From an optimization exercise on the open Yosys and OpenROAD flow, aimed at small area and a short achievable clock period; shortcuts taken in it are not production practice. Where RTL was checked, it was by simulation tests only, not by an equivalence proof against the original. Some runs may be left out. An edit can pass the tests and still lose a function that they never use. The RTL of runs 5 to 8, 10 and 11 was laid out without a check of its function. No activity file was given, so power comes from the tool's default toggle rates.

**flow/run.sh**
```bash
#!/bin/bash
# synth_recipe.tcl (not shown) runs the flow's synth.tcl, then flattens the netlist and writes it again
# the make line also repeats each setting of config.mk as NAME=value (left out here)
make -C /OpenROAD-flow-scripts/flow DESIGN_CONFIG=/design/flow/config.mk WORK_HOME=/design/flow/orfs CLKGATE_MAP_FILE= SYNTH_SCRIPT=/design/flow/synth_recipe.tcl finish
```
**flow/constraint.sdc**
```tcl
create_clock -name core_clock -period 5.2 [get_ports {clk}]
set_input_delay 1.0400 -clock core_clock [delete_from_list [all_inputs] [get_ports {clk}]]
set_output_delay 1.0400 -clock core_clock [all_outputs]
set_load 0.01 [all_outputs]
```
**flow/design.v**
```verilog
module dff(d,clk,q);
    input d,clk;
    output q;
    reg q;
    always @ (posedge clk)
    begin
    q<=d;
    end
endmodule 
module pipo(d, clk, q);
input [7:0]d;
input clk;
output [7:0]q;
    dff uua(d[7], clk, q[7]);
    dff uub(d[6], clk, q[6]);
    dff uuc(d[5], clk, q[5]);
    dff uud(d[4], clk, q[4]);
    dff uue(d[3], clk, q[3]);
    dff uuf(d[2], clk, q[2]);
    dff uug(d[1], clk, q[1]);
    dff uuh(d[0], clk, q[0]);
endmodule
module regfile(clk, en_write, en_read, reg_write_addr,  reg_read_addr1, reg_read_addr2, reg_write_data, reg_read_data1, reg_read_data2 );
input clk;
input en_write;
input en_read;
input [3:0] reg_write_addr;
input [3:0] reg_read_addr1;
input [3:0] reg_read_addr2;
input [7:0] reg_write_data;
reg [7:0] Registers[15:0];
reg [7:0] out_val1;
reg [7:0] out_val2;
output [7:0] reg_read_data1;
output [7:0] reg_read_data2;
	always @(posedge clk)
	begin
      		if (en_write)
       		begin
			Registers[reg_write_addr] <= reg_write_data;
       		end
	end
   	always @(negedge clk)
	begin
		if(en_read)
		begin
		out_val1 <= Registers[reg_read_addr1];
		out_val2 <= Registers[reg_read_addr2];
		end
	end   
assign reg_read_data1 = en_write ? 8'b0 : out_val1;
assign reg_read_data2 = en_write ? 8'b0 : out_val2;
endmodule
module SIMD_CU(d,d1,d2,en_write, 
		en_read, reg_write_addr1,
		reg_write_addr2,reg_write_addr3, 
		reg_read_addr1,reg_read_addr2,reg_read_addr3,reg_read_addr4,reg_read_addr5, reg_read_addr6,  
		clk, 
		reg_read_data1, reg_read_data2, reg_read_data3, reg_read_data4,reg_read_data5,reg_read_data6);
	input clk,en_write, en_read;
	input [3:0] reg_write_addr1;
	input [3:0] reg_write_addr2;
	input [3:0] reg_write_addr3;
	input [3:0] reg_read_addr1;
	input [3:0] reg_read_addr2;
	input [3:0] reg_read_addr3;
	input [3:0] reg_read_addr4;
	input [3:0] reg_read_addr5;
	input [3:0] reg_read_addr6;
	input [7:0] d,d1,d2;
	wire [7:0] q,q1,q2;
	output[7:0] reg_read_data1;
	output[7:0] reg_read_data2;
	output[7:0] reg_read_data3;
	output[7:0] reg_read_data4;
	output[7:0] reg_read_data5;
	output[7:0] reg_read_data6;
	pipo p1(d, clk, q);
	pipo p2(d1, clk, q1);
	pipo p3(d2, clk, q2);
	regfile PEM1(clk, en_write, en_read, reg_write_addr1,  reg_read_addr1, reg_read_addr2, q, reg_read_data1, reg_read_data2 );
	regfile PEM2(clk, en_write, en_read, reg_write_addr2,  reg_read_addr3, reg_read_addr4, q1, reg_read_data3, reg_read_data4 );
	regfile PEM3(clk, en_write, en_read, reg_write_addr3,  reg_read_addr5, reg_read_addr6, q2, reg_read_data5, reg_read_data6 );
endmodule
```
**flow/config.mk**
```make
export PLATFORM = sky130hd
export DESIGN_NAME = SIMD_CU
export DESIGN_NICKNAME = SIMD_CU
export VERILOG_FILES = /design/flow/design.v
export SDC_FILE = /design/flow/constraint.sdc
export NUM_CORES = 4
export LEC_CHECK = 0
export CAP_MARGIN = 20
export CORE_MARGIN = 2
export CORE_UTILIZATION = 40
export SETUP_SLACK_MARGIN = 1.5
export SLEW_MARGIN = 20
```
Run 1, supply network:
Pins as bars on the die edge. Tap cells in gray.
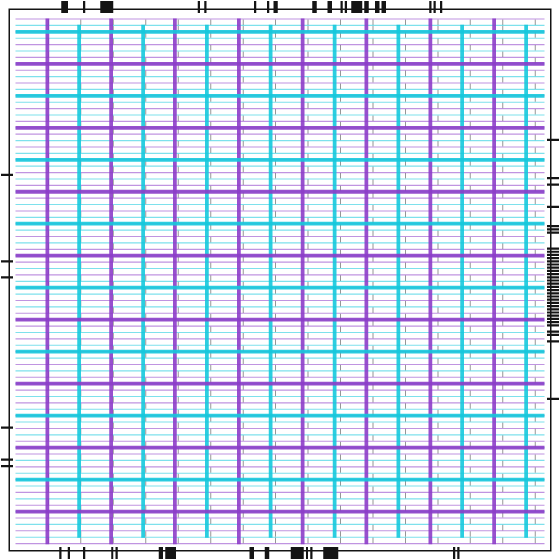
legend:
  VDD:
    color: cyan
  VSS:
    color: purple
tap cells: 672
met4 straps: 16
met5 straps: 16
Die Y: 230 um
die width: 230 um
Core Footprint: 50,200 um2

Run 1, cells colored by class:
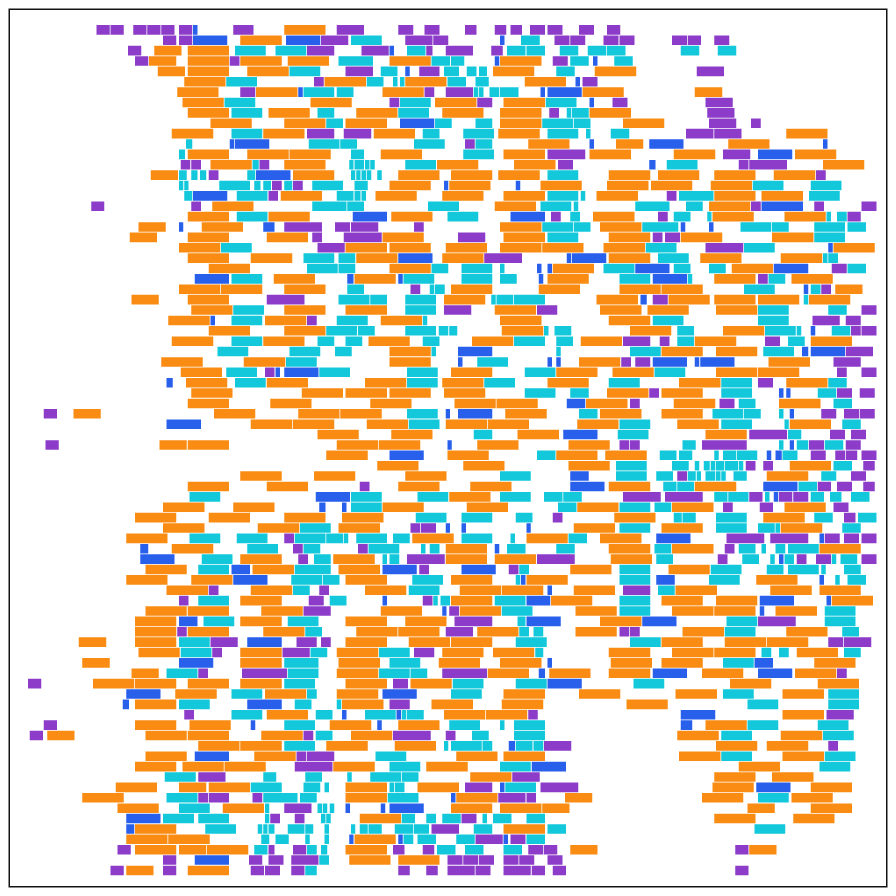
legend:
  all other logic:
    color: cyan
    cells: 481
    share_of_their_area: 27%
  clock drivers and dummy loads:
    color: blue
    cells: 140
    share_of_their_area: 6.9%
  flops:
    color: orange
    cells: 456
    share_of_their_area: 52%
  other buffers and delay cells:
    color: purple
    cells: 268
    share_of_their_area: 13%

Run 1, clock network drawn from the DEF:
Scale bar: 50 um.
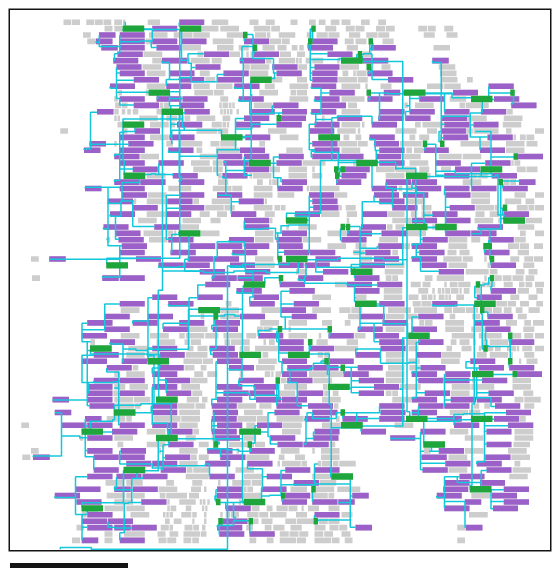
legend:
  flip-flops:
    color: purple
    count: 456
  clock wires:
    color: cyan
    length: 5,910 um
  cells driving clock nets:
    color: green
    count: 97
routed clock nets: 98

==> reports/qor.yml, run 1 <==
placement:
  placed_cells: 1812
  placed_area_um2: 22900
critical_path:
  path_delay_family: "flip-flops"
  critPathMaxFanout: 1
  crit_type: "flop to output pin"
  critPathCaptureType: "output pin"
  crit_cells: 2
  r2r_slack_ns: 1.01
  critPathMaxStageDelay_ns: 0.39
  cp_cell_sequence: "nor2b_4 -> buf_6"
timing:
  rsz0062_at_grt: "yes"
  setup_tns_ns: 0
  worst_slew_pin_slew_ns: 1.21
  hold_viol: 0
  fin_ws_ns: 0.194
finish:
  dominant_cells: "sequential cells"
  nClkBuffers: 71
  fill_cells: 3892
  layout.nets: 1367
  multi_input_area_um2: 7000
  buf_share: 0.129
  n_all_buffers: 268
  num-nonclk-inverters: 0
status:
  status: "no timing/DRC/antenna violations"
pwr:
  p_switching_uw: 1970
  pg_seq_uw: 4150
  p_leak_uw: 0.00914
  power_leader: "registers"
logic_synthesis:
  yosys.area_share.xor_xnor: 0
  synth_seq_area_share: 0.661
  synth_top_family_by_area: "multiplexers"
  synth-compound-area-share: 0.0354
  synthTopCellsByArea: "edfxtp_1 64%, mux4_2 12%, mux4_1 10%"
  synth_adder_area_share: 0
  yosys.cell_types.count: 25
  syn-num-nets: 1074
  synth_ff_type: "edfxtp_1"
clocking:
  path_clk_slew_ns: 0.06
  insertion_delay_ns: 0.62
  cts_root_buf: "clkbuf_16"
grt:
  grtUsageMet2: 0.353
  antenna_found_initial: 0
  grt_pass1_vias: 11969
floorplanning:
  tapCellCount: 672
## Run 2: what changed since run 1
--- a/flow/design.v
+++ b/flow/design.v
@@ -6,21 +6,15 @@
     begin
     q<=d;
     end
-endmodule 
+endmodule
 module pipo(d, clk, q);
-input [7:0]d;
+input [7:0] d;
 input clk;
-output [7:0]q;
-    dff uua(d[7], clk, q[7]);
-    dff uub(d[6], clk, q[6]);
-    dff uuc(d[5], clk, q[5]);
-    dff uud(d[4], clk, q[4]);
-    dff uue(d[3], clk, q[3]);
-    dff uuf(d[2], clk, q[2]);
-    dff uug(d[1], clk, q[1]);
-    dff uuh(d[0], clk, q[0]);
+output reg [7:0] q;
+always @(posedge clk) q <= d;
 endmodule
-module regfile(clk, en_write, en_read, reg_write_addr,  reg_read_addr1, reg_read_addr2, reg_write_data, reg_read_data1, reg_read_data2 );
+module regfile(clk, en_write, en_read, reg_write_addr, reg_read_addr1, reg_read_addr2,
+               reg_write_data, reg_read_data1, reg_read_data2);
 input clk;
 input en_write;
 input en_read;
@@ -28,28 +22,36 @@
 input [3:0] reg_read_addr1;
 input [3:0] reg_read_addr2;
 input [7:0] reg_write_data;
-reg [7:0] Registers[15:0];
-reg [7:0] out_val1;
-reg [7:0] out_val2;
 output [7:0] reg_read_data1;
 output [7:0] reg_read_data2;
-	always @(posedge clk)
-	begin
-      		if (en_write)
-       		begin
-			Registers[reg_write_addr] <= reg_write_data;
-       		end
-	end
-   	always @(negedge clk)
-	begin
-		if(en_read)
-		begin
-		out_val1 <= Registers[reg_read_addr1];
-		out_val2 <= Registers[reg_read_addr2];
-		end
-	end   
-assign reg_read_data1 = en_write ? 8'b0 : out_val1;
-assign reg_read_data2 = en_write ? 8'b0 : out_val2;
+reg [7:0] Registers [0:15];
+reg [7:0] hold1, hold2;
+genvar i;
+generate
+  for (i = 0; i < 16; i = i + 1) begin : row
+    always @(posedge clk)
+      if (en_write && reg_write_addr == i)
+        Registers[i] <= reg_write_data;
+  end
+endgenerate
+wire [15:0] sel1 = {16{en_read}} & (16'b1 << reg_read_addr1);
+wire [15:0] sel2 = {16{en_read}} & (16'b1 << reg_read_addr2);
+reg [7:0] r1, r2;
+integer k;
+always @* begin
+  r1 = {8{~en_read}} & hold1;
+  r2 = {8{~en_read}} & hold2;
+  for (k = 0; k < 16; k = k + 1) begin
+    r1 = r1 | ({8{sel1[k]}} & Registers[k]);
+    r2 = r2 | ({8{sel2[k]}} & Registers[k]);
+  end
+end
+always @(posedge clk) begin
+  hold1 <= r1;
+  hold2 <= r2;
+end
+assign reg_read_data1 = {8{~en_write}} & r1;
+assign reg_read_data2 = {8{~en_write}} & r2;
 endmodule
 module SIMD_CU(d,d1,d2,en_write, 
 		en_read, reg_write_addr1,
Run 2, supply network:
Pins as bars on the die edge. Tap cells in gray.
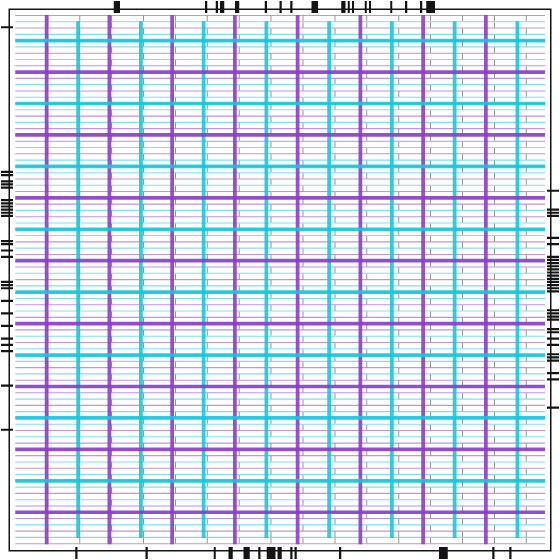
legend:
  VDD:
    color: cyan
  VSS:
    color: purple
tap cells: 688
rows: 84
met1 rails: 85

Run 2, cells colored by class:
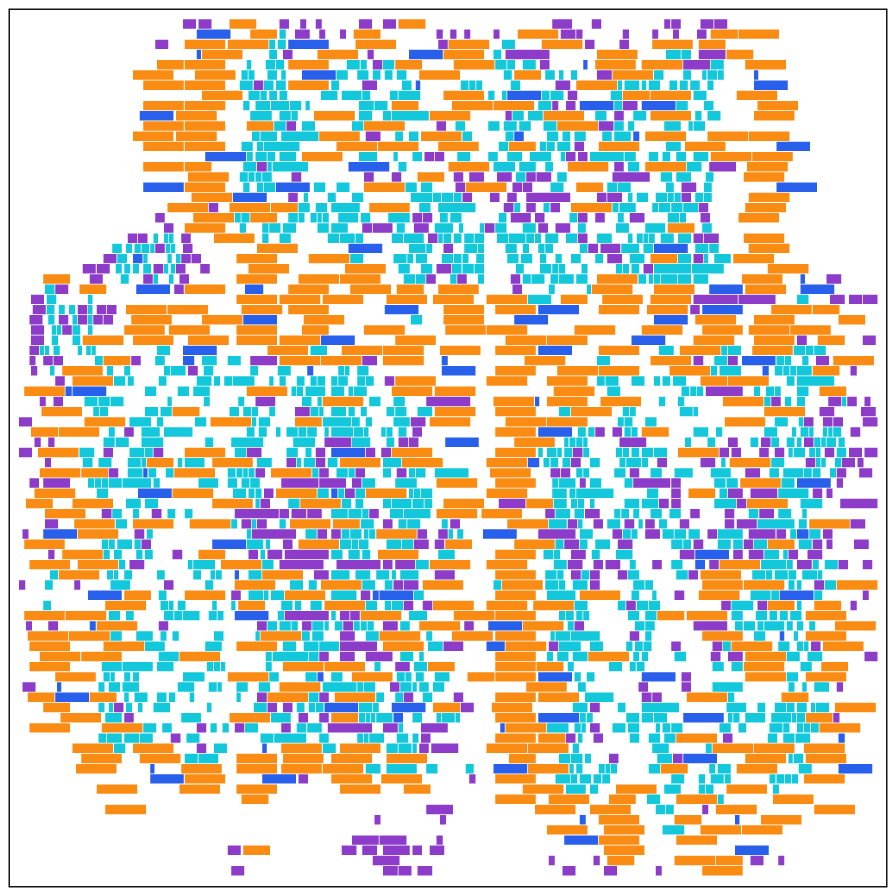
legend:
  clock drivers and dummy loads:
    color: blue
    cells: 96
    share_of_their_area: 6.4%
  flops:
    color: orange
    cells: 456
    share_of_their_area: 46%
  other buffers and delay cells:
    color: purple
    cells: 450
    share_of_their_area: 16%
  all other logic:
    color: cyan
    cells: 1,127
    share_of_their_area: 32%
Final Instance Area: 28,900 um2
Finished Core Util: 0.552

Run 2, clock network drawn from the DEF:
Scale bar: 50 um.
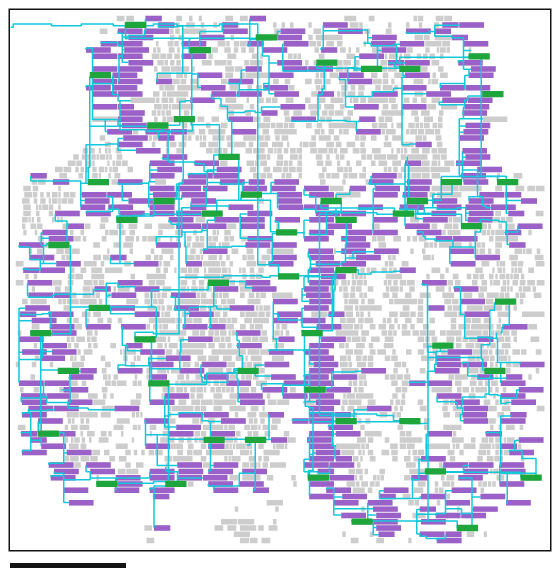
legend:
  clock wires:
    color: cyan
    length: 6,060 um
  flip-flops:
    color: purple
    count: 456
  cells driving clock nets:
    color: green
    count: 52
routed clock nets: 53
Worst-Skew Late Latency: 0.61 ns
skew final: 0.0297 ns
Clk pwr share: 0.426
Clock group: 3880 uW

Run 2, IR drop over the die:
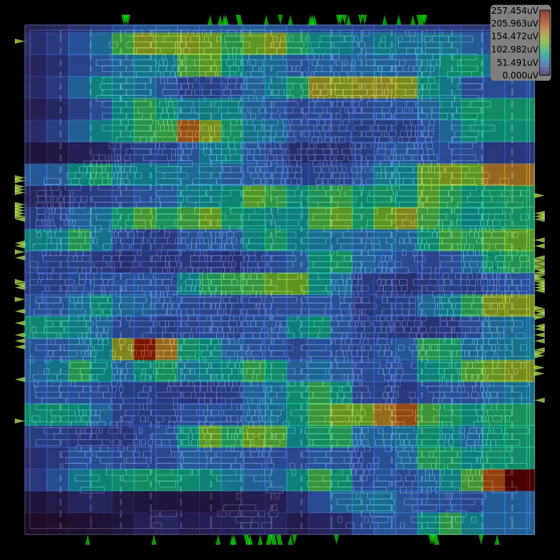
Pwr per Cell Area: 315 nW/um2
Net Sw Power: 2220 uW
internal power: 6880 uW

==> reports/qor.yml, run 2 <==
status:
  status: "no timing/DRC/antenna violations"
finish:
  buf_share: 0.151  # +0.0214
  clock_area_frac: 0.0619
  nClkBuffers: 62  # -13%
  layout_common_cells: "384 x edfxtp_1, 254 x buf_4, 188 x nand3_1"
  reg_top3: "PEM1.Registers: 128 flops, PEM2.Registers: 128 flops, PEM3.Registers: 128 flops"
  area_growth_syn_to_layout_pct: 37.0
  seq-cell-share: 0.449
  drive_above_1_share: 0.364
  multi_input_area_um2: 8870  # +27%
  fill_cells: 4368  # +12%
  multi_input_area_share: 0.307
  mostFrequentLayoutCell: "edfxtp_1"
  n_all_buffers: 450  # +68%
  layout.nets: 2150  # +57%
  num-nonclk-inverters: 8  # +8
  stdcell_count: 2817
  seq_area_um2: 13000
  antenna_cells: 0
  dominant_cells: "sequential cells"
timing:
  fin_ws_ns: 1.33  # +1.14 ns
  hold_viol: 0  # unchanged
  fmax_ghz: 0.258
  fin_crit_ns: 3.87
  worst_slew_pin_slew_ns: 1.04  # -0.170 ns
  holdWs_ns: 0.468
  setup_tns_ns: 0  # unchanged
  timing.slew.headroom: 0.306
  post-route-period-util: 0.744
  rsz0062_at_grt: "yes"
logic_synthesis:
  synth_ff_type: "edfxtp_1"
  synth_top_family_by_area: "simple AND/OR/NAND/NOR gates"
  synth_seq_area_share: 0.615  # -0.0454
  yosys.area_share.xor_xnor: 0  # unchanged
  synth-simple-area-share: 0.183
  synth_warnings: 3
  yosysMostFrequentCell: "edfxtp_1"
  yosys.cell_types.count: 74  # +200%
  synthTopCellsByArea: "edfxtp_1 55%, dfxtp_1 6.8%, nand3_1 4.8%"
  synth_cells: 1720
  synth-compound-area-share: 0.128  # +0.0927
  synth_top_area_cell: "edfxtp_1"
  async_reset_ff_frac: 0
  synth.avg_cell_area_um2: 12.3
  syn-num-nets: 1783  # +66%
  syn-cell-area_um2: 21100
  synth_adder_area_share: 0  # unchanged
critical_path:
  crit_cells: 10  # +8
  rr_worst_depth: 4
  arrival_ns: 2.83
  critPathCaptureType: "output pin"
  critPathMaxStageDelay_ns: 0.54  # +0.15 ns
  startpoint_type: "input port"
  startpoint: "en_read"
  critPathRequiredTime_ns: 4.16
  path_delay_family: "simple AND/OR/NAND/NOR gates"
  critPathMaxFanout: 8  # +7
  r2r-start: "PEM2.Registers[1][1]$_DFFE_PP_"
  cp_cell_sequence: "buf_16 -> buf_16 -> buf_8 -> and3b_2 -> buf_6 -> nand3_2 -> nand2_2 -> or4_4 -> and2_4 -> buf_6"
  r2r_slack_ns: 3.43  # +2.42 ns
  crit_type: "input port to output pin"
  timing.critical_path.buf_inv: 5
grt:
  grt_pass1_wl_um: 128000
  grtUsageTotal: 0.328
  grt_pass1_vias: 18294  # +53%
  grt.met1_usage: 0.451
  overflow: 0
  grtUsageMet2: 0.478  # +0.125
  antenna_found_initial: 2  # +2
  grt_max_degree: 46
pwr:
  pg_seq_uw: 4110  # -1%
  vdd_ir_drop_max_uv: 267
  p_leak_uw: 0.0105  # +14%
  seqPwrFrac: 0.451
  power_leader: "registers"
  total_power_uw: 9100
clocking:
  tritoncts: "built"
  cts_buffers: 52
  cts_root_buf: "clkbuf_16"
  path_clk_slew_ns: 0.06  # about the same
  cts_sinks: 456
  cts_max_level: 2
floorplanning:
  design.die.area_um2: 54600
  coreArea_um2: 52300  # +4.3%
  die-height_um: 234  # +1.7%
  start_util: 0.403
  die_x_um: 234  # +1.7%
  tapCellCount: 688  # +2.4%
  io_pins: 111
min_path:
  worstHoldEndpoint: "PEM3.hold1[5]$_DFF_P_"
  hp-start: "PEM3.hold1[5]$_DFF_P_"
route:
  vias_per_cell: 6.69
  vias: 18849
  dr_wl_met2_um: 38800
  drtPass1Iterations: 6
  m1WireLength_um: 35400
  drc: 0
  wl_um: 90600
  wl_per_cell_um: 32.2
  dr_wl_met3_um: 11500
placement:
  placed_cells: 2585  # +43%
  placed_area_um2: 24100  # +5.0%
  io_buffers: 110
  gp_congestion: 1.01
## Run 3: what changed since run 2
--- a/flow/design.v
+++ b/flow/design.v
@@ -26,32 +26,102 @@
 output [7:0] reg_read_data2;
 reg [7:0] Registers [0:15];
 reg [7:0] hold1, hold2;
+wire [15:0] wsel, nwsel;
+wdec wd (.en(en_write), .a(reg_write_addr), .sel(wsel), .nsel(nwsel));
 genvar i;
 generate
   for (i = 0; i < 16; i = i + 1) begin : row
+    wire [7:0] nxt;
+    genvar b;
+    for (b = 0; b < 8; b = b + 1) begin : wb
+      wbit w (.q(Registers[i][b]), .d(reg_write_data[b]), .s(wsel[i]), .ns(nwsel[i]), .nxt(nxt[b]));
+    end
     always @(posedge clk)
-      if (en_write && reg_write_addr == i)
-        Registers[i] <= reg_write_data;
+      Registers[i] <= nxt;
   end
 endgenerate
-wire [15:0] sel1 = {16{en_read}} & (16'b1 << reg_read_addr1);
-wire [15:0] sel2 = {16{en_read}} & (16'b1 << reg_read_addr2);
-reg [7:0] r1, r2;
-integer k;
-always @* begin
-  r1 = {8{~en_read}} & hold1;
-  r2 = {8{~en_read}} & hold2;
-  for (k = 0; k < 16; k = k + 1) begin
-    r1 = r1 | ({8{sel1[k]}} & Registers[k]);
-    r2 = r2 | ({8{sel2[k]}} & Registers[k]);
+wire [15:0] sel1, sel2;
+wire selh1, selh2;
+rdec rd1 (.en(en_read), .a(reg_read_addr1), .sel(sel1), .selh(selh1));
+rdec rd2 (.en(en_read), .a(reg_read_addr2), .sel(sel2), .selh(selh2));
+wire [7:0] r1, r2;
+generate
+  for (i = 0; i < 8; i = i + 1) begin : rb
+    wire [15:0] col;
+    genvar j;
+    for (j = 0; j < 16; j = j + 1) begin : c
+      assign col[j] = Registers[j][i];
+    end
+    rsel rs1 (.sel(sel1), .selh(selh1), .m(col), .h(hold1[i]), .we(en_write), .r(r1[i]), .o(reg_read_data1[i]));
+    rsel rs2 (.sel(sel2), .selh(selh2), .m(col), .h(hold2[i]), .we(en_write), .r(r2[i]), .o(reg_read_data2[i]));
   end
-end
+endgenerate
 always @(posedge clk) begin
   hold1 <= r1;
   hold2 <= r2;
 end
-assign reg_read_data1 = {8{~en_write}} & r1;
-assign reg_read_data2 = {8{~en_write}} & r2;
+endmodule
+module wdec(en, a, sel, nsel);
+input en;
+input [3:0] a;
+output [15:0] sel, nsel;
+assign sel = {16{en}} & (16'b1 << a);
+assign nsel = ~sel;
+endmodule
+module wbit(q, d, s, ns, nxt);
+input q, d, s, ns;
+output nxt;
+assign nxt = (ns & q) | (s & d);
+endmodule
+module rdec(en, a, sel, selh);
+input en;
+input [3:0] a;
+output [15:0] sel;
+output selh;
+assign sel = {16{en}} & (16'b1 << a);
+assign selh = ~en;
+endmodule
+module rsel(sel, selh, m, h, we, r, o);
+input [15:0] sel, m;
+input selh, h, we;
+output r, o;
+wire [5:0] x;
+aoi222 g0 (sel[0],  m[0],  sel[1],  m[1],  sel[2],  m[2],  x[0]);
+aoi222 g1 (sel[3],  m[3],  sel[4],  m[4],  sel[5],  m[5],  x[1]);
+aoi222 g2 (sel[6],  m[6],  sel[7],  m[7],  sel[8],  m[8],  x[2]);
+aoi222 g3 (sel[9],  m[9],  sel[10], m[10], sel[11], m[11], x[3]);
+aoi222 g4 (sel[12], m[12], sel[13], m[13], sel[14], m[14], x[4]);
+aoi22  g5 (sel[15], m[15], selh,    h,                     x[5]);
+wire n0, n1;
+and3g  g6 (x[0], x[1], x[2], n0);
+and3g  g7 (x[3], x[4], x[5], n1);
+nand2g g8 (n0, n1, r);
+aoi21  g9 (n0, n1, we, o);
+endmodule
+module aoi222(a1, a2, b1, b2, c1, c2, y);
+input a1, a2, b1, b2, c1, c2;
+output y;
+assign y = ~((a1 & a2) | (b1 & b2) | (c1 & c2));
+endmodule
+module aoi22(a1, a2, b1, b2, y);
+input a1, a2, b1, b2;
+output y;
+assign y = ~((a1 & a2) | (b1 & b2));
+endmodule
+module aoi21(a1, a2, b1, y);
+input a1, a2, b1;
+output y;
+assign y = ~((a1 & a2) | b1);
+endmodule
+module and3g(a, b, c, y);
+input a, b, c;
+output y;
+assign y = a & b & c;
+endmodule
+module nand2g(a, b, y);
+input a, b;
+output y;
+assign y = ~(a & b);
 endmodule
 module SIMD_CU(d,d1,d2,en_write, 
 		en_read, reg_write_addr1,
--- a/flow/config.mk
+++ b/flow/config.mk
@@ -8,5 +8,7 @@
 export CAP_MARGIN = 20
 export CORE_MARGIN = 2
 export CORE_UTILIZATION = 40
+export CTS_BUF_LIST = sky130_fd_sc_hd__clkbuf_4 sky130_fd_sc_hd__clkbuf_8
 export SETUP_SLACK_MARGIN = 1.5
 export SLEW_MARGIN = 20
+export SYNTH_HIERARCHICAL = 1
Run 3, IR drop over the die:
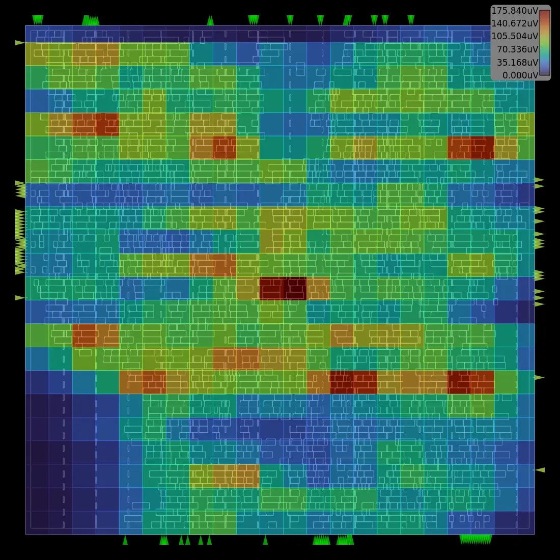
Pwr per Cell Area: 428 nW/um2
total power draw: 9890 uW
Net Sw Power: 2790 uW

Run 3, routed metal, one color a layer:
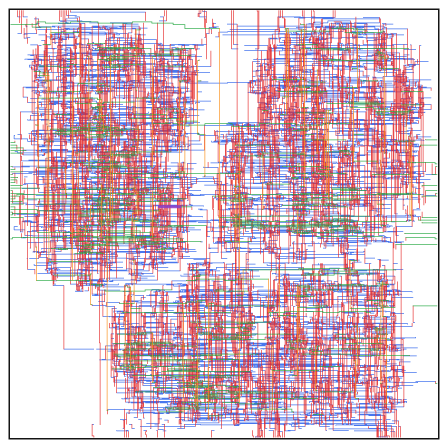
legend:
  met1:
    color: blue
    wire_length: 29.4 mm
  met4:
    color: orange
    wire_length: 2,790 um
  met2:
    color: red
    wire_length: 31.0 mm
  met5:
    color: purple
    wire_length: 10.1 um
  met3:
    color: green
    wire_length: 6,370 um

Run 3, cells colored by class:
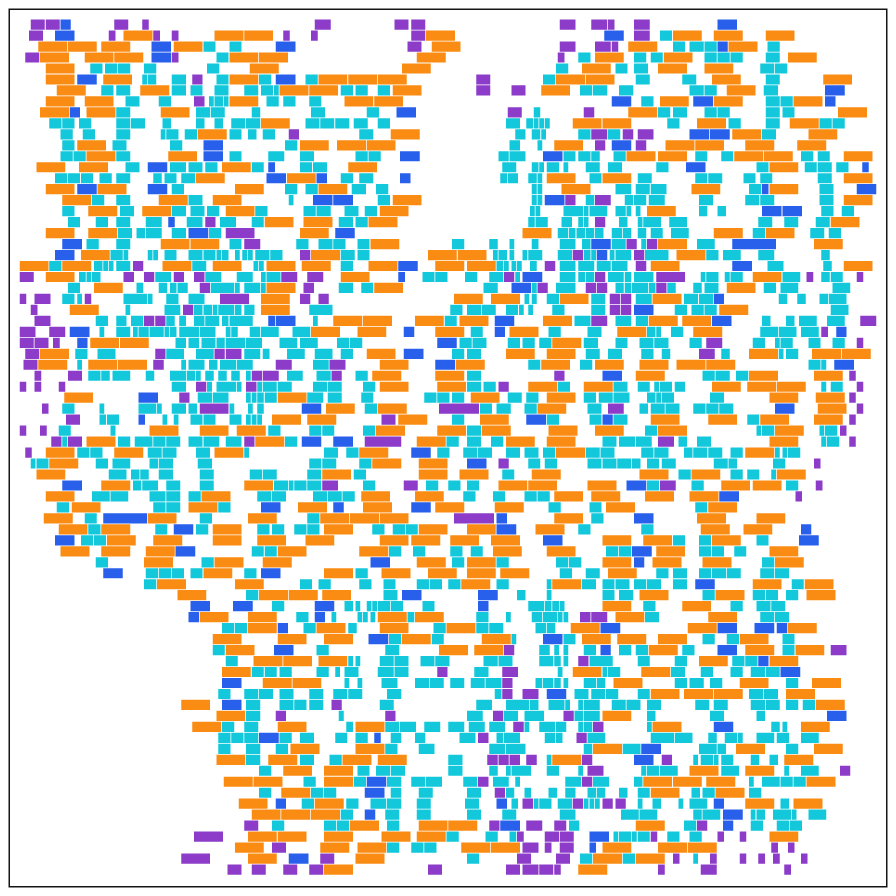
Finished Core Util: 0.513
Final Instance Area: 23,100 um2
Core Rows: 78

Run 3, clock network drawn from the DEF:
Scale bar: 50 um.
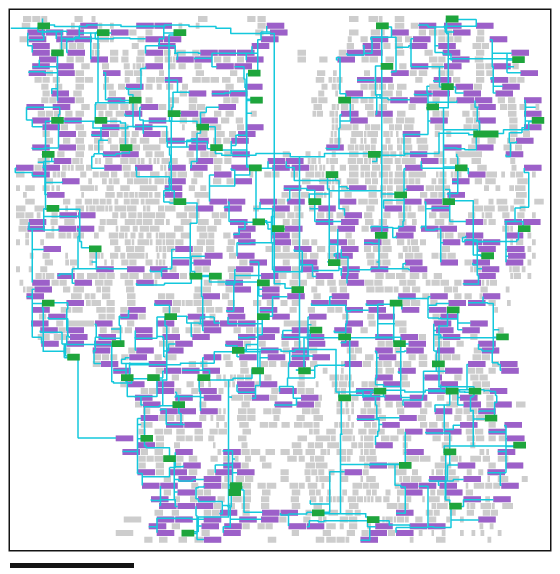
Clock group: 3520 uW
Clk pwr share: 0.356

==> reports/qor.yml, run 3 <==
finish:
  mostFrequentLayoutCell: "dfxtp_1"
  area_growth_syn_to_layout_pct: 27.2
  seq_area_um2: 9130  # -30%
  buf_share: 0.0822  # -0.0685
  drive_above_1_share: 0.286  # -0.0784
  multi_input_area_um2: 9600  # +8.2%
  clock_area_frac: 0.0741  # +0.0122
  nClkBuffers: 125  # +100%
  dominant_cells: "multi-input combinational cells"
  seq-cell-share: 0.395  # -0.0543
clocking:
  tritoncts: "built"
  cts_max_level: 3  # +1
  insertion_delay_ns: 0.65  # +0.04 ns
  cts_buffers: 79  # +52%
  cts_root_buf: "clkbuf_8"
  path_clk_slew_ns: 0.06  # about the same
  cts_sinks: 456  # unchanged
logic_synthesis:
  synth_seq_area_share: 0.502  # -0.113
  syn-num-nets: 1671  # -6.3%
  synth-simple-area-share: 0.121  # -0.0616
  yosys.area_share.xor_xnor: 0  # unchanged
  synth_cells: 1608  # -6.5%
  synth_top_family_by_area: "compound AO/OA/AOI/OAI gates"
  synth_ff_type: "dfxtp_1"
  syn-cell-area_um2: 18200  # -14%
  synth_adder_area_share: 0  # unchanged
  yosysMostFrequentCell: "dfxtp_1"
  synth-compound-area-share: 0.373  # +0.245
  yosys.cell_types.count: 21  # -72%
  synth_warnings: 10  # +7
  synth_top_area_cell: "dfxtp_1"
critical_path:
  path_delay_family: "buffers and inverters"
  r2r_slack_ns: 3.76  # +0.33 ns
  r2r-start: "PEM2.Registers[9][6]$_DFF_P_"
  timing.critical_path.buf_inv: 5  # unchanged
  arrival_ns: 2.95  # +0.12 ns
  startpoint: "en_read"
  critPathRequiredTime_ns: 4.16  # about the same
  cp_cell_sequence: "buf_12 -> buf_12 -> or3b_4 -> buf_12 -> nor2_4 -> buf_6 -> a222oi_1 -> and3_4 -> a21oi_2 -> buf_2"
  critPathCaptureType: "output pin"
  critPathMaxStageDelay_ns: 0.53  # about the same
  crit_cells: 10  # unchanged
timing:
  skew_ns: 0.0233  # -0.00638 ns
  fin_crit_ns: 3.99  # +0.124 ns
  fmax_ghz: 0.250  # -3.1%
  setup_tns_ns: 0  # unchanged
  post-route-period-util: 0.768  # +0.0238
  timing.slew.headroom: 0.299  # -0.00779
  holdWs_ns: 0.504  # +0.0359 ns
grt:
  grt_pass1_wl_um: 105000  # -18%
  overflow: 0  # unchanged
  grt.met1_usage: 0.394  # -0.0564
  grt_pass1_vias: 16676  # -8.8%
  grtUsageMet2: 0.439  # -0.0390
  grt_max_degree: 44  # -4.3%
route:
  vias_per_cell: 6.87  # +2.7%
  dr_wl_met2_um: 31000  # -20%
  drtPass1Iterations: 9  # +3
  m1WireLength_um: 29400  # -17%
  wl_um: 69600  # -23%
  drc: 0  # unchanged
  wl_per_cell_um: 27.1  # -16%
  vias: 17631  # -6.5%
  dr_wl_met3_um: 6370  # -45%
min_path:
  worstHoldEndpoint: "PEM1.Registers[10][6]$_DFF_P_"
  hp-start: "PEM1.Registers[10][6]$_DFF_P_"
pwr:
  pg_seq_uw: 4940  # +20%
  p_leak_uw: 0.00863  # -18%
  seqPwrFrac: 0.500  # +0.049
  vdd_ir_drop_max_uv: 251  # -6.1%
  intPower_uw: 7100  # +3.1%
status:
  status: "no timing/DRC/antenna violations"
placement:
  placed_area_um2: 20500  # -15%
floorplanning:
  die_x_um: 217  # -7.0%
  start_util: 0.403  # about the same
  tapCellCount: 600  # -13%
  design.die.area_um2: 47100  # -14%
## Run 4: what changed since run 3
--- a/flow/config.mk
+++ b/flow/config.mk
@@ -8,7 +8,6 @@
 export CAP_MARGIN = 20
 export CORE_MARGIN = 2
 export CORE_UTILIZATION = 40
-export CTS_BUF_LIST = sky130_fd_sc_hd__clkbuf_4 sky130_fd_sc_hd__clkbuf_8
 export SETUP_SLACK_MARGIN = 1.5
 export SLEW_MARGIN = 20
 export SYNTH_HIERARCHICAL = 1
Run 4, IR drop over the die:
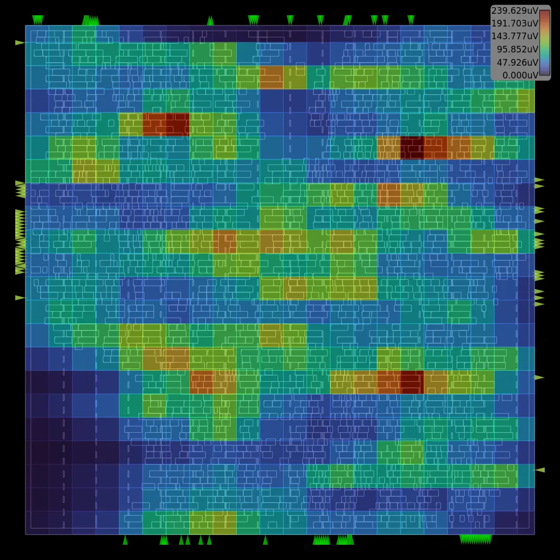
Net Sw Power: 2780 uW
internal power: 7430 uW
total power draw: 10,200 uW
Pwr per Cell Area: 440 nW/um2

Run 4, clock network drawn from the DEF:
Scale bar: 50 um.
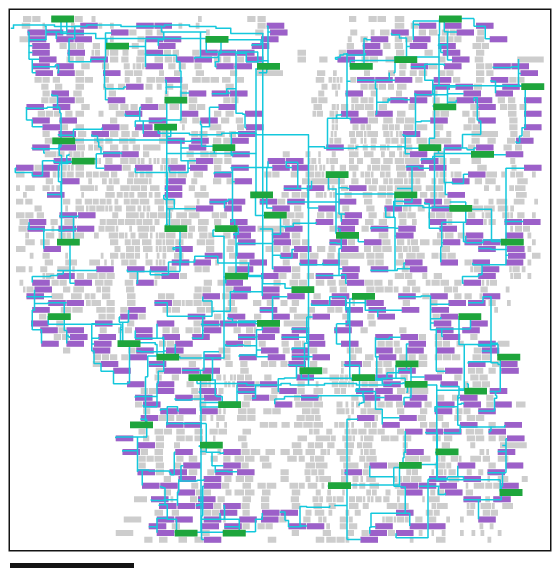
Clock group: 3860 uW
skew final: 0.0219 ns
Clk pwr share: 0.378
Worst-Skew Late Latency: 0.59 ns

Run 4, cells colored by class:
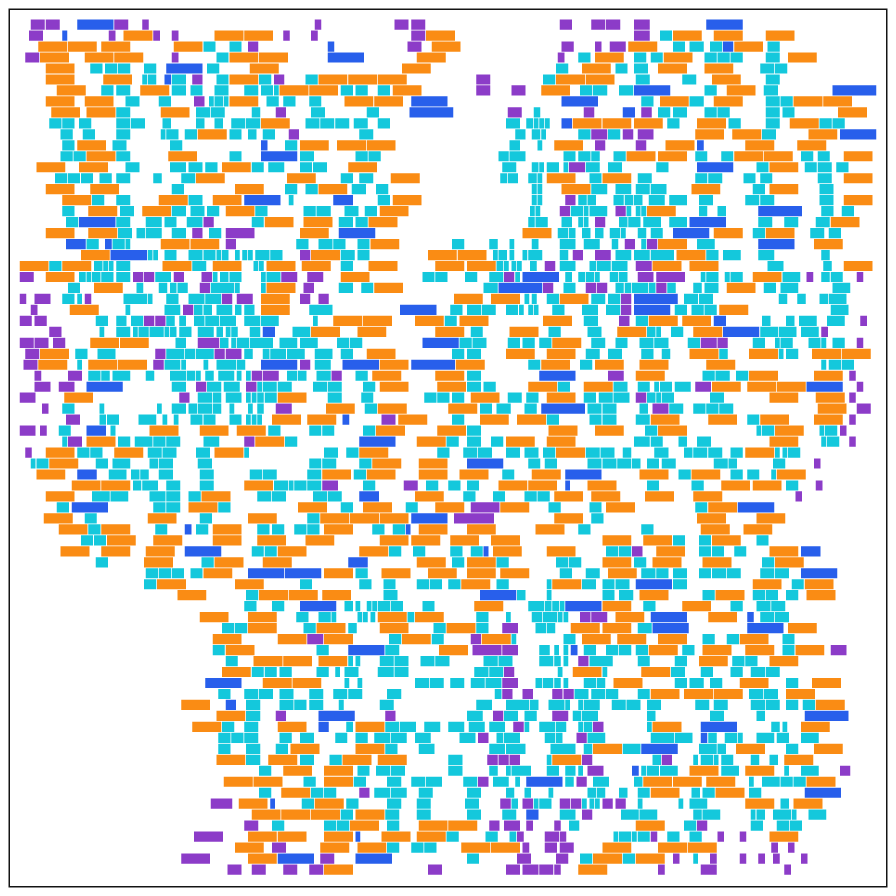
legend:
  all other logic:
    color: cyan
    cells: 1,146
    share_of_their_area: 43%
  other buffers and delay cells:
    color: purple
    cells: 231
    share_of_their_area: 8.7%
  clock drivers and dummy loads:
    color: blue
    cells: 93
    share_of_their_area: 8.0%
  flops:
    color: orange
    cells: 456
    share_of_their_area: 41%

Run 4, supply network:
Pins as bars on the die edge. Tap cells in gray.
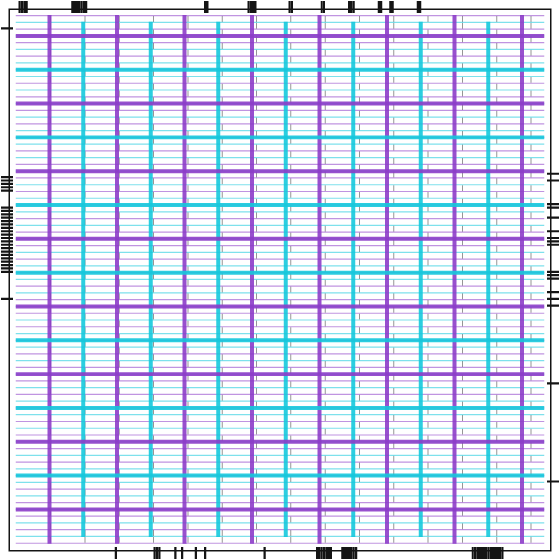
legend:
  VSS:
    color: purple
  VDD:
    color: cyan
signal pins: 111
met1 rails: 79
met5 straps: 15

==> reports/qor.yml, run 4 <==
status:
  status: "no timing/DRC/antenna violations"
floorplanning:
  die_x_um: 217  # unchanged
  num_rows: 78  # unchanged
  tapCellCount: 600  # unchanged
  start_util: 0.403  # unchanged
  design.die.area_um2: 47100  # unchanged
min_path:
  hp-start: "PEM1.Registers[4][4]$_DFF_P_"
critical_path:
  r2r-start: "PEM3.Registers[3][7]$_DFF_P_"
  crit_path_frequent_cell: "buf_12"
  timing.critical_path.buf_inv: 5  # unchanged
  critPathRequiredTime_ns: 4.16  # about the same
  critPathMaxFanout: 6
  arrival_ns: 3.02  # +0.07 ns
  startpoint: "en_read"
  critPathCaptureType: "output pin"
  cp_cell_sequence: "buf_12 -> buf_12 -> buf_8 -> or3b_4 -> nor2_4 -> buf_6 -> a222oi_1 -> and3_4 -> a21oi_2 -> buf_2"
  critPathMaxStageDelay_ns: 0.56  # +0.03 ns
  crit_cells: 10  # unchanged
  r2r_slack_ns: 3.74  # -0.02 ns
finish:
  final_util: 0.515  # +0.00205
  area_growth_syn_to_layout_pct: 27.7
  mostFrequentLayoutCell: "dfxtp_1"
  seq-cell-share: 0.393  # -0.00157
  drive_above_1_share: 0.261  # -0.0245
  multi_input_area_um2: 9540  # -0.64%
  layout.nets: 1948
  clock_area_frac: 0.0778  # +0.00369
  nClkBuffers: 66  # -47%
  num-nonclk-inverters: 6
pwr:
  vdd_ir_drop_max_uv: 270  # +7.6%
  seqPwrFrac: 0.483  # -0.017
  p_leak_uw: 0.00862  # about the same
  pg_seq_uw: 4940  # about the same
grt:
  grt_pass1_wl_um: 103000  # -1.5%
  grt.met1_usage: 0.396  # +0.00200
  grt_max_degree: 44  # unchanged
  overflow: 0  # unchanged
  grtUsageMet2: 0.436  # -0.00362
  grt_pass1_vias: 16285  # -2.3%
logic_synthesis:
  yosysMostFrequentCell: "dfxtp_1"
  synth_warnings: 10  # unchanged
  synth-simple-area-share: 0.121  # unchanged
  synth.avg_cell_area_um2: 11.3
  synth_adder_area_share: 0  # unchanged
  synth_top_family_by_area: "compound AO/OA/AOI/OAI gates"
  synth_seq_area_share: 0.502  # unchanged
  synth-compound-area-share: 0.373  # unchanged
  synth_ff_type: "dfxtp_1"
  syn-num-nets: 1671  # unchanged
  syn-cell-area_um2: 18200  # unchanged
  yosys.area_share.xor_xnor: 0  # unchanged
  synth_top_area_cell: "dfxtp_1"
  yosys.cell_types.count: 21  # unchanged
  synth_cells: 1608  # unchanged
route:
  wl_um: 68400  # -1.7%
  drtPass1Iterations: 12  # +3
  vias_per_cell: 6.89  # +0.20%
  dr_wl_met3_um: 6300  # -1.1%
  wl_per_cell_um: 27.0  # -0.26%
  dr_wl_met2_um: 30600  # -1.5%
  drt.antenna.violating_nets: 0
  vias: 17404  # -1.3%
  drc: 0  # unchanged
timing:
  post-route-period-util: 0.781  # +0.0127
  fmax_ghz: 0.246  # -1.6%
  holdWs_ns: 0.507  # +0.00234 ns
  setup_tns_ns: 0  # unchanged
  timing.slew.headroom: 0.320  # +0.0212
clocking:
  path_clk_slew_ns: 0.06  # about the same
  tritoncts: "built"
  cts_max_level: 2  # -1
  cts_sinks: 456  # unchanged
  cts_setup_buffers: 46
  cts_buffers: 50  # -37%
  cts_root_buf: "clkbuf_16"
placement:
  placed_area_um2: 20500  # unchanged
## Run 5: files that changed since run 4, shown whole
==> flow/design.v <==
module dff(d,clk,q);
    input d,clk;
    output q;
    reg q;
    always @ (posedge clk)
    begin
    q<=d;
    end
endmodule
module pipo(d, clk, q);
input [7:0] d;
input clk;
output reg [7:0] q;
always @(posedge clk) q <= d;
endmodule
module regfile(clk, en_write, en_read, reg_write_addr, reg_read_addr1, reg_read_addr2,
               reg_write_data, reg_read_data1, reg_read_data2);
input clk;
input en_write;
input en_read;
input [3:0] reg_write_addr;
input [3:0] reg_read_addr1;
input [3:0] reg_read_addr2;
input [7:0] reg_write_data;
output [7:0] reg_read_data1;
output [7:0] reg_read_data2;
reg [7:0] Registers [0:15];
reg [7:0] hold1_n, hold2_n;    
wire [15:0] wsel, nwsel;
wdec wd (.en(en_write), .a(reg_write_addr), .sel(wsel), .nsel(nwsel));
genvar i, j;
generate
  for (i = 0; i < 16; i = i + 1) begin : row
    wire [7:0] nxt;
    for (j = 0; j < 8; j = j + 1) begin : wb
      g_a22o w (.a1(nwsel[i]), .a2(Registers[i][j]), .b1(wsel[i]), .b2(reg_write_data[j]), .y(nxt[j]));
    end
    always @(posedge clk)
      Registers[i] <= nxt;
  end
endgenerate
wire [15:0] sel1, sel2;
wire selh1, selh2;
rdec rd1 (.en(en_read), .a(reg_read_addr1), .sel(sel1), .selh(selh1));
rdec rd2 (.en(en_read), .a(reg_read_addr2), .sel(sel2), .selh(selh2));
wire [7:0] r1n, r2n;
generate
  for (i = 0; i < 8; i = i + 1) begin : rb
    wire [15:0] col;
    for (j = 0; j < 16; j = j + 1) begin : c
      assign col[j] = Registers[j][i];
    end
    rsel rs1 (.sel(sel1), .selh(selh1), .m(col), .hn(hold1_n[i]), .we(en_write), .rn(r1n[i]), .o(reg_read_data1[i]));
    rsel rs2 (.sel(sel2), .selh(selh2), .m(col), .hn(hold2_n[i]), .we(en_write), .rn(r2n[i]), .o(reg_read_data2[i]));
  end
endgenerate
always @(posedge clk) begin
  hold1_n <= r1n;
  hold2_n <= r2n;
end
endmodule
module wdec(en, a, sel, nsel);
input en;
input [3:0] a;
output [15:0] sel, nsel;
wire [3:0] lo_n, hi_n;
predec p (.en(en), .a(a), .lo_n(lo_n), .hi_n(hi_n));
genvar k;
generate
  for (k = 0; k < 16; k = k + 1) begin : d
    g_nor2 s (.a(lo_n[k % 4]), .b(hi_n[k / 4]), .y(sel[k]));
    g_or2  n (.a(lo_n[k % 4]), .b(hi_n[k / 4]), .y(nsel[k]));
  end
endgenerate
endmodule
module rdec(en, a, sel, selh);
input en;
input [3:0] a;
output [15:0] sel;
output selh;
wire [3:0] lo_n, hi_n;
predec p (.en(en), .a(a), .lo_n(lo_n), .hi_n(hi_n));
genvar k;
generate
  for (k = 0; k < 16; k = k + 1) begin : d
    g_nor2 s (.a(lo_n[k % 4]), .b(hi_n[k / 4]), .y(sel[k]));
  end
endgenerate
g_inv ih (.a(en), .y(selh));
endmodule
module predec(en, a, lo_n, hi_n);
input en;
input [3:0] a;
output [3:0] lo_n, hi_n;
wire [3:0] an;
g_inv i0 (.a(a[0]), .y(an[0]));
g_inv i1 (.a(a[1]), .y(an[1]));
g_inv i2 (.a(a[2]), .y(an[2]));
g_inv i3 (.a(a[3]), .y(an[3]));
g_nand2 l0 (.a(an[1]), .b(an[0]), .y(lo_n[0]));
g_nand2 l1 (.a(an[1]), .b(a[0]),  .y(lo_n[1]));
g_nand2 l2 (.a(a[1]),  .b(an[0]), .y(lo_n[2]));
g_nand2 l3 (.a(a[1]),  .b(a[0]),  .y(lo_n[3]));
g_nand3 h0 (.a(en), .b(an[3]), .c(an[2]), .y(hi_n[0]));
g_nand3 h1 (.a(en), .b(an[3]), .c(a[2]),  .y(hi_n[1]));
g_nand3 h2 (.a(en), .b(a[3]),  .c(an[2]), .y(hi_n[2]));
g_nand3 h3 (.a(en), .b(a[3]),  .c(a[2]),  .y(hi_n[3]));
endmodule
module rsel(sel, selh, m, hn, we, rn, o);
input [15:0] sel, m;
input selh, hn, we;
output rn, o;
wire y0, y1, hp;
g_or8  p0 (.s(sel[7:0]),  .m(m[7:0]),  .y(y0));
g_or8  p1 (.s(sel[15:8]), .m(m[15:8]), .y(y1));
g_and2b hh (.a_n(hn), .b(selh), .y(hp));
g_nor3 rr (.a(y0), .b(y1), .c(hp), .y(rn));
g_nor2 oo (.a(we), .b(rn), .y(o));
endmodule
module g_or8(s, m, y);
input [7:0] s, m;
output y;
assign y = |(s & m);
endmodule
module g_inv(a, y);
input a; output y;
assign y = ~a;
endmodule
module g_nand2(a, b, y);
input a, b; output y;
assign y = ~(a & b);
endmodule
module g_nand3(a, b, c, y);
input a, b, c; output y;
assign y = ~(a & b & c);
endmodule
module g_nand4(a, b, c, d, y);
input a, b, c, d; output y;
assign y = ~(a & b & c & d);
endmodule
module g_nor2(a, b, y);
input a, b; output y;
assign y = ~(a | b);
endmodule
module g_or2(a, b, y);
input a, b; output y;
assign y = a | b;
endmodule
module g_nor3(a, b, c, y);
input a, b, c; output y;
assign y = ~(a | b | c);
endmodule
module g_and2b(a_n, b, y);
input a_n, b; output y;
assign y = ~a_n & b;
endmodule
module g_a22o(a1, a2, b1, b2, y);
input a1, a2, b1, b2; output y;
assign y = (a1 & a2) | (b1 & b2);
endmodule
module g_a22oi(a1, a2, b1, b2, y);
input a1, a2, b1, b2; output y;
assign y = ~((a1 & a2) | (b1 & b2));
endmodule
module SIMD_CU(d,d1,d2,en_write, 
		en_read, reg_write_addr1,
		reg_write_addr2,reg_write_addr3, 
		reg_read_addr1,reg_read_addr2,reg_read_addr3,reg_read_addr4,reg_read_addr5, reg_read_addr6,  
		clk, 
		reg_read_data1, reg_read_data2, reg_read_data3, reg_read_data4,reg_read_data5,reg_read_data6);
	input clk,en_write, en_read;
	input [3:0] reg_write_addr1;
	input [3:0] reg_write_addr2;
	input [3:0] reg_write_addr3;
	input [3:0] reg_read_addr1;
	input [3:0] reg_read_addr2;
	input [3:0] reg_read_addr3;
	input [3:0] reg_read_addr4;
	input [3:0] reg_read_addr5;
	input [3:0] reg_read_addr6;
	input [7:0] d,d1,d2;
	wire [7:0] q,q1,q2;
	output[7:0] reg_read_data1;
	output[7:0] reg_read_data2;
	output[7:0] reg_read_data3;
	output[7:0] reg_read_data4;
	output[7:0] reg_read_data5;
	output[7:0] reg_read_data6;
	pipo p1(d, clk, q);
	pipo p2(d1, clk, q1);
	pipo p3(d2, clk, q2);
	regfile PEM1(clk, en_write, en_read, reg_write_addr1,  reg_read_addr1, reg_read_addr2, q, reg_read_data1, reg_read_data2 );
	regfile PEM2(clk, en_write, en_read, reg_write_addr2,  reg_read_addr3, reg_read_addr4, q1, reg_read_data3, reg_read_data4 );
	regfile PEM3(clk, en_write, en_read, reg_write_addr3,  reg_read_addr5, reg_read_addr6, q2, reg_read_data5, reg_read_data6 );
endmodule
==> flow/config.mk <==
export PLATFORM = sky130hd
export DESIGN_NAME = SIMD_CU
export DESIGN_NICKNAME = SIMD_CU
export VERILOG_FILES = /design/flow/design.v
export SDC_FILE = /design/flow/constraint.sdc
export NUM_CORES = 4
export LEC_CHECK = 0
export CAP_MARGIN = 20
export CORE_MARGIN = 2
export CORE_UTILIZATION = 40
export SETUP_SLACK_MARGIN = 0
export SLEW_MARGIN = 20
export SYNTH_HIERARCHICAL = 1
Run 5, supply network:
Pins as bars on the die edge. Tap cells in gray.
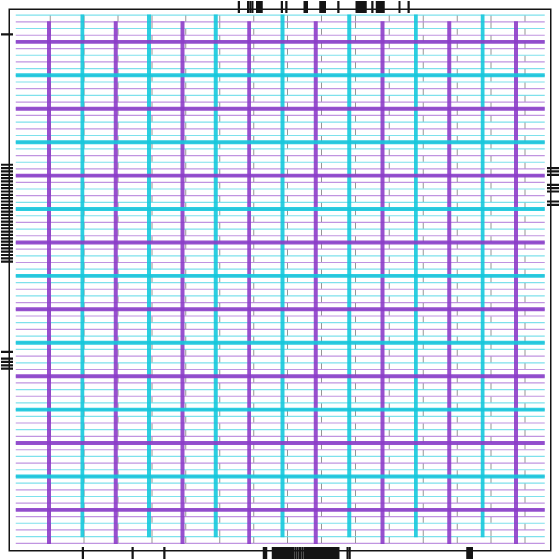
Core Footprint: 46,300 um2
die width: 220 um
Peak VDD IR: 276 uV
Die Y: 220 um

Run 5, routed metal, one color a layer:
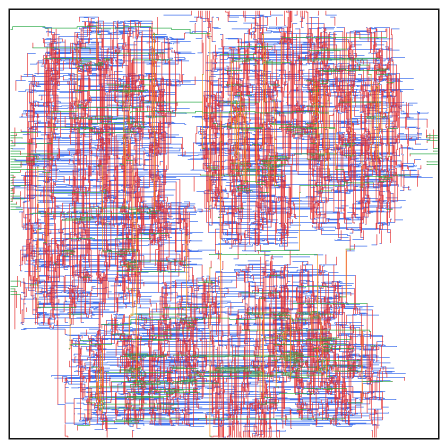
legend:
  met1:
    color: blue
    wire_length: 29.7 mm
  met4:
    color: orange
    wire_length: 2,330 um
  met3:
    color: green
    wire_length: 4,250 um
  met2:
    color: red
    wire_length: 30.2 mm

Run 5, IR drop over the die:
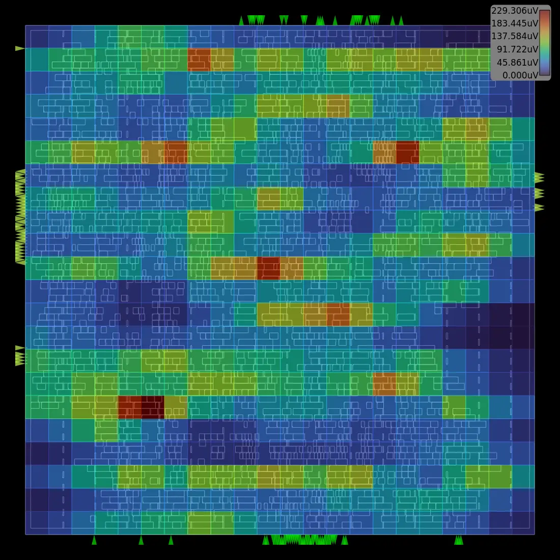
internal power: 7230 uW
total power draw: 9970 uW

Run 5, clock network drawn from the DEF:
Scale bar: 50 um.
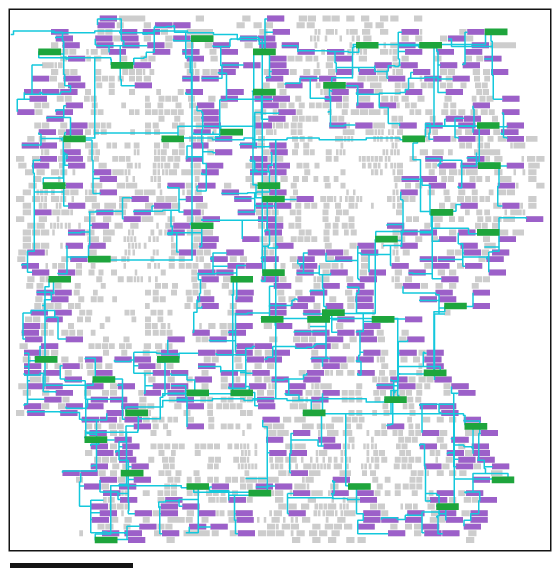
legend:
  flip-flops:
    color: purple
    count: 456
  clock wires:
    color: cyan
    length: 5,740 um
  cells driving clock nets:
    color: green
    count: 49
routed clock nets: 50
Worst-Skew Late Latency: 0.61 ns
Clk pwr share: 0.366
Clock group: 3650 uW
skew final: 0.0264 ns

==> reports/qor.yml, run 5 <==
route:
  drc: 0  # unchanged
  wl_um: 66500  # -2.6%
  dr_wl_met3_um: 4250  # -32%
  drt.antenna.violating_nets: 0  # unchanged
  drtPass1Iterations: 8  # -4
  vias_per_cell: 6.45  # -6.4%
floorplanning:
  num_rows: 79  # +1.3%
  design.die.area_um2: 48300  # +2.4%
timing:
  timing.slew.headroom: 0.231  # -0.0892
  fmax_ghz: 0.208  # -15%
  setup_tns_ns: 0  # unchanged
  holdWs_ns: 0.510  # +0.00302 ns
  post-route-period-util: 0.923  # +0.142
finish:
  clock_area_frac: 0.0757  # -0.00203
  seq-cell-share: 0.412  # +0.0183
  num-nonclk-inverters: 42  # +36
  area_growth_syn_to_layout_pct: 19.2
  mostFrequentLayoutCell: "dfxtp_1"
  drive_above_1_share: 0.0914  # -0.170
  nClkBuffers: 68  # +3.0%
critical_path:
  cp_cell_sequence: "clkdlybuf4s50_1 -> buf_12 -> nand3_1 -> nor2_1 -> a22oi_1 -> nand4_1 -> nor3_2 -> nor2_1 -> clkdlybuf4s50_1"
  critPathRequiredTime_ns: 4.16  # about the same
  critPathMaxFanout: 30  # +24
  r2r-start: "p1.q[0]$_DFF_P_"
  critPathMaxStageDelay_ns: 0.61  # +0.05 ns
  timing.critical_path.buf_inv: 3  # -2
  arrival_ns: 3.76  # +0.74 ns
grt:
  grt_max_degree: 42  # -4.5%
  grt_pass1_wl_um: 99000  # -4.0%
  overflow: 0  # unchanged
  grt_pass1_vias: 15791  # -3.0%
  grtUsageMet2: 0.433  # -0.00276
logic_synthesis:
  yosys.cell_types.count: 11  # -48%
  syn-num-nets: 1833  # +9.7%
  synth.avg_cell_area_um2: 10.5  # -7.0%
  syn-cell-area_um2: 18600  # +2.4%
  synth_top_area_cell: "dfxtp_1"
  synth_cells: 1770  # +10%
clocking:
  cts_setup_buffers: 0  # -100%
  cts_max_level: 2  # unchanged
placement:
  placed_area_um2: 20500  # +0.23%
status:
  status: "no timing/DRC/antenna violations"
## Run 6: what changed since run 5
--- a/flow/config.mk
+++ b/flow/config.mk
@@ -8,6 +8,6 @@
 export CAP_MARGIN = 20
 export CORE_MARGIN = 2
 export CORE_UTILIZATION = 40
-export SETUP_SLACK_MARGIN = 0
+export SETUP_SLACK_MARGIN = 1
 export SLEW_MARGIN = 20
 export SYNTH_HIERARCHICAL = 1
Run 6, IR drop over the die:
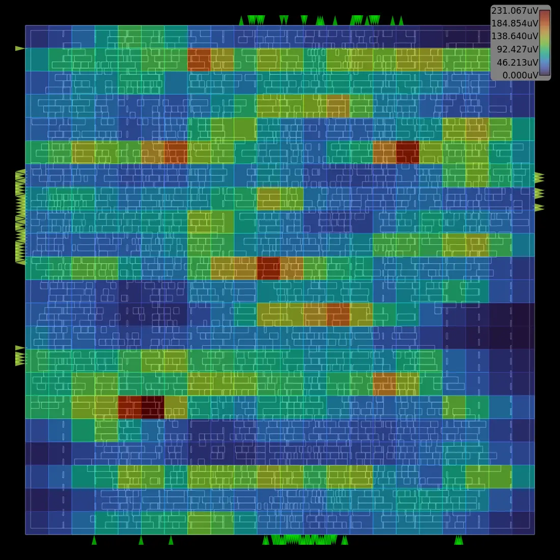
internal power: 7270 uW
Pwr per Cell Area: 428 nW/um2
total power draw: 10,100 uW
Net Sw Power: 2830 uW

Run 6, clock network drawn from the DEF:
Scale bar: 50 um.
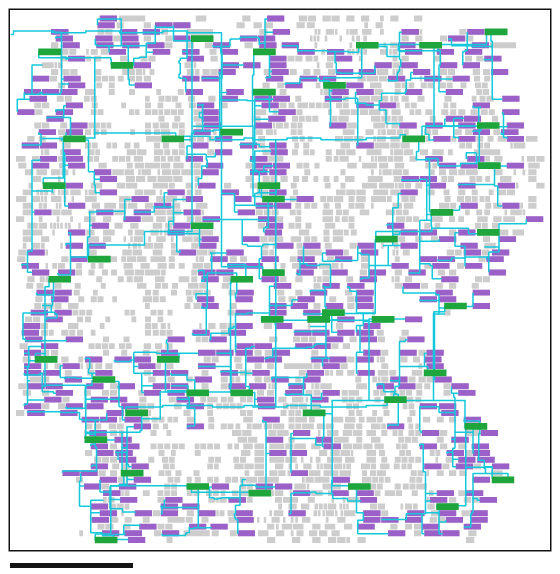
Clk pwr share: 0.361
skew final: 0.0273 ns

Run 6, routed metal, one color a layer:
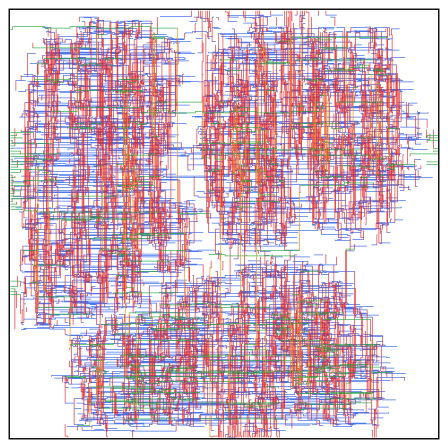
legend:
  met2:
    color: red
    wire_length: 31.3 mm
  met1:
    color: blue
    wire_length: 29.8 mm
  met4:
    color: orange
    wire_length: 2,840 um
  met3:
    color: green
    wire_length: 4,290 um
wire per inst: 26.3 um
Routed WL: 68,200 um
vias: 16,782
gr usage total: 0.278

Run 6, cells colored by class:
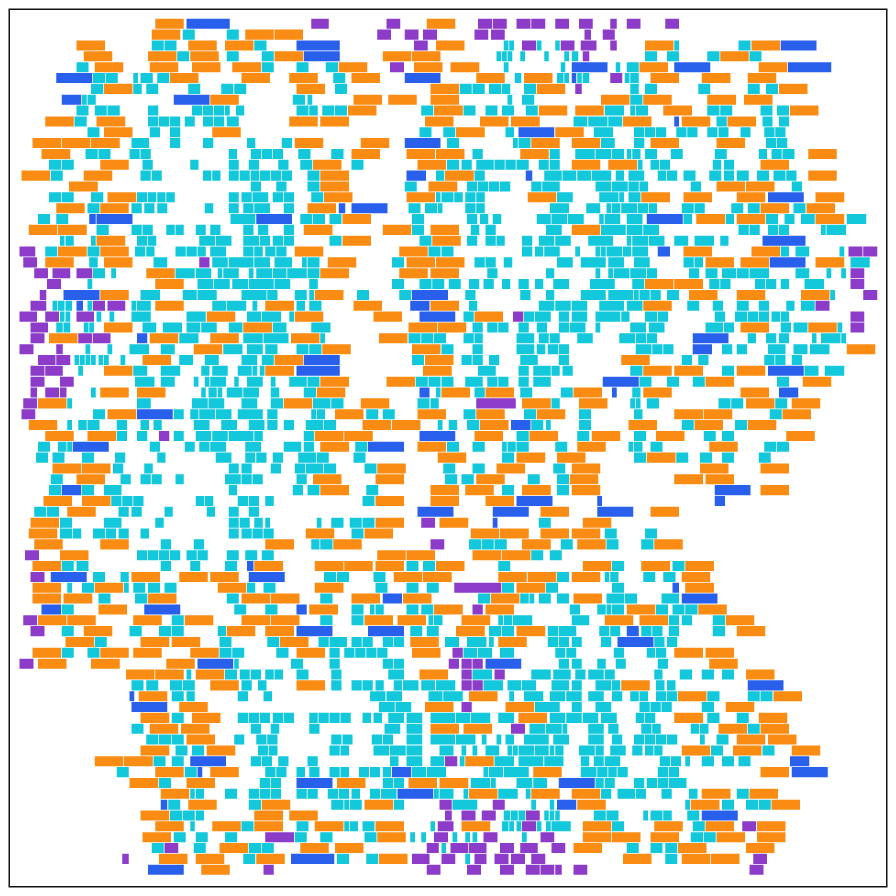
register share of the cell area: 0.387
Finished Core Util: 0.510
Core Rows: 79
Final Instance Area: 23,600 um2

==> reports/qor.yml, run 6 <==
status:
  status: "no timing/DRC/antenna violations"
clocking:
  cts_setup_buffers: 11  # +11
  cts_max_level: 2  # unchanged
  insertion_delay_ns: 0.61  # about the same
  path_clk_slew_ns: 0.06
logic_synthesis:
  synth_cells: 1770  # unchanged
  synth_top_area_cell: "dfxtp_1"
  muxShareOfSynthArea: 0
  async_reset_ff_frac: 0
  syn-num-nets: 1833  # unchanged
  synth_seq_area_share: 0.491
  synth.avg_cell_area_um2: 10.5  # unchanged
  syn-cell-area_um2: 18600  # unchanged
  yosys.cell_types.count: 11  # unchanged
  synth_common_cells: "456 x dfxtp_1, 384 x a22o_1, 384 x a22oi_1"
  synth_edf_count: 0
critical_path:
  cp_cell_sequence: "buf_4 -> bufbuf_16 -> nand3_4 -> nor2_4 -> a22oi_1 -> nand4_1 -> nor3_2 -> nor2_1 -> clkdlybuf4s50_1"
  r2r-start: "PEM1.Registers[5][5]$_DFF_P_"
  critPathCaptureType: "output pin"
  startpoint: "en_read"
  critPathMaxFanout: 8  # -73%
  rr_worst_depth: 11
  arrival_ns: 3.14  # -0.62 ns
  timing.critical_path.buf_inv: 3  # unchanged
  critPathMaxStageDelay_ns: 0.52  # -0.09 ns
  critPathRequiredTime_ns: 4.16  # about the same
finish:
  layout.nets: 2010
  drive_above_1_share: 0.195  # +0.103
  buf_share: 0.0527
  multi_input_area_um2: 10600
  stdcell_count: 2591
  num-nonclk-inverters: 42  # unchanged
  area_growth_syn_to_layout_pct: 26.8
  mostFrequentLayoutCell: "dfxtp_1"
  nClkBuffers: 68  # unchanged
  clock_area_frac: 0.0712  # -0.00455
floorplanning:
  design.die.area_um2: 48300  # unchanged
  die-height_um: 220  # unchanged
  die_x_um: 220  # unchanged
  coreArea_um2: 46300  # unchanged
timing:
  slew_violations: 0
  timing.slew.headroom: 0.244  # +0.0133
  setup_tns_ns: 0  # unchanged
  holdWs_ns: 0.511  # +0.00124 ns
  fmax_ghz: 0.239  # +15%
  fin_ws_ns: 1.02
  post-route-period-util: 0.803  # -0.119
grt:
  grt.met1_usage: 0.372
  grt_max_degree: 42  # unchanged
  grt_pass1_wl_um: 102000  # +2.6%
  grt_pass1_vias: 16288  # +3.1%
  antenna_found_initial: 1
  overflow: 0  # unchanged
  grtUsageMet2: 0.445  # +0.0117
route:
  drc: 0  # unchanged
  dr_wl_met3_um: 4280  # +0.75%
  dr_wl_met2_um: 31300
  m1WireLength_um: 29800
  vias_per_cell: 6.48  # +0.43%
  drtPass1Iterations: 7  # -1
  drt.antenna.violating_nets: 0  # unchanged
pwr:
  seqPwrFrac: 0.499
  vdd_ir_drop_max_uv: 276  # -0.11%
  p_clk_uw: 3650  # about the same
min_path:
  hp-start: "PEM2.Registers[10][0]$_DFF_P_"
  hold_path_class: "flop to flop"
run:
  max-cap-violations: 0
placement:
  placed_area_um2: 20500  # unchanged
## Run 7: what changed since run 6
--- a/flow/config.mk
+++ b/flow/config.mk
@@ -8,6 +8,6 @@
 export CAP_MARGIN = 20
 export CORE_MARGIN = 2
 export CORE_UTILIZATION = 40
-export SETUP_SLACK_MARGIN = 1
+export SETUP_SLACK_MARGIN = 2.5
 export SLEW_MARGIN = 20
 export SYNTH_HIERARCHICAL = 1
Run 7, clock network drawn from the DEF:
Scale bar: 50 um.
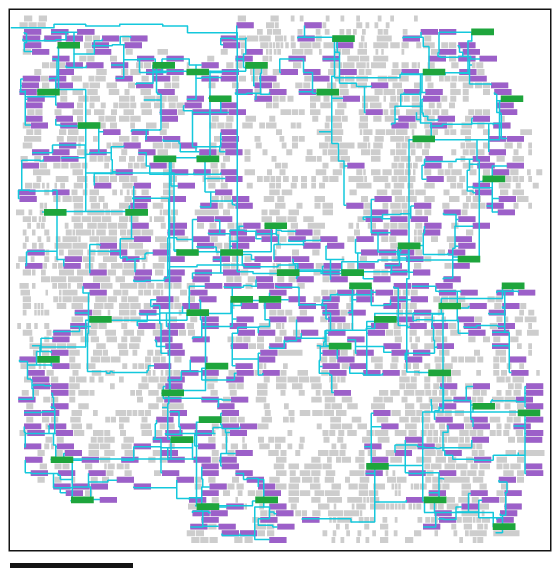
Worst-Skew Late Latency: 0.60 ns
Clk pwr share: 0.355
Clock group: 3660 uW

Run 7, cells colored by class:
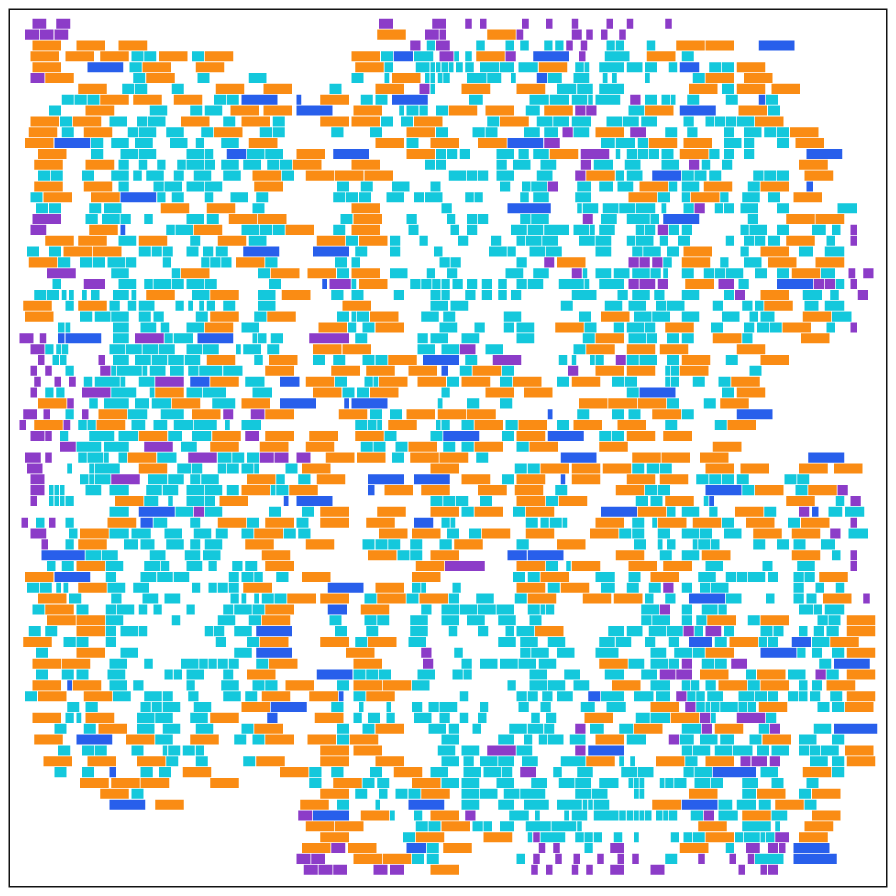
legend:
  clock drivers and dummy loads:
    color: blue
    cells: 88
    share_of_their_area: 6.9%
  other buffers and delay cells:
    color: purple
    cells: 189
    share_of_their_area: 6.6%
  all other logic:
    color: cyan
    cells: 1,314
    share_of_their_area: 49%
  flops:
    color: orange
    cells: 456
    share_of_their_area: 38%

Run 7, supply network:
Pins as bars on the die edge. Tap cells in gray.
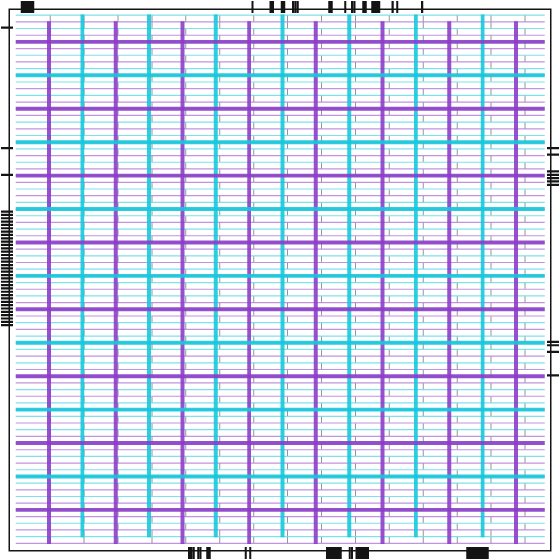
Peak VDD IR: 281 uV

Run 7, IR drop over the die:
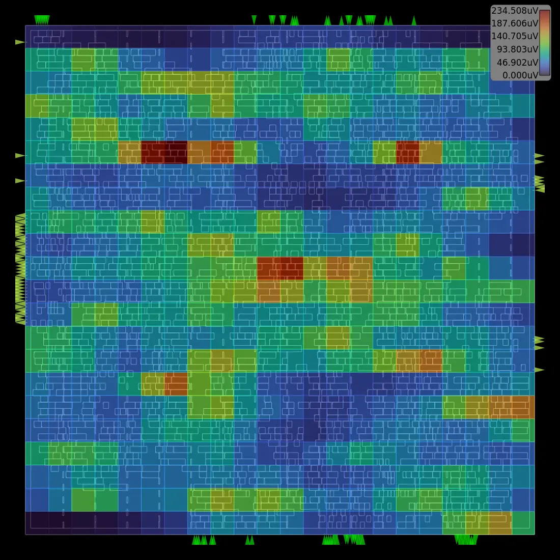
Pwr per Cell Area: 411 nW/um2
total power draw: 10,300 uW
Net Sw Power: 3020 uW
internal power: 7290 uW

==> reports/qor.yml, run 7 <==
status:
  status: "no timing/DRC/antenna violations"
finish:
  n_all_buffers: 189
  fill_cells: 4057
  multi_input_gates: 1272
  num-nonclk-inverters: 42  # unchanged
  stdcell_count: 2656  # +2.5%
  nClkBuffers: 70  # +2.9%
  buf_share: 0.0644  # +0.0116
  mostFrequentLayoutCell: "dfxtp_1"
  antenna_cells: 2
  final_util: 0.542  # +0.0318
  area_growth_syn_to_layout_pct: 34.7
  layout.nets: 2073  # +3.1%
  clock_area_frac: 0.0670  # -0.00417
  final_area_um2: 25100  # +6.2%
  multi_input_area_um2: 11700  # +10%
  drive_above_1_share: 0.363  # +0.169
  seq-cell-share: 0.364  # -0.0227
min_path:
  min_path_cells: 1
  hp-start: "PEM1.Registers[14][6]$_DFF_P_"
  worstHoldEndpoint: "PEM1.Registers[14][6]$_DFF_P_"
  hold_path_class: "flop to flop"
route:
  wl_um: 71000  # +4.1%
  dr_wl_met2_um: 33600  # +7.3%
  drtPass1Iterations: 5  # -2
  wl_per_cell_um: 26.7  # +1.6%
  vias_per_cell: 6.40  # -1.2%
  dr_wl_met3_um: 4080  # -4.8%
  m1WireLength_um: 30000  # +0.85%
  drc: 0  # unchanged
  drt_iter0_markers: 1383
  vias: 16992  # +1.3%
  drt.antenna.violating_nets: 0  # unchanged
timing:
  timing.slew.headroom: 0.289  # +0.0455
  holdWs_ns: 0.513  # +0.00250 ns
  fmax_ghz: 0.266  # +11%
  fin_crit_ns: 3.75
  post-route-period-util: 0.722  # -0.0812
  setup_tns_ns: 0  # unchanged
  setup_violations: 0
  fin_ws_ns: 1.45  # +0.422 ns
  slew_violations: 0  # unchanged
  skew_ns: 0.0122  # -0.0151 ns
critical_path:
  critPathMaxStageDelay_ns: 0.27  # -0.25 ns
  critPathCaptureType: "output pin"
  crit_slowest_cell: "nor3_2"
  rr_worst_depth: 8  # -3
  r2r_slack_ns: 3.57
  startpoint: "en_read"
  arrival_ns: 2.71  # -0.43 ns
  cp_cell_sequence: "buf_12 -> buf_16 -> buf_8 -> nand3_4 -> nor2_4 -> a22oi_2 -> nand4_1 -> nor3_2 -> nor2_2 -> buf_2"
  crit_cells: 10
  critPathMaxFanout: 8  # unchanged
  timing.critical_path.buf_inv: 4  # +1
  path_delay_family: "simple AND/OR/NAND/NOR gates"
  critPathRequiredTime_ns: 4.16  # about the same
  r2r-start: "PEM1.Registers[2][7]$_DFF_P_"
floorplanning:
  num_rows: 79  # unchanged
  io_pins: 111
  die_x_um: 220  # unchanged
  design.die.area_um2: 48300  # unchanged
  coreArea_um2: 46300  # unchanged
  die-height_um: 220  # unchanged
  tapCellCount: 607
grt:
  overflow: 0  # unchanged
  grt_max_degree: 61  # +45%
  grt.met1_usage: 0.375  # +0.00315
  grtUsageTotal: 0.290  # +0.0122
  grt_pass1_wl_um: 106000  # +4.1%
  antenna_found_initial: 4  # +3
  grtUsageMet2: 0.479  # +0.0348
  grt_pass1_vias: 16497  # +1.3%
logic_synthesis:
  synth_cells: 1770  # unchanged
  synth-seq-cells: 456
  synth_ff_type: "dfxtp_1"
  syn-cell-area_um2: 18600  # unchanged
  synth_edf_count: 0  # unchanged
  async_reset_ff_frac: 0  # unchanged
  yosysMostFrequentCell: "dfxtp_1"
  synth.avg_cell_area_um2: 10.5  # unchanged
  syn-num-nets: 1833  # unchanged
  synth_top_area_cell: "dfxtp_1"
  synth_seq_area_share: 0.491  # unchanged
  synthTopCellsByArea: "dfxtp_1 49%, a22o_1 18%, a22oi_1 15%"
  muxShareOfSynthArea: 0  # unchanged
  yosys.cell_types.count: 11  # unchanged
  synth_common_cells: "456 x dfxtp_1, 384 x a22o_1, 384 x a22oi_1"
  netlist.area_leader.share: 0.491
pwr:
  pwr-share-comb: 0.147
  seqPwrFrac: 0.498  # about the same
  p_comb_uw: 1510
  pg_seq_uw: 5130
  power_leader: "registers"
clocking:
  cts_max_level: 2  # unchanged
  tritoncts: "built"
  cts_setup_buffers: 61  # +50
  cts_buffers: 49
  cts_max_path_buffers: 3
  path_clk_slew_ns: 0.06  # about the same
run:
  max-cap-violations: 0  # unchanged
placement:
  placed_area_um2: 21700  # +6.0%
  placed_cells: 2488
## Run 8: what changed since run 7
==> flow/flow/run.sh (new file) <==
#!/bin/bash
# Standard synthesis, then every combinational cell that synthesis gave a
# drive strength above 1 is set back to strength 1 (same function and pins;
# flip-flops are left as they are), then the standard layout from there.
# Each tool's output goes to a log file of its own in this folder.
set -euo pipefail
R=orfs/results/sky130hd/SIMD_CU/base
bash standard.sh synth > synth.log 2>&1
python3 flow/downsize.py "$FLOW_HOME/platforms/sky130hd/lib/sky130_fd_sc_hd__tt_025C_1v80.lib" \
  $R/1_2_yosys.v > downsize.log 2>&1
rm -f $R/1_synth.odb $R/1_synth.sdc
bash standard.sh finish > layout.log 2>&1
==> flow/flow/downsize.py (new file) <==
# Set every combinational cell in a synthesized netlist to drive strength 1.
# usage: downsize.py LIBERTY NETLIST (the netlist is rewritten in place)
import re, sys, collections
lib, net = sys.argv[1], sys.argv[2]
cells = set(re.findall(r'cell\s*\(\s*"?(sky130_fd_sc_hd__\w+?)"?\s*\)', open(lib).read()))
keep = ('df', 'edf', 'sdf', 'dl', 'clk', 'conb', 'tap', 'fill', 'decap')
changed = collections.Counter()
def swap(m):
    name, base, size = m.group(0), m.group(1), m.group(2)
    if base.startswith(keep) or size == '1':
        return name
    new = 'sky130_fd_sc_hd__%s_1' % base
    if new not in cells:
        return name
    changed[name + ' -> ' + new] += 1
    return new
text = open(net).read()
text = re.sub(r'(?<=^  )sky130_fd_sc_hd__(\w+?)_(\d+)(?= )', swap, text, flags=re.M)
open(net, 'w').write(text)
for k, n in sorted(changed.items()):
    print(n, k)
==> flow/standard.sh (new file) <==
#!/bin/bash
# synth_recipe.tcl (not shown) runs the flow's synth.tcl, then flattens the netlist and writes it again
# the make line also repeats each setting of config.mk as NAME=value (left out here)
make -C /OpenROAD-flow-scripts/flow DESIGN_CONFIG=/design/flow/config.mk WORK_HOME=/design/flow/orfs CLKGATE_MAP_FILE= SYNTH_SCRIPT=/design/flow/synth_recipe.tcl "${@:-finish}"
--- a/flow/config.mk
+++ b/flow/config.mk
@@ -8,6 +8,6 @@
 export CAP_MARGIN = 20
 export CORE_MARGIN = 2
 export CORE_UTILIZATION = 40
-export SETUP_SLACK_MARGIN = 2.5
+export SETUP_SLACK_MARGIN = 1.5
 export SLEW_MARGIN = 20
 export SYNTH_HIERARCHICAL = 1
removed: flow/run.sh
Run 8, IR drop over the die:
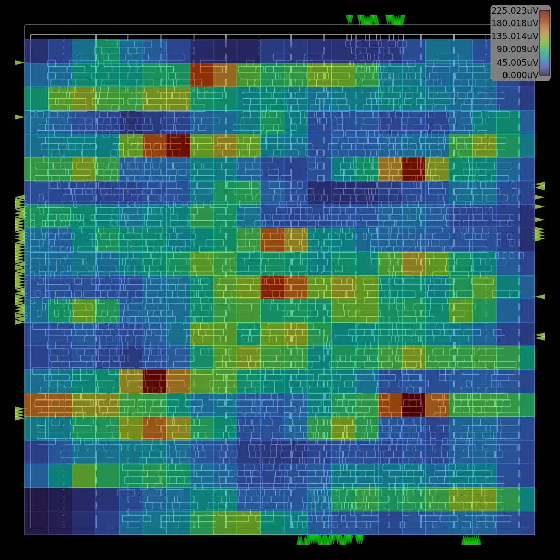
internal power: 7010 uW
total power draw: 9940 uW
Pwr per Cell Area: 417 nW/um2

Run 8, routed metal, one color a layer:
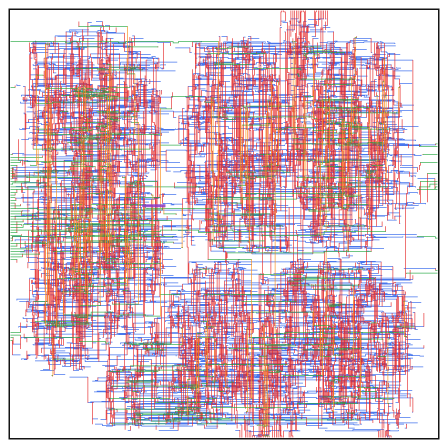
legend:
  met4:
    color: orange
    wire_length: 4,090 um
  met5:
    color: purple
    wire_length: 10.1 um
  met3:
    color: green
    wire_length: 5,870 um
  met2:
    color: red
    wire_length: 31.5 mm
  met1:
    color: blue
    wire_length: 29.6 mm

Run 8, clock network drawn from the DEF:
Scale bar: 50 um.
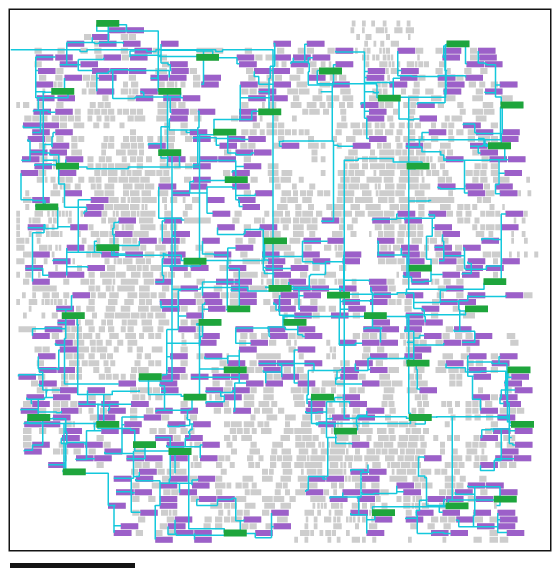
Worst-Skew Late Latency: 0.62 ns
Clock group: 3480 uW
Clk pwr share: 0.350
skew final: 0.0313 ns

Run 8, supply network:
Pins as bars on the die edge. Tap cells in gray.
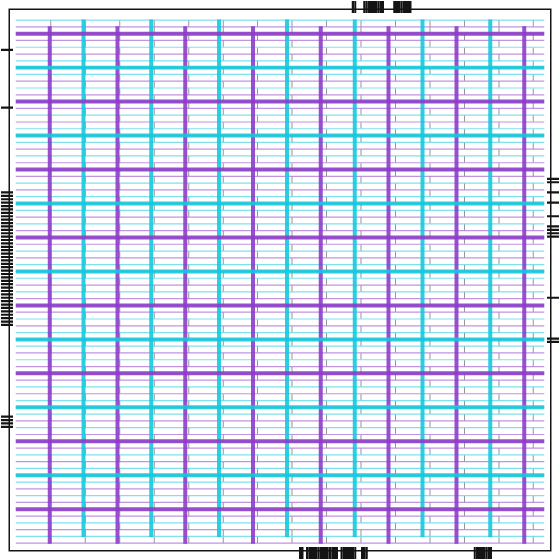
legend:
  VSS:
    color: purple
  VDD:
    color: cyan
signal pins: 111
tap cells: 592
met1 rails: 78
rows: 77

==> reports/qor.yml, run 8 <==
status:
  status: "no timing/DRC/antenna violations"
pwr:
  seqPwrFrac: 0.510  # +0.012
  power_leader: "registers"
  p_comb_uw: 1380  # -9%
  pwr-share-comb: 0.139  # -0.008
  vdd_ir_drop_max_uv: 305  # +8.3%
clocking:
  cts_buffers: 47  # -4.1%
  path_clk_slew_ns: 0.06  # about the same
  cts_setup_buffers: 17  # -72%
  cts_max_level: 2  # unchanged
  tritoncts: "built"
finish:
  n_all_buffers: 155  # -18%
  area_growth_syn_to_layout_pct: 32.3
  num-nonclk-inverters: 42  # unchanged
  mostFrequentLayoutCell: "dfxtp_1"
  antenna_cells: 5  # +3
  stdcell_count: 2609  # -1.8%
  buf_share: 0.0535  # -0.0109
  clock_area_frac: 0.0665  # -0.000521
  seq-cell-share: 0.383  # +0.0191
  final_area_um2: 23800  # -5.0%
  drive_above_1_share: 0.273  # -0.0901
  nClkBuffers: 68  # -2.9%
route:
  dr_wl_met3_um: 5870  # +44%
  drt_iter0_markers: 1809  # +31%
  drt.antenna.violating_nets: 0  # unchanged
  dr_wl_met2_um: 31500  # -6.2%
  wl_um: 71000  # about the same
  drtPass1Iterations: 7  # +2
  wl_per_cell_um: 27.2  # +1.9%
logic_synthesis:
  syn-num-nets: 1833  # unchanged
  synth_cells: 1770  # unchanged
  syn-cell-area_um2: 18000  # -3.2%
grt:
  grtUsageMet2: 0.459  # -0.0207
  overflow: 0  # unchanged
  grt_max_degree: 61  # unchanged
  grt_pass1_vias: 16665  # +1.0%
timing:
  holdWs_ns: 0.509  # -0.00425 ns
  fin_ws_ns: 1.40  # -0.0456 ns
  slew_violations: 0  # unchanged
  timing.slew.headroom: 0.235  # -0.0540
  setup_violations: 0  # unchanged
critical_path:
  arrival_ns: 2.76  # +0.05 ns
  crit_cells: 9  # -1
  rr_worst_depth: 1  # -7
  cp_cell_sequence: "clkdlybuf4s15_2 -> inv_2 -> nand2_4 -> nor2_4 -> a22oi_1 -> nand4_1 -> nor3_2 -> nor2_1 -> buf_2"
  path_delay_family: "simple AND/OR/NAND/NOR gates"
  critPathCaptureType: "output pin"
  crit_slowest_cell: "nand4_1"
floorplanning:
  tapCellCount: 592  # -2.5%
  io_pins: 111  # unchanged
  design.die.area_um2: 46700  # -3.2%
run:
  max-cap-violations: 0  # unchanged
min_path:
  hp-start: "PEM2.Registers[5][0]$_DFF_P_"
  hold_path_class: "flop to flop"
  worstHoldEndpoint: "PEM2.Registers[5][0]$_DFF_P_"
  min_path_cells: 1  # unchanged
## Run 9: what changed since run 8
--- a/flow/design.v
+++ b/flow/design.v
@@ -25,7 +25,7 @@
 output [7:0] reg_read_data1;
 output [7:0] reg_read_data2;
 reg [7:0] Registers [0:15];
-reg [7:0] hold1_n, hold2_n;    
+reg [7:0] hold1, hold2;
 wire [15:0] wsel, nwsel;
 wdec wd (.en(en_write), .a(reg_write_addr), .sel(wsel), .nsel(nwsel));
 genvar i, j;
@@ -43,20 +43,22 @@
 wire selh1, selh2;
 rdec rd1 (.en(en_read), .a(reg_read_addr1), .sel(sel1), .selh(selh1));
 rdec rd2 (.en(en_read), .a(reg_read_addr2), .sel(sel2), .selh(selh2));
-wire [7:0] r1n, r2n;
+wire wen;
+g_inv iw (.a(en_write), .y(wen));
+wire [7:0] r1, r2;
 generate
   for (i = 0; i < 8; i = i + 1) begin : rb
     wire [15:0] col;
     for (j = 0; j < 16; j = j + 1) begin : c
       assign col[j] = Registers[j][i];
     end
-    rsel rs1 (.sel(sel1), .selh(selh1), .m(col), .hn(hold1_n[i]), .we(en_write), .rn(r1n[i]), .o(reg_read_data1[i]));
-    rsel rs2 (.sel(sel2), .selh(selh2), .m(col), .hn(hold2_n[i]), .we(en_write), .rn(r2n[i]), .o(reg_read_data2[i]));
+    rsel rs1 (.sel(sel1), .selh(selh1), .m(col), .h(hold1[i]), .wen(wen), .r(r1[i]), .o(reg_read_data1[i]));
+    rsel rs2 (.sel(sel2), .selh(selh2), .m(col), .h(hold2[i]), .wen(wen), .r(r2[i]), .o(reg_read_data2[i]));
   end
 endgenerate
 always @(posedge clk) begin
-  hold1_n <= r1n;
-  hold2_n <= r2n;
+  hold1 <= r1;
+  hold2 <= r2;
 end
 endmodule
 module wdec(en, a, sel, nsel);
@@ -106,21 +108,23 @@
 g_nand3 h2 (.a(en), .b(a[3]),  .c(an[2]), .y(hi_n[2]));
 g_nand3 h3 (.a(en), .b(a[3]),  .c(a[2]),  .y(hi_n[3]));
 endmodule
-module rsel(sel, selh, m, hn, we, rn, o);
+module rsel(sel, selh, m, h, wen, r, o);
 input [15:0] sel, m;
-input selh, hn, we;
-output rn, o;
+input selh, h, wen;
+output r, o;
+wire [7:0] x;
+genvar k;
+generate
+  for (k = 0; k < 8; k = k + 1) begin : t
+    g_a22oi g (.a1(sel[2*k]), .a2(m[2*k]), .b1(sel[2*k+1]), .b2(m[2*k+1]), .y(x[k]));
+  end
+endgenerate
 wire y0, y1, hp;
-g_or8  p0 (.s(sel[7:0]),  .m(m[7:0]),  .y(y0));
-g_or8  p1 (.s(sel[15:8]), .m(m[15:8]), .y(y1));
-g_and2b hh (.a_n(hn), .b(selh), .y(hp));
-g_nor3 rr (.a(y0), .b(y1), .c(hp), .y(rn));
-g_nor2 oo (.a(we), .b(rn), .y(o));
-endmodule
-module g_or8(s, m, y);
-input [7:0] s, m;
-output y;
-assign y = |(s & m);
+g_nand4 n0 (.a(x[0]), .b(x[1]), .c(x[2]), .d(x[3]), .y(y0));
+g_nand4 n1 (.a(x[4]), .b(x[5]), .c(x[6]), .d(x[7]), .y(y1));
+g_and2  hh (.a(selh), .b(h), .y(hp));
+g_or3   rr (.a(y0), .b(y1), .c(hp), .y(r));
+g_o31a  oo (.a1(y0), .a2(y1), .a3(hp), .b1(wen), .y(o));
 endmodule
 module g_inv(a, y);
 input a; output y;
@@ -146,13 +150,13 @@
 input a, b; output y;
 assign y = a | b;
 endmodule
-module g_nor3(a, b, c, y);
+module g_or3(a, b, c, y);
 input a, b, c; output y;
-assign y = ~(a | b | c);
-endmodule
-module g_and2b(a_n, b, y);
-input a_n, b; output y;
-assign y = ~a_n & b;
+assign y = a | b | c;
+endmodule
+module g_and2(a, b, y);
+input a, b; output y;
+assign y = a & b;
 endmodule
 module g_a22o(a1, a2, b1, b2, y);
 input a1, a2, b1, b2; output y;
@@ -161,6 +165,10 @@
 module g_a22oi(a1, a2, b1, b2, y);
 input a1, a2, b1, b2; output y;
 assign y = ~((a1 & a2) | (b1 & b2));
+endmodule
+module g_o31a(a1, a2, a3, b1, y);
+input a1, a2, a3, b1; output y;
+assign y = (a1 | a2 | a3) & b1;
 endmodule
 module SIMD_CU(d,d1,d2,en_write, 
 		en_read, reg_write_addr1,
==> flow/run.sh (new file) <==
#!/bin/bash
# synth_recipe.tcl (not shown) runs the flow's synth.tcl, then flattens the netlist and writes it again
# the make line also repeats each setting of config.mk as NAME=value (left out here)
make -C /OpenROAD-flow-scripts/flow DESIGN_CONFIG=/design/flow/config.mk WORK_HOME=/design/flow/orfs CLKGATE_MAP_FILE= SYNTH_SCRIPT=/design/flow/synth_recipe.tcl finish
removed: flow/flow/run.sh
removed: flow/flow/downsize.py
removed: flow/standard.sh
Run 9, clock network drawn from the DEF:
Scale bar: 50 um.
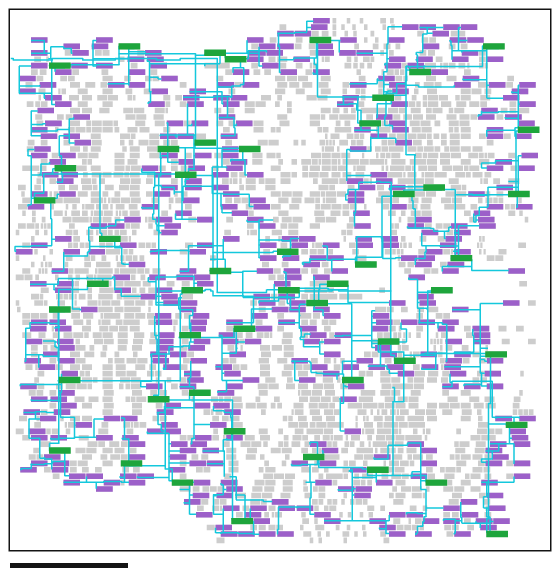
legend:
  flip-flops:
    color: purple
    count: 456
  clock wires:
    color: cyan
    length: 6,090 um
  cells driving clock nets:
    color: green
    count: 50
flops lie: all over the die
routed clock nets: 51
Clock group: 3590 uW
Clk pwr share: 0.353
Worst-Skew Late Latency: 0.59 ns

Run 9, supply network:
Pins as bars on the die edge. Tap cells in gray.
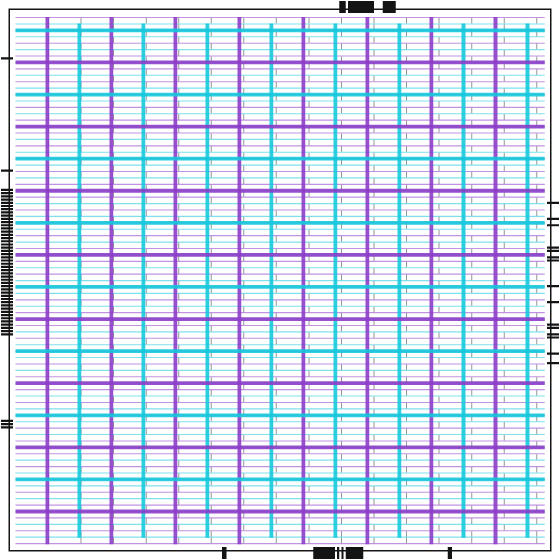
legend:
  VDD:
    color: cyan
  VSS:
    color: purple
met1 rails: 83
met5 straps: 16
rows: 82
signal pins: 111
Die Y: 229 um
Core Footprint: 50,100 um2
die width: 229 um

Run 9, cells colored by class:
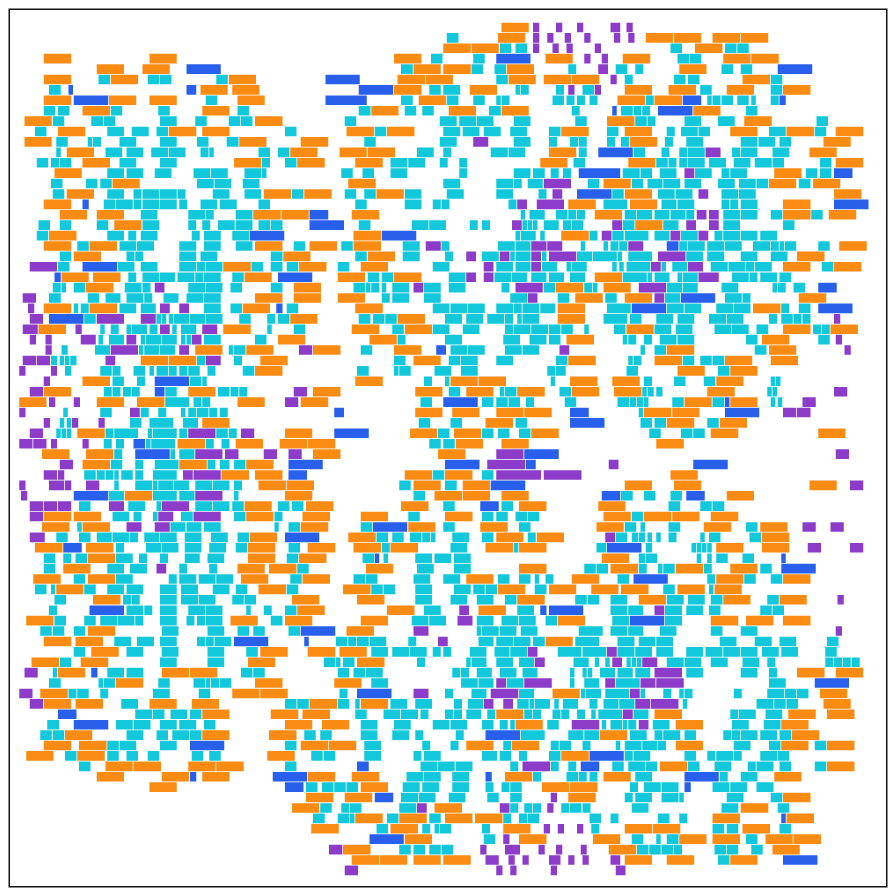
Final Instance Area: 25,700 um2
register share of the cell area: 0.356
Finished Core Util: 0.513

Run 9, routed metal, one color a layer:
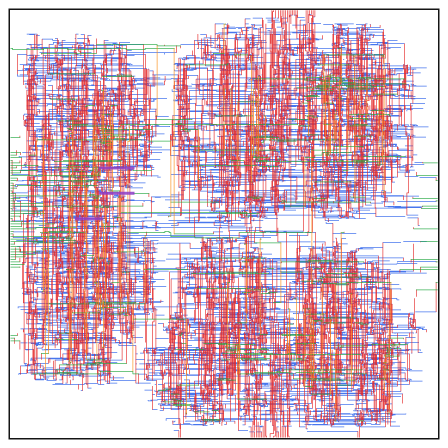
legend:
  met4:
    color: orange
    wire_length: 3,520 um
  met1:
    color: blue
    wire_length: 31.7 mm
  met5:
    color: purple
    wire_length: 48.8 um
  met3:
    color: green
    wire_length: 4,370 um
  met2:
    color: red
    wire_length: 34.3 mm

==> reports/qor.yml, run 9 <==
status:
  status: "no timing/DRC/antenna violations"
critical_path:
  cp_cell_sequence: "buf_12 -> buf_16 -> buf_12 -> nand3_4 -> nor2_4 -> buf_12 -> a22oi_2 -> nand4_1 -> o31a_1 -> buf_2"
  crit_slowest_cell: "o31a_1"
  crit_cells: 10  # +1
  path_delay_family: "buffers and inverters"
  critPathCaptureType: "output pin"
  r2r-start: "PEM2.Registers[10][4]$_DFF_P_"
  r2r_slack_ns: 3.68
  rr_worst_depth: 4  # +3
  arrival_ns: 2.71  # -0.05 ns
  startpoint: "en_read"
finish:
  seq_area_um2: 9130
  buf_share: 0.0769  # +0.0234
  nClkBuffers: 72  # +5.9%
  n_all_buffers: 210  # +35%
  drive_above_1_share: 0.375  # +0.102
  stdcell_count: 2747  # +5.3%
  num-nonclk-inverters: 45  # +7.1%
  antenna_cells: 1  # -4
  clock_area_frac: 0.0648  # -0.00167
  reg_top3: "PEM1.Registers: 128 flops, PEM2.Registers: 128 flops, PEM3.Registers: 128 flops"
  mostFrequentLayoutCell: "dfxtp_1"
  area_growth_syn_to_layout_pct: 26.8
pwr:
  intPower_uw: 7200  # +2.6%
  power_leader: "registers"
  pwr-share-comb: 0.140  # about the same
  total_power_uw: 10200  # +2.5%
  vdd_ir_drop_max_uv: 258  # -15%
  p_comb_uw: 1430  # +4%
  seqPwrFrac: 0.507  # -0.003
  p_per_area_nw_per_um2: 397  # -4.9%
grt:
  grt_max_degree: 17  # -72%
  overflow: 0  # unchanged
  grtUsageMet2: 0.446  # -0.0129
  top_usage_layer: "met2"
  grtUsageMet3: 0.0463
  grt_pass1_vias: 17145  # +2.9%
  grt_pass1_wl_um: 110000
clocking:
  cts_max_level: 2  # unchanged
  path_clk_slew_ns: 0.06  # about the same
  cts_setup_buffers: 46  # +29
  cts_buffers: 50  # +6.4%
  tritoncts: "built"
  cts_max_path_buffers: 3
  cts.hold.buffers_added: 0
run:
  max-cap-violations: 0  # unchanged
timing:
  slew_violations: 0  # unchanged
  hold_viol: 0
  fin_crit_ns: 3.75
  fin_ws_ns: 1.45  # +0.0538 ns
  skew_ns: 0.00921  # -0.0221 ns
  setup_violations: 0  # unchanged
  timing.slew.headroom: 0.235  # -0.000802
  holdWs_ns: 0.544  # +0.0354 ns
floorplanning:
  io_pins: 111  # unchanged
  tapCellCount: 672  # +14%
  design.die.area_um2: 52400  # +12%
route:
  drtPass1Iterations: 5  # -2
  dr_wl_met2_um: 34300  # +9.1%
  drt_iter0_markers: 1588  # -12%
  drt.antenna.violating_nets: 0  # unchanged
  wl_um: 73900  # +4.1%
  top_layer_used: "met5"
  m1WireLength_um: 31700
  dr_wl_met3_um: 4370  # -25%
  vias: 17599
  drc: 0
  wl_per_cell_um: 26.9  # -1.1%
min_path:
  min_path_cells: 2  # +1
  hp-start: "PEM2.hold2[6]$_DFF_P_"
  hold_path_class: "flop to flop"
  worstHoldEndpoint: "PEM2.hold2[6]$_DFF_P_"
logic_synthesis:
  synth_seq_area_share: 0.451
  muxShareOfSynthArea: 0
  syn-cell-area_um2: 20200  # +12%
  synth-simple-area-share: 0.116
  synth_edf_count: 0
  syn-num-nets: 1836  # +0.16%
  synth_cells: 1773  # +0.17%
  yosysMostFrequentCell: "dfxtp_1"
  synth_common_cells: "456 x dfxtp_1, 384 x a22o_1, 384 x a22oi_2"
  synth_ff_type: "dfxtp_1"
--- run 10 (changed files replaced; the others as in run 9) ---
removed: flow/run.sh
==> flow/design.v <==
module dff(d,clk,q);
    input d,clk;
    output q;
    reg q;
    always @ (posedge clk)
    begin
    q<=d;
    end
endmodule
module pipo(d, clk, q);
input [7:0] d;
input clk;
output reg [7:0] q;
always @(posedge clk) q <= d;
endmodule
module regfile(clk, en_write, en_read, reg_write_addr, reg_read_addr1, reg_read_addr2,
               reg_write_data, reg_read_data1, reg_read_data2);
input clk;
input en_write;
input en_read;
input [3:0] reg_write_addr;
input [3:0] reg_read_addr1;
input [3:0] reg_read_addr2;
input [7:0] reg_write_data;
output [7:0] reg_read_data1;
output [7:0] reg_read_data2;
reg [7:0] Registers [0:15];
reg [7:0] hold1, hold2;
wire [15:0] wsel, nwsel;
wdec wd (.en(en_write), .a(reg_write_addr), .sel(wsel), .nsel(nwsel));
genvar i, j;
generate
  for (i = 0; i < 16; i = i + 1) begin : row
    wire [7:0] nxt;
    for (j = 0; j < 8; j = j + 1) begin : wb
      g_a22o w (.a1(nwsel[i]), .a2(Registers[i][j]), .b1(wsel[i]), .b2(reg_write_data[j]), .y(nxt[j]));
    end
    always @(posedge clk)
      Registers[i] <= nxt;
  end
endgenerate
wire [15:0] sel1, sel2;
rdec rd1 (.a(reg_read_addr1), .sel(sel1));
rdec rd2 (.a(reg_read_addr2), .sel(sel2));
wire en_read_n;
g_inv ie (.a(en_read), .y(en_read_n));
wire [7:0] r1, r2;
generate
  for (i = 0; i < 8; i = i + 1) begin : rb
    wire [15:0] col;
    for (j = 0; j < 16; j = j + 1) begin : c
      assign col[j] = Registers[j][i];
    end
    rsel rs1 (.sel(sel1), .m(col), .en(en_read), .en_n(en_read_n), .h(hold1[i]), .we(en_write), .r(r1[i]), .o(reg_read_data1[i]));
    rsel rs2 (.sel(sel2), .m(col), .en(en_read), .en_n(en_read_n), .h(hold2[i]), .we(en_write), .r(r2[i]), .o(reg_read_data2[i]));
  end
endgenerate
always @(posedge clk) begin
  hold1 <= r1;
  hold2 <= r2;
end
endmodule
module wdec(en, a, sel, nsel);
input en;
input [3:0] a;
output [15:0] sel, nsel;
wire [3:0] lo_n, hi_n;
predec p (.a(a), .lo_n(lo_n), .hi_n(hi_n));
genvar k;
generate
  for (k = 0; k < 16; k = k + 1) begin : d
    wire s;
    g_nor2 s0 (.a(lo_n[k % 4]), .b(hi_n[k / 4]), .y(s));
    g_and2 s1 (.a(s), .b(en), .y(sel[k]));
    g_nand2 n (.a(s), .b(en), .y(nsel[k]));
  end
endgenerate
endmodule
module rdec(a, sel);
input [3:0] a;
output [15:0] sel;
wire [3:0] lo_n, hi_n;
predec p (.a(a), .lo_n(lo_n), .hi_n(hi_n));
genvar k;
generate
  for (k = 0; k < 16; k = k + 1) begin : d
    g_nor2 s (.a(lo_n[k % 4]), .b(hi_n[k / 4]), .y(sel[k]));
  end
endgenerate
endmodule
module predec(a, lo_n, hi_n);
input [3:0] a;
output [3:0] lo_n, hi_n;
wire [3:0] an;
g_inv i0 (.a(a[0]), .y(an[0]));
g_inv i1 (.a(a[1]), .y(an[1]));
g_inv i2 (.a(a[2]), .y(an[2]));
g_inv i3 (.a(a[3]), .y(an[3]));
g_nand2 l0 (.a(an[1]), .b(an[0]), .y(lo_n[0]));
g_nand2 l1 (.a(an[1]), .b(a[0]),  .y(lo_n[1]));
g_nand2 l2 (.a(a[1]),  .b(an[0]), .y(lo_n[2]));
g_nand2 l3 (.a(a[1]),  .b(a[0]),  .y(lo_n[3]));
g_nand2 h0 (.a(an[3]), .b(an[2]), .y(hi_n[0]));
g_nand2 h1 (.a(an[3]), .b(a[2]),  .y(hi_n[1]));
g_nand2 h2 (.a(a[3]),  .b(an[2]), .y(hi_n[2]));
g_nand2 h3 (.a(a[3]),  .b(a[2]),  .y(hi_n[3]));
endmodule
module rsel(sel, m, en, en_n, h, we, r, o);
input [15:0] sel, m;
input en, en_n, h, we;
output r, o;
wire y0, y1, rn;
g_or8    p0 (.s(sel[7:0]),  .m(m[7:0]),  .y(y0));
g_or8    p1 (.s(sel[15:8]), .m(m[15:8]), .y(y1));
g_a222oi f  (.a1(en), .a2(y0), .b1(en), .b2(y1), .c1(en_n), .c2(h), .y(rn));
g_nor2   oo (.a(we), .b(rn), .y(o));
g_inv    ir (.a(rn), .y(r));
endmodule
module g_or8(s, m, y);
input [7:0] s, m;
output y;
assign y = |(s & m);
endmodule
module g_inv(a, y);
input a; output y;
assign y = ~a;
endmodule
module g_nand2(a, b, y);
input a, b; output y;
assign y = ~(a & b);
endmodule
module g_and2(a, b, y);
input a, b; output y;
assign y = a & b;
endmodule
module g_nor2(a, b, y);
input a, b; output y;
assign y = ~(a | b);
endmodule
module g_a22o(a1, a2, b1, b2, y);
input a1, a2, b1, b2; output y;
assign y = (a1 & a2) | (b1 & b2);
endmodule
module g_a222oi(a1, a2, b1, b2, c1, c2, y);
input a1, a2, b1, b2, c1, c2; output y;
assign y = ~((a1 & a2) | (b1 & b2) | (c1 & c2));
endmodule
module SIMD_CU(d,d1,d2,en_write, 
		en_read, reg_write_addr1,
		reg_write_addr2,reg_write_addr3, 
		reg_read_addr1,reg_read_addr2,reg_read_addr3,reg_read_addr4,reg_read_addr5, reg_read_addr6,  
		clk, 
		reg_read_data1, reg_read_data2, reg_read_data3, reg_read_data4,reg_read_data5,reg_read_data6);
	input clk,en_write, en_read;
	input [3:0] reg_write_addr1;
	input [3:0] reg_write_addr2;
	input [3:0] reg_write_addr3;
	input [3:0] reg_read_addr1;
	input [3:0] reg_read_addr2;
	input [3:0] reg_read_addr3;
	input [3:0] reg_read_addr4;
	input [3:0] reg_read_addr5;
	input [3:0] reg_read_addr6;
	input [7:0] d,d1,d2;
	wire [7:0] q,q1,q2;
	output[7:0] reg_read_data1;
	output[7:0] reg_read_data2;
	output[7:0] reg_read_data3;
	output[7:0] reg_read_data4;
	output[7:0] reg_read_data5;
	output[7:0] reg_read_data6;
	pipo p1(d, clk, q);
	pipo p2(d1, clk, q1);
	pipo p3(d2, clk, q2);
	regfile PEM1(clk, en_write, en_read, reg_write_addr1,  reg_read_addr1, reg_read_addr2, q, reg_read_data1, reg_read_data2 );
	regfile PEM2(clk, en_write, en_read, reg_write_addr2,  reg_read_addr3, reg_read_addr4, q1, reg_read_data3, reg_read_data4 );
	regfile PEM3(clk, en_write, en_read, reg_write_addr3,  reg_read_addr5, reg_read_addr6, q2, reg_read_data5, reg_read_data6 );
endmodule
==> flow/flow/run.sh <==
#!/bin/bash
# Standard synthesis, then every combinational cell that synthesis gave a
# drive strength above 1 is set back to strength 1 (same function and pins;
# flip-flops are left as they are), then the standard layout from there.
# Each tool's output goes to a log file of its own in this folder.
set -euo pipefail
R=orfs/results/sky130hd/SIMD_CU/base
bash standard.sh synth > synth.log 2>&1
python3 flow/downsize.py "$FLOW_HOME/platforms/sky130hd/lib/sky130_fd_sc_hd__tt_025C_1v80.lib" \
  $R/1_2_yosys.v > downsize.log 2>&1
rm -f $R/1_synth.odb $R/1_synth.sdc
bash standard.sh finish > layout.log 2>&1
==> flow/flow/downsize.py <==
# Set every combinational cell in a synthesized netlist to drive strength 1.
# usage: downsize.py LIBERTY NETLIST (the netlist is rewritten in place)
import re, sys, collections
lib, net = sys.argv[1], sys.argv[2]
cells = set(re.findall(r'cell\s*\(\s*"?(sky130_fd_sc_hd__\w+?)"?\s*\)', open(lib).read()))
keep = ('df', 'edf', 'sdf', 'dl', 'clk', 'conb', 'tap', 'fill', 'decap')
changed = collections.Counter()
def swap(m):
    name, base, size = m.group(0), m.group(1), m.group(2)
    if base.startswith(keep) or size == '1':
        return name
    new = 'sky130_fd_sc_hd__%s_1' % base
    if new not in cells:
        return name
    changed[name + ' -> ' + new] += 1
    return new
text = open(net).read()
text = re.sub(r'(?<=^  )sky130_fd_sc_hd__(\w+?)_(\d+)(?= )', swap, text, flags=re.M)
open(net, 'w').write(text)
for k, n in sorted(changed.items()):
    print(n, k)
==> flow/standard.sh <==
#!/bin/bash
# synth_recipe.tcl (not shown) runs the flow's synth.tcl, then flattens the netlist and writes it again
# the make line also repeats each setting of config.mk as NAME=value (left out here)
make -C /OpenROAD-flow-scripts/flow DESIGN_CONFIG=/design/flow/config.mk WORK_HOME=/design/flow/orfs CLKGATE_MAP_FILE= SYNTH_SCRIPT=/design/flow/synth_recipe.tcl "${@:-finish}"
Run 10, clock network drawn from the DEF:
Scale bar: 50 um.
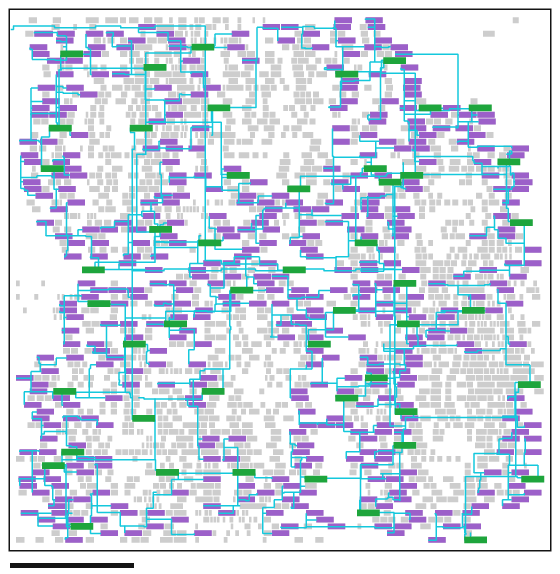
legend:
  clock wires:
    color: cyan
    length: 5,950 um
  cells driving clock nets:
    color: green
    count: 49
  flip-flops:
    color: purple
    count: 456
flops lie: all over the die

Run 10, supply network:
Pins as bars on the die edge. Tap cells in gray.
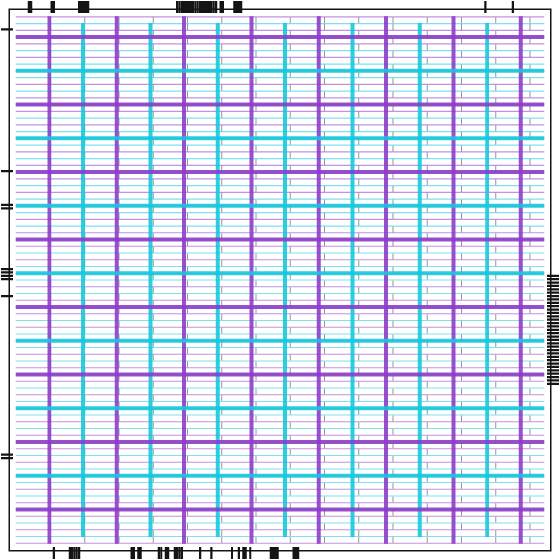
legend:
  VSS:
    color: purple
  VDD:
    color: cyan
signal pins: 111
met4 straps: 15
met1 rails: 79
tap cells: 600
met5 straps: 15
Peak VDD IR: 254 uV
Core Footprint: 45,200 um2
die width: 218 um
Die Y: 218 um

Run 10, cells colored by class:
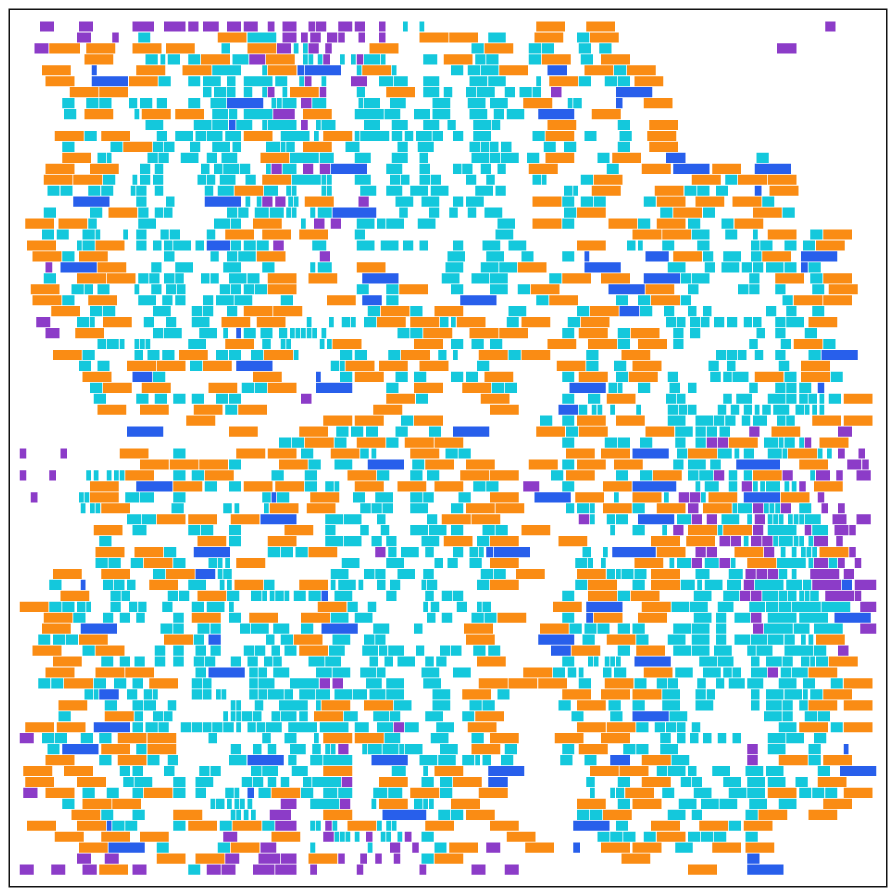
legend:
  all other logic:
    color: cyan
    cells: 1,359
    share_of_their_area: 48%
  other buffers and delay cells:
    color: purple
    cells: 174
    share_of_their_area: 6.1%
  flops:
    color: orange
    cells: 456
    share_of_their_area: 39%
  clock drivers and dummy loads:
    color: blue
    cells: 89
    share_of_their_area: 7.1%

Run 10, IR drop over the die:
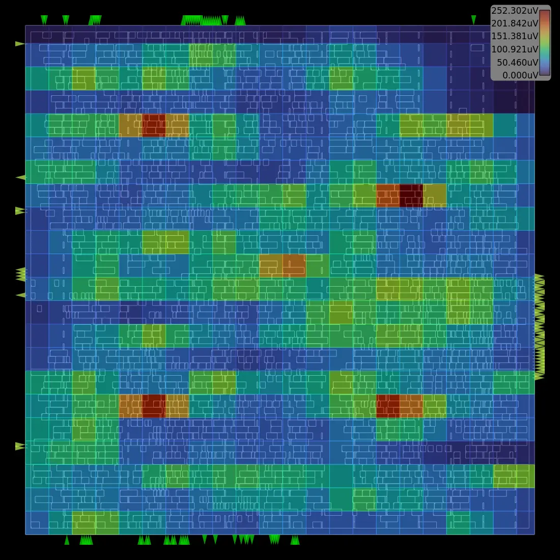
internal power: 7310 uW
Net Sw Power: 3050 uW
total power draw: 10,400 uW
Pwr per Cell Area: 430 nW/um2

==> reports/qor.yml, run 10 <==
clocking:
  insertion_delay_ns: 0.62  # +0.03 ns
  cts_buffers: 49  # -2.0%
  tritoncts: "built"
  cts_max_level: 2  # unchanged
  cts_setup_buffers: 48  # +4.3%
  cts_max_path_buffers: 3  # unchanged
  cts.hold.buffers_added: 0  # unchanged
  path_clk_slew_ns: 0.06  # about the same
logic_synthesis:
  synthTopCellsByArea: "dfxtp_1 50%, a22o_1 18%, a22oi_1 16%"
  synth_common_cells: "456 x dfxtp_1, 384 x a22o_1, 384 x a22oi_1"
  muxShareOfSynthArea: 0  # unchanged
  yosys.cell_types.count: 9
  synth_edf_count: 0  # unchanged
  yosysMostFrequentCell: "dfxtp_1"
  synth_cells: 1815  # +2.4%
  synth-simple-area-share: 0.114  # -0.00294
  syn-cell-area_um2: 18300  # -9.8%
  synth_ff_type: "dfxtp_1"
route:
  dr_wl_met3_um: 4780  # +9.2%
  drt.antenna.violating_nets: 0  # unchanged
  wl_per_cell_um: 26.6  # -1.1%
  m1WireLength_um: 30500  # -3.8%
  drtPass1Iterations: 10  # +5
  dr_wl_met2_um: 32400  # -5.5%
  drt_iter0_markers: 2192  # +38%
  wl_um: 71300  # -3.6%
  top_layer_used: "met4"
  drc: 0  # unchanged
pwr:
  power_leader: "registers"
  p_comb_uw: 1650  # +15%
  p_clk_frac: 0.351  # -0.002
  pwr-share-comb: 0.159  # +0.019
  p_clk_uw: 3640  # +1%
  seqPwrFrac: 0.490  # -0.017
finish:
  reg_top3: "PEM1.Registers: 128 flops, PEM2.Registers: 128 flops, PEM3.Registers: 128 flops"
  nClkBuffers: 68  # -5.6%
  mostFrequentLayoutCell: "dfxtp_1"
  multi_input_gates: 1272
  layout_common_cells: "455 x dfxtp_1, 384 x a22o_1, 220 x a22oi_1"
  antenna_cells: 0  # -1
  area_growth_syn_to_layout_pct: 32.2
  clock_area_frac: 0.0692  # +0.00441
  drive_above_1_share: 0.267  # -0.108
  final_area_um2: 24100  # -6.0%
  final_util: 0.534  # +0.0212
  buf_share: 0.0589  # -0.0180
  n_all_buffers: 174  # -17%
  multi_input_area_share: 0.445
  seq-cell-share: 0.378  # +0.0228
  stdcell_count: 2678  # -2.5%
grt:
  overflow: 0  # unchanged
  grtUsageMet3: 0.0431  # -0.00319
  grt_pass1_vias: 16855  # -1.7%
  grt_pass1_wl_um: 106000  # -4.4%
  grt_max_degree: 82  # +65
  top_usage_layer: "met2"
  grtUsageMet2: 0.465  # +0.0193
timing:
  holdWs_ns: 0.483  # -0.0616 ns
  setup_violations: 0  # unchanged
  slew_violations: 0  # unchanged
  hold_viol: 0  # unchanged
  timing.slew.headroom: 0.250  # +0.0152
  fin_crit_ns: 3.76  # +0.0111 ns
  fin_ws_ns: 1.44  # -0.0111 ns
  fmax_ghz: 0.266
critical_path:
  crit_end: "reg_read_data1[5]"
  arrival_ns: 2.72  # about the same
  startpoint: "reg_read_addr1[1]"
  r2r_slack_ns: 2.80  # -0.88 ns
  rr_worst_depth: 14  # +10
  r2r-start: "PEM1.Registers[8][2]$_DFF_P_"
  cp_cell_sequence: "buf_6 -> inv_4 -> nand2_8 -> nor2_4 -> a22oi_2 -> nand4_1 -> a222oi_1 -> buf_4 -> nor2_1 -> buf_2"
  critPathMaxStageDelay_ns: 0.43
  critPathCaptureType: "output pin"
  path_delay_family: "compound AO/OA/AOI/OAI gates"
  crit_slowest_cell: "a222oi_1"
  crit_cells: 10  # unchanged
placement:
  hpwl_um: 48900
floorplanning:
  io_pins: 111  # unchanged
  design.die.area_um2: 47400  # -9.7%
  tapCellCount: 600  # -11%
min_path:
  worstHoldEndpoint: "PEM2.hold1[6]$_DFF_P_"
  hold_path_class: "flop to flop"
  min_path_cells: 2  # unchanged
status:
  status: "no timing/DRC/antenna violations"
run:
  max-cap-violations: 0  # unchanged
## Run 11: what changed since run 10
==> flow/flow/run.sh (replaced) <==
#!/bin/bash
# Standard synthesis, then every combinational cell that synthesis gave a
# drive strength above 1 is set back to strength 1 (same function and pins;
# flip-flops are left as they are), then the standard layout from there.
# Clock tree: larger sink clusters and no dummy loads.
# Each tool's output goes to a log file of its own in this folder.
set -euo pipefail
R=orfs/results/sky130hd/SIMD_CU/base
bash standard.sh synth > synth.log 2>&1
python3 flow/downsize.py "$FLOW_HOME/platforms/sky130hd/lib/sky130_fd_sc_hd__tt_025C_1v80.lib" \
  $R/1_2_yosys.v > downsize.log 2>&1
rm -f $R/1_synth.odb $R/1_synth.sdc
bash standard.sh finish \
  CTS_ARGS="-sink_clustering_enable -repair_clock_nets -dont_use_dummy_load -sink_clustering_size 24 -sink_clustering_max_diameter 80" \
  > layout.log 2>&1
Run 11, IR drop over the die:
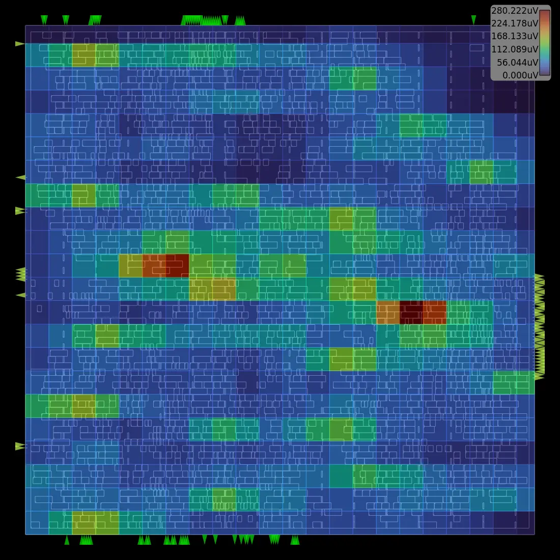
Pwr per Cell Area: 384 nW/um2
Net Sw Power: 2730 uW

Run 11, routed metal, one color a layer:
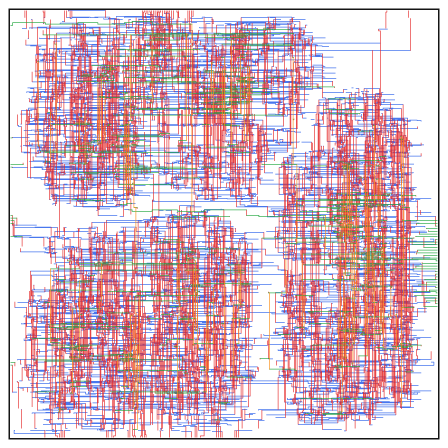
Routed WL: 70,400 um
gr usage total: 0.286
vias: 17,448

Run 11, clock network drawn from the DEF:
Scale bar: 50 um.
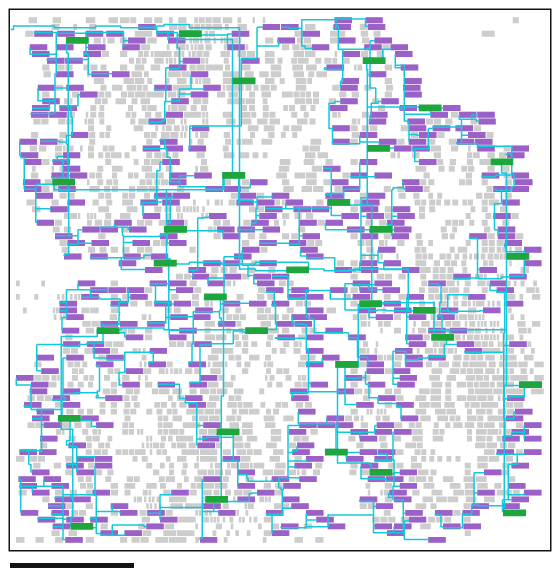
legend:
  clock wires:
    color: cyan
    length: 5,250 um
  cells driving clock nets:
    color: green
    count: 30
  flip-flops:
    color: purple
    count: 456
flops lie: all over the die
routed clock nets: 31

Run 11, cells colored by class:
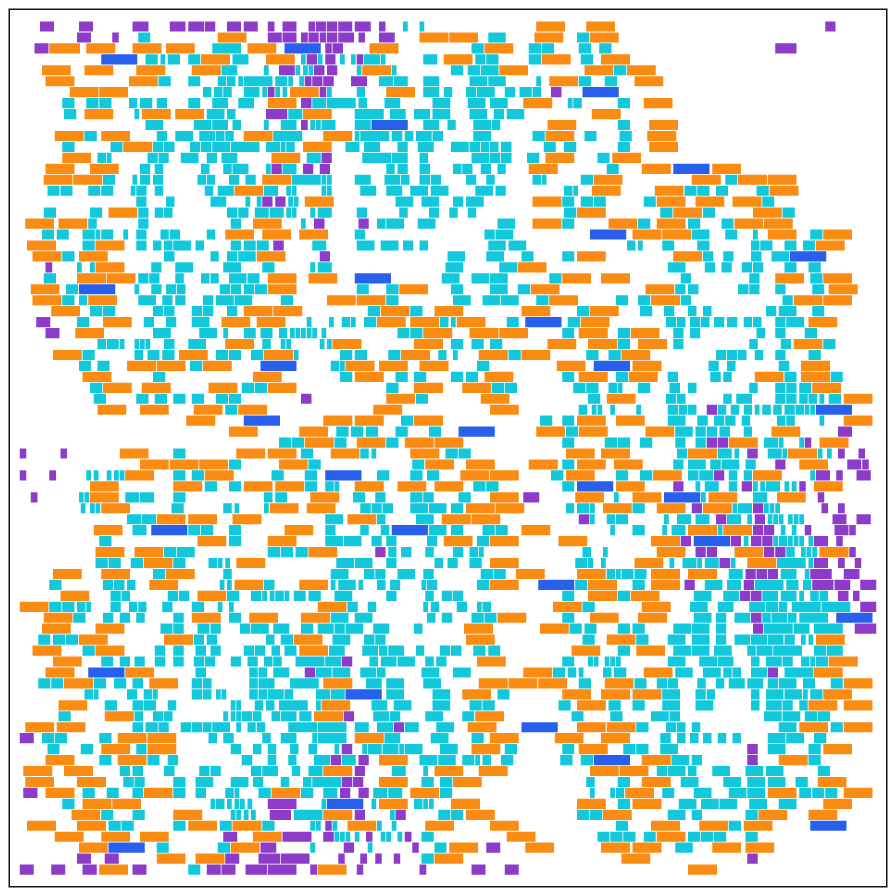
legend:
  cells driving clock nets:
    color: blue
    cells: 30
    share_of_their_area: 3.3%
  other buffers and delay cells:
    color: purple
    cells: 189
    share_of_their_area: 6.9%
  flops:
    color: orange
    cells: 456
    share_of_their_area: 41%
  all other logic:
    color: cyan
    cells: 1,359
    share_of_their_area: 49%

==> reports/qor.yml, run 11 <==
pwr:
  intPower_uw: 6200  # -15%
  seqPwrFrac: 0.567  # +0.077
  pwr-share-comb: 0.187  # +0.028
  p_clk_uw: 2200  # -40%
  power_leader: "registers"
logic_synthesis:
  syn-cell-area_um2: 18300  # unchanged
  muxShareOfSynthArea: 0  # unchanged
  synth_edf_count: 0  # unchanged
  synth-simple-area-share: 0.114  # unchanged
  synth_cells: 1815  # unchanged
finish:
  stdcell_count: 2634  # -1.6%
  seq-cell-share: 0.393  # +0.0143
  nClkBuffers: 30  # -56%
  layout_common_cells: "455 x dfxtp_1, 384 x a22o_1, 230 x a22oi_1"
  multi_input_gates: 1272  # unchanged
  reg_top3: "PEM1.Registers: 128 flops, PEM2.Registers: 128 flops, PEM3.Registers: 128 flops"
  multi_input_area_share: 0.458  # +0.0128
  n_all_buffers: 189  # +8.6%
  final_area_um2: 23200  # -3.7%
  mostFrequentLayoutCell: "dfxtp_1"
clocking:
  cts_setup_buffers: 61  # +27%
  cts_max_path_buffers: 3  # unchanged
  path_clk_slew_ns: 0.05  # about the same
  cts_max_level: 1  # -1
  tritoncts: "built"
grt:
  grtUsageMet2: 0.465  # about the same
  overflow: 0  # unchanged
  grt_max_degree: 82  # unchanged
  top_usage_layer: "met2"
timing:
  slew_violations: 0  # unchanged
  hold_viol: 0  # unchanged
  holdWs_ns: 0.482  # -0.000487 ns
  timing.slew.headroom: 0.238  # -0.0113
  fmax_ghz: 0.269  # +0.93%
  fin_ws_ns: 1.48  # +0.0348 ns
critical_path:
  path_delay_family: "compound AO/OA/AOI/OAI gates"
  rr_worst_depth: 16  # +2
  critPathCaptureType: "output pin"
  crit_cells: 10  # unchanged
  crit_end: "reg_read_data2[0]"
  cp_cell_sequence: "buf_6 -> inv_4 -> nand2_8 -> nor2_4 -> buf_4 -> a22oi_2 -> nand4_1 -> a222oi_1 -> nor2_1 -> buf_2"
  arrival_ns: 2.68  # -0.04 ns
route:
  dr_wl_met3_um: 4900  # +2.7%
  drt.antenna.violating_nets: 0  # unchanged
  wl_per_cell_um: 26.7  # +0.34%
  dr_wl_met2_um: 32400  # about the same
  drt_iter0_markers: 2195  # +0.14%
  m1WireLength_um: 29700  # -2.6%
  drc: 0  # unchanged
floorplanning:
  die_x_um: 218  # unchanged
  coreArea_um2: 45200  # unchanged
  design.die.area_um2: 47400  # unchanged
  die-height_um: 218  # unchanged
  io_pins: 111  # unchanged
status:
  status: "no timing/DRC/antenna violations"
placement:
  hpwl_um: 48900  # unchanged
min_path:
  hold_path_class: "flop to flop"
  min_path_cells: 2  # unchanged
  worstHoldEndpoint: "PEM3.hold2[5]$_DFF_P_"
run:
  max-cap-violations: 0  # unchanged

## what the ideal ports hide
The flow's constraints put no driver on any port. The routed layouts listed below were extracted and timed again, unchanged, in two steps.
Step 1: set_driving_cell puts a clkbuf_16 on clk and a buf_2 on each other input, an assumption about the parent block.
Step 2 times the ports against the registers' clock, not the clock port: input delays grow and output delays shrink by t, the midpoint of the rising clock arrivals with the driver on.
Slacks: no drivers / after step 1 / after step 2; pairs: no drivers / after step 1.
run | t, ns | setup WS [ns] | clock arrival spread, ns | worst data-port slew with drivers (ns)
run 2 | 0.655 | 1.330 / 1.177 / 1.177 | 0.035 / 0.035 | 0.25
run 3 | 0.692 | 1.206 / 1.159 / 1.159 | 0.028 / 0.029 | 0.11
run 4 | 0.637 | 1.140 / 1.093 / 1.093 | 0.023 / 0.022 | 0.12
run 5 | 0.651 | 0.403 / 0.381 / 0.381 | 0.027 / 0.027 | 0.09
run 6 | 0.646 | 1.024 / 1.001 / 1.001 | 0.031 / 0.030 | 0.10
run 7 | 0.654 | 1.446 / 1.395 / 1.395 | 0.013 / 0.014 | 0.10
run 8 | 0.661 | 1.400 / 1.362 / 1.362 | 0.031 / 0.031 | 0.12
run 9 | 0.642 | 1.454 / 1.408 / 1.408 | 0.015 / 0.014 | 0.10
run 10 | 0.657 | 1.443 / 1.399 / 1.399 | 0.034 / 0.035 | 0.07
run 11 | 0.646 | 1.477 / 1.424 / 1.407 | 0.058 / 0.058 | 0.07
After both steps setup and hold are still met in every run listed. For run 2, which loses most, drivers alone change the setup slack by -0.153 ns; drivers and shift together by -0.153 ns.
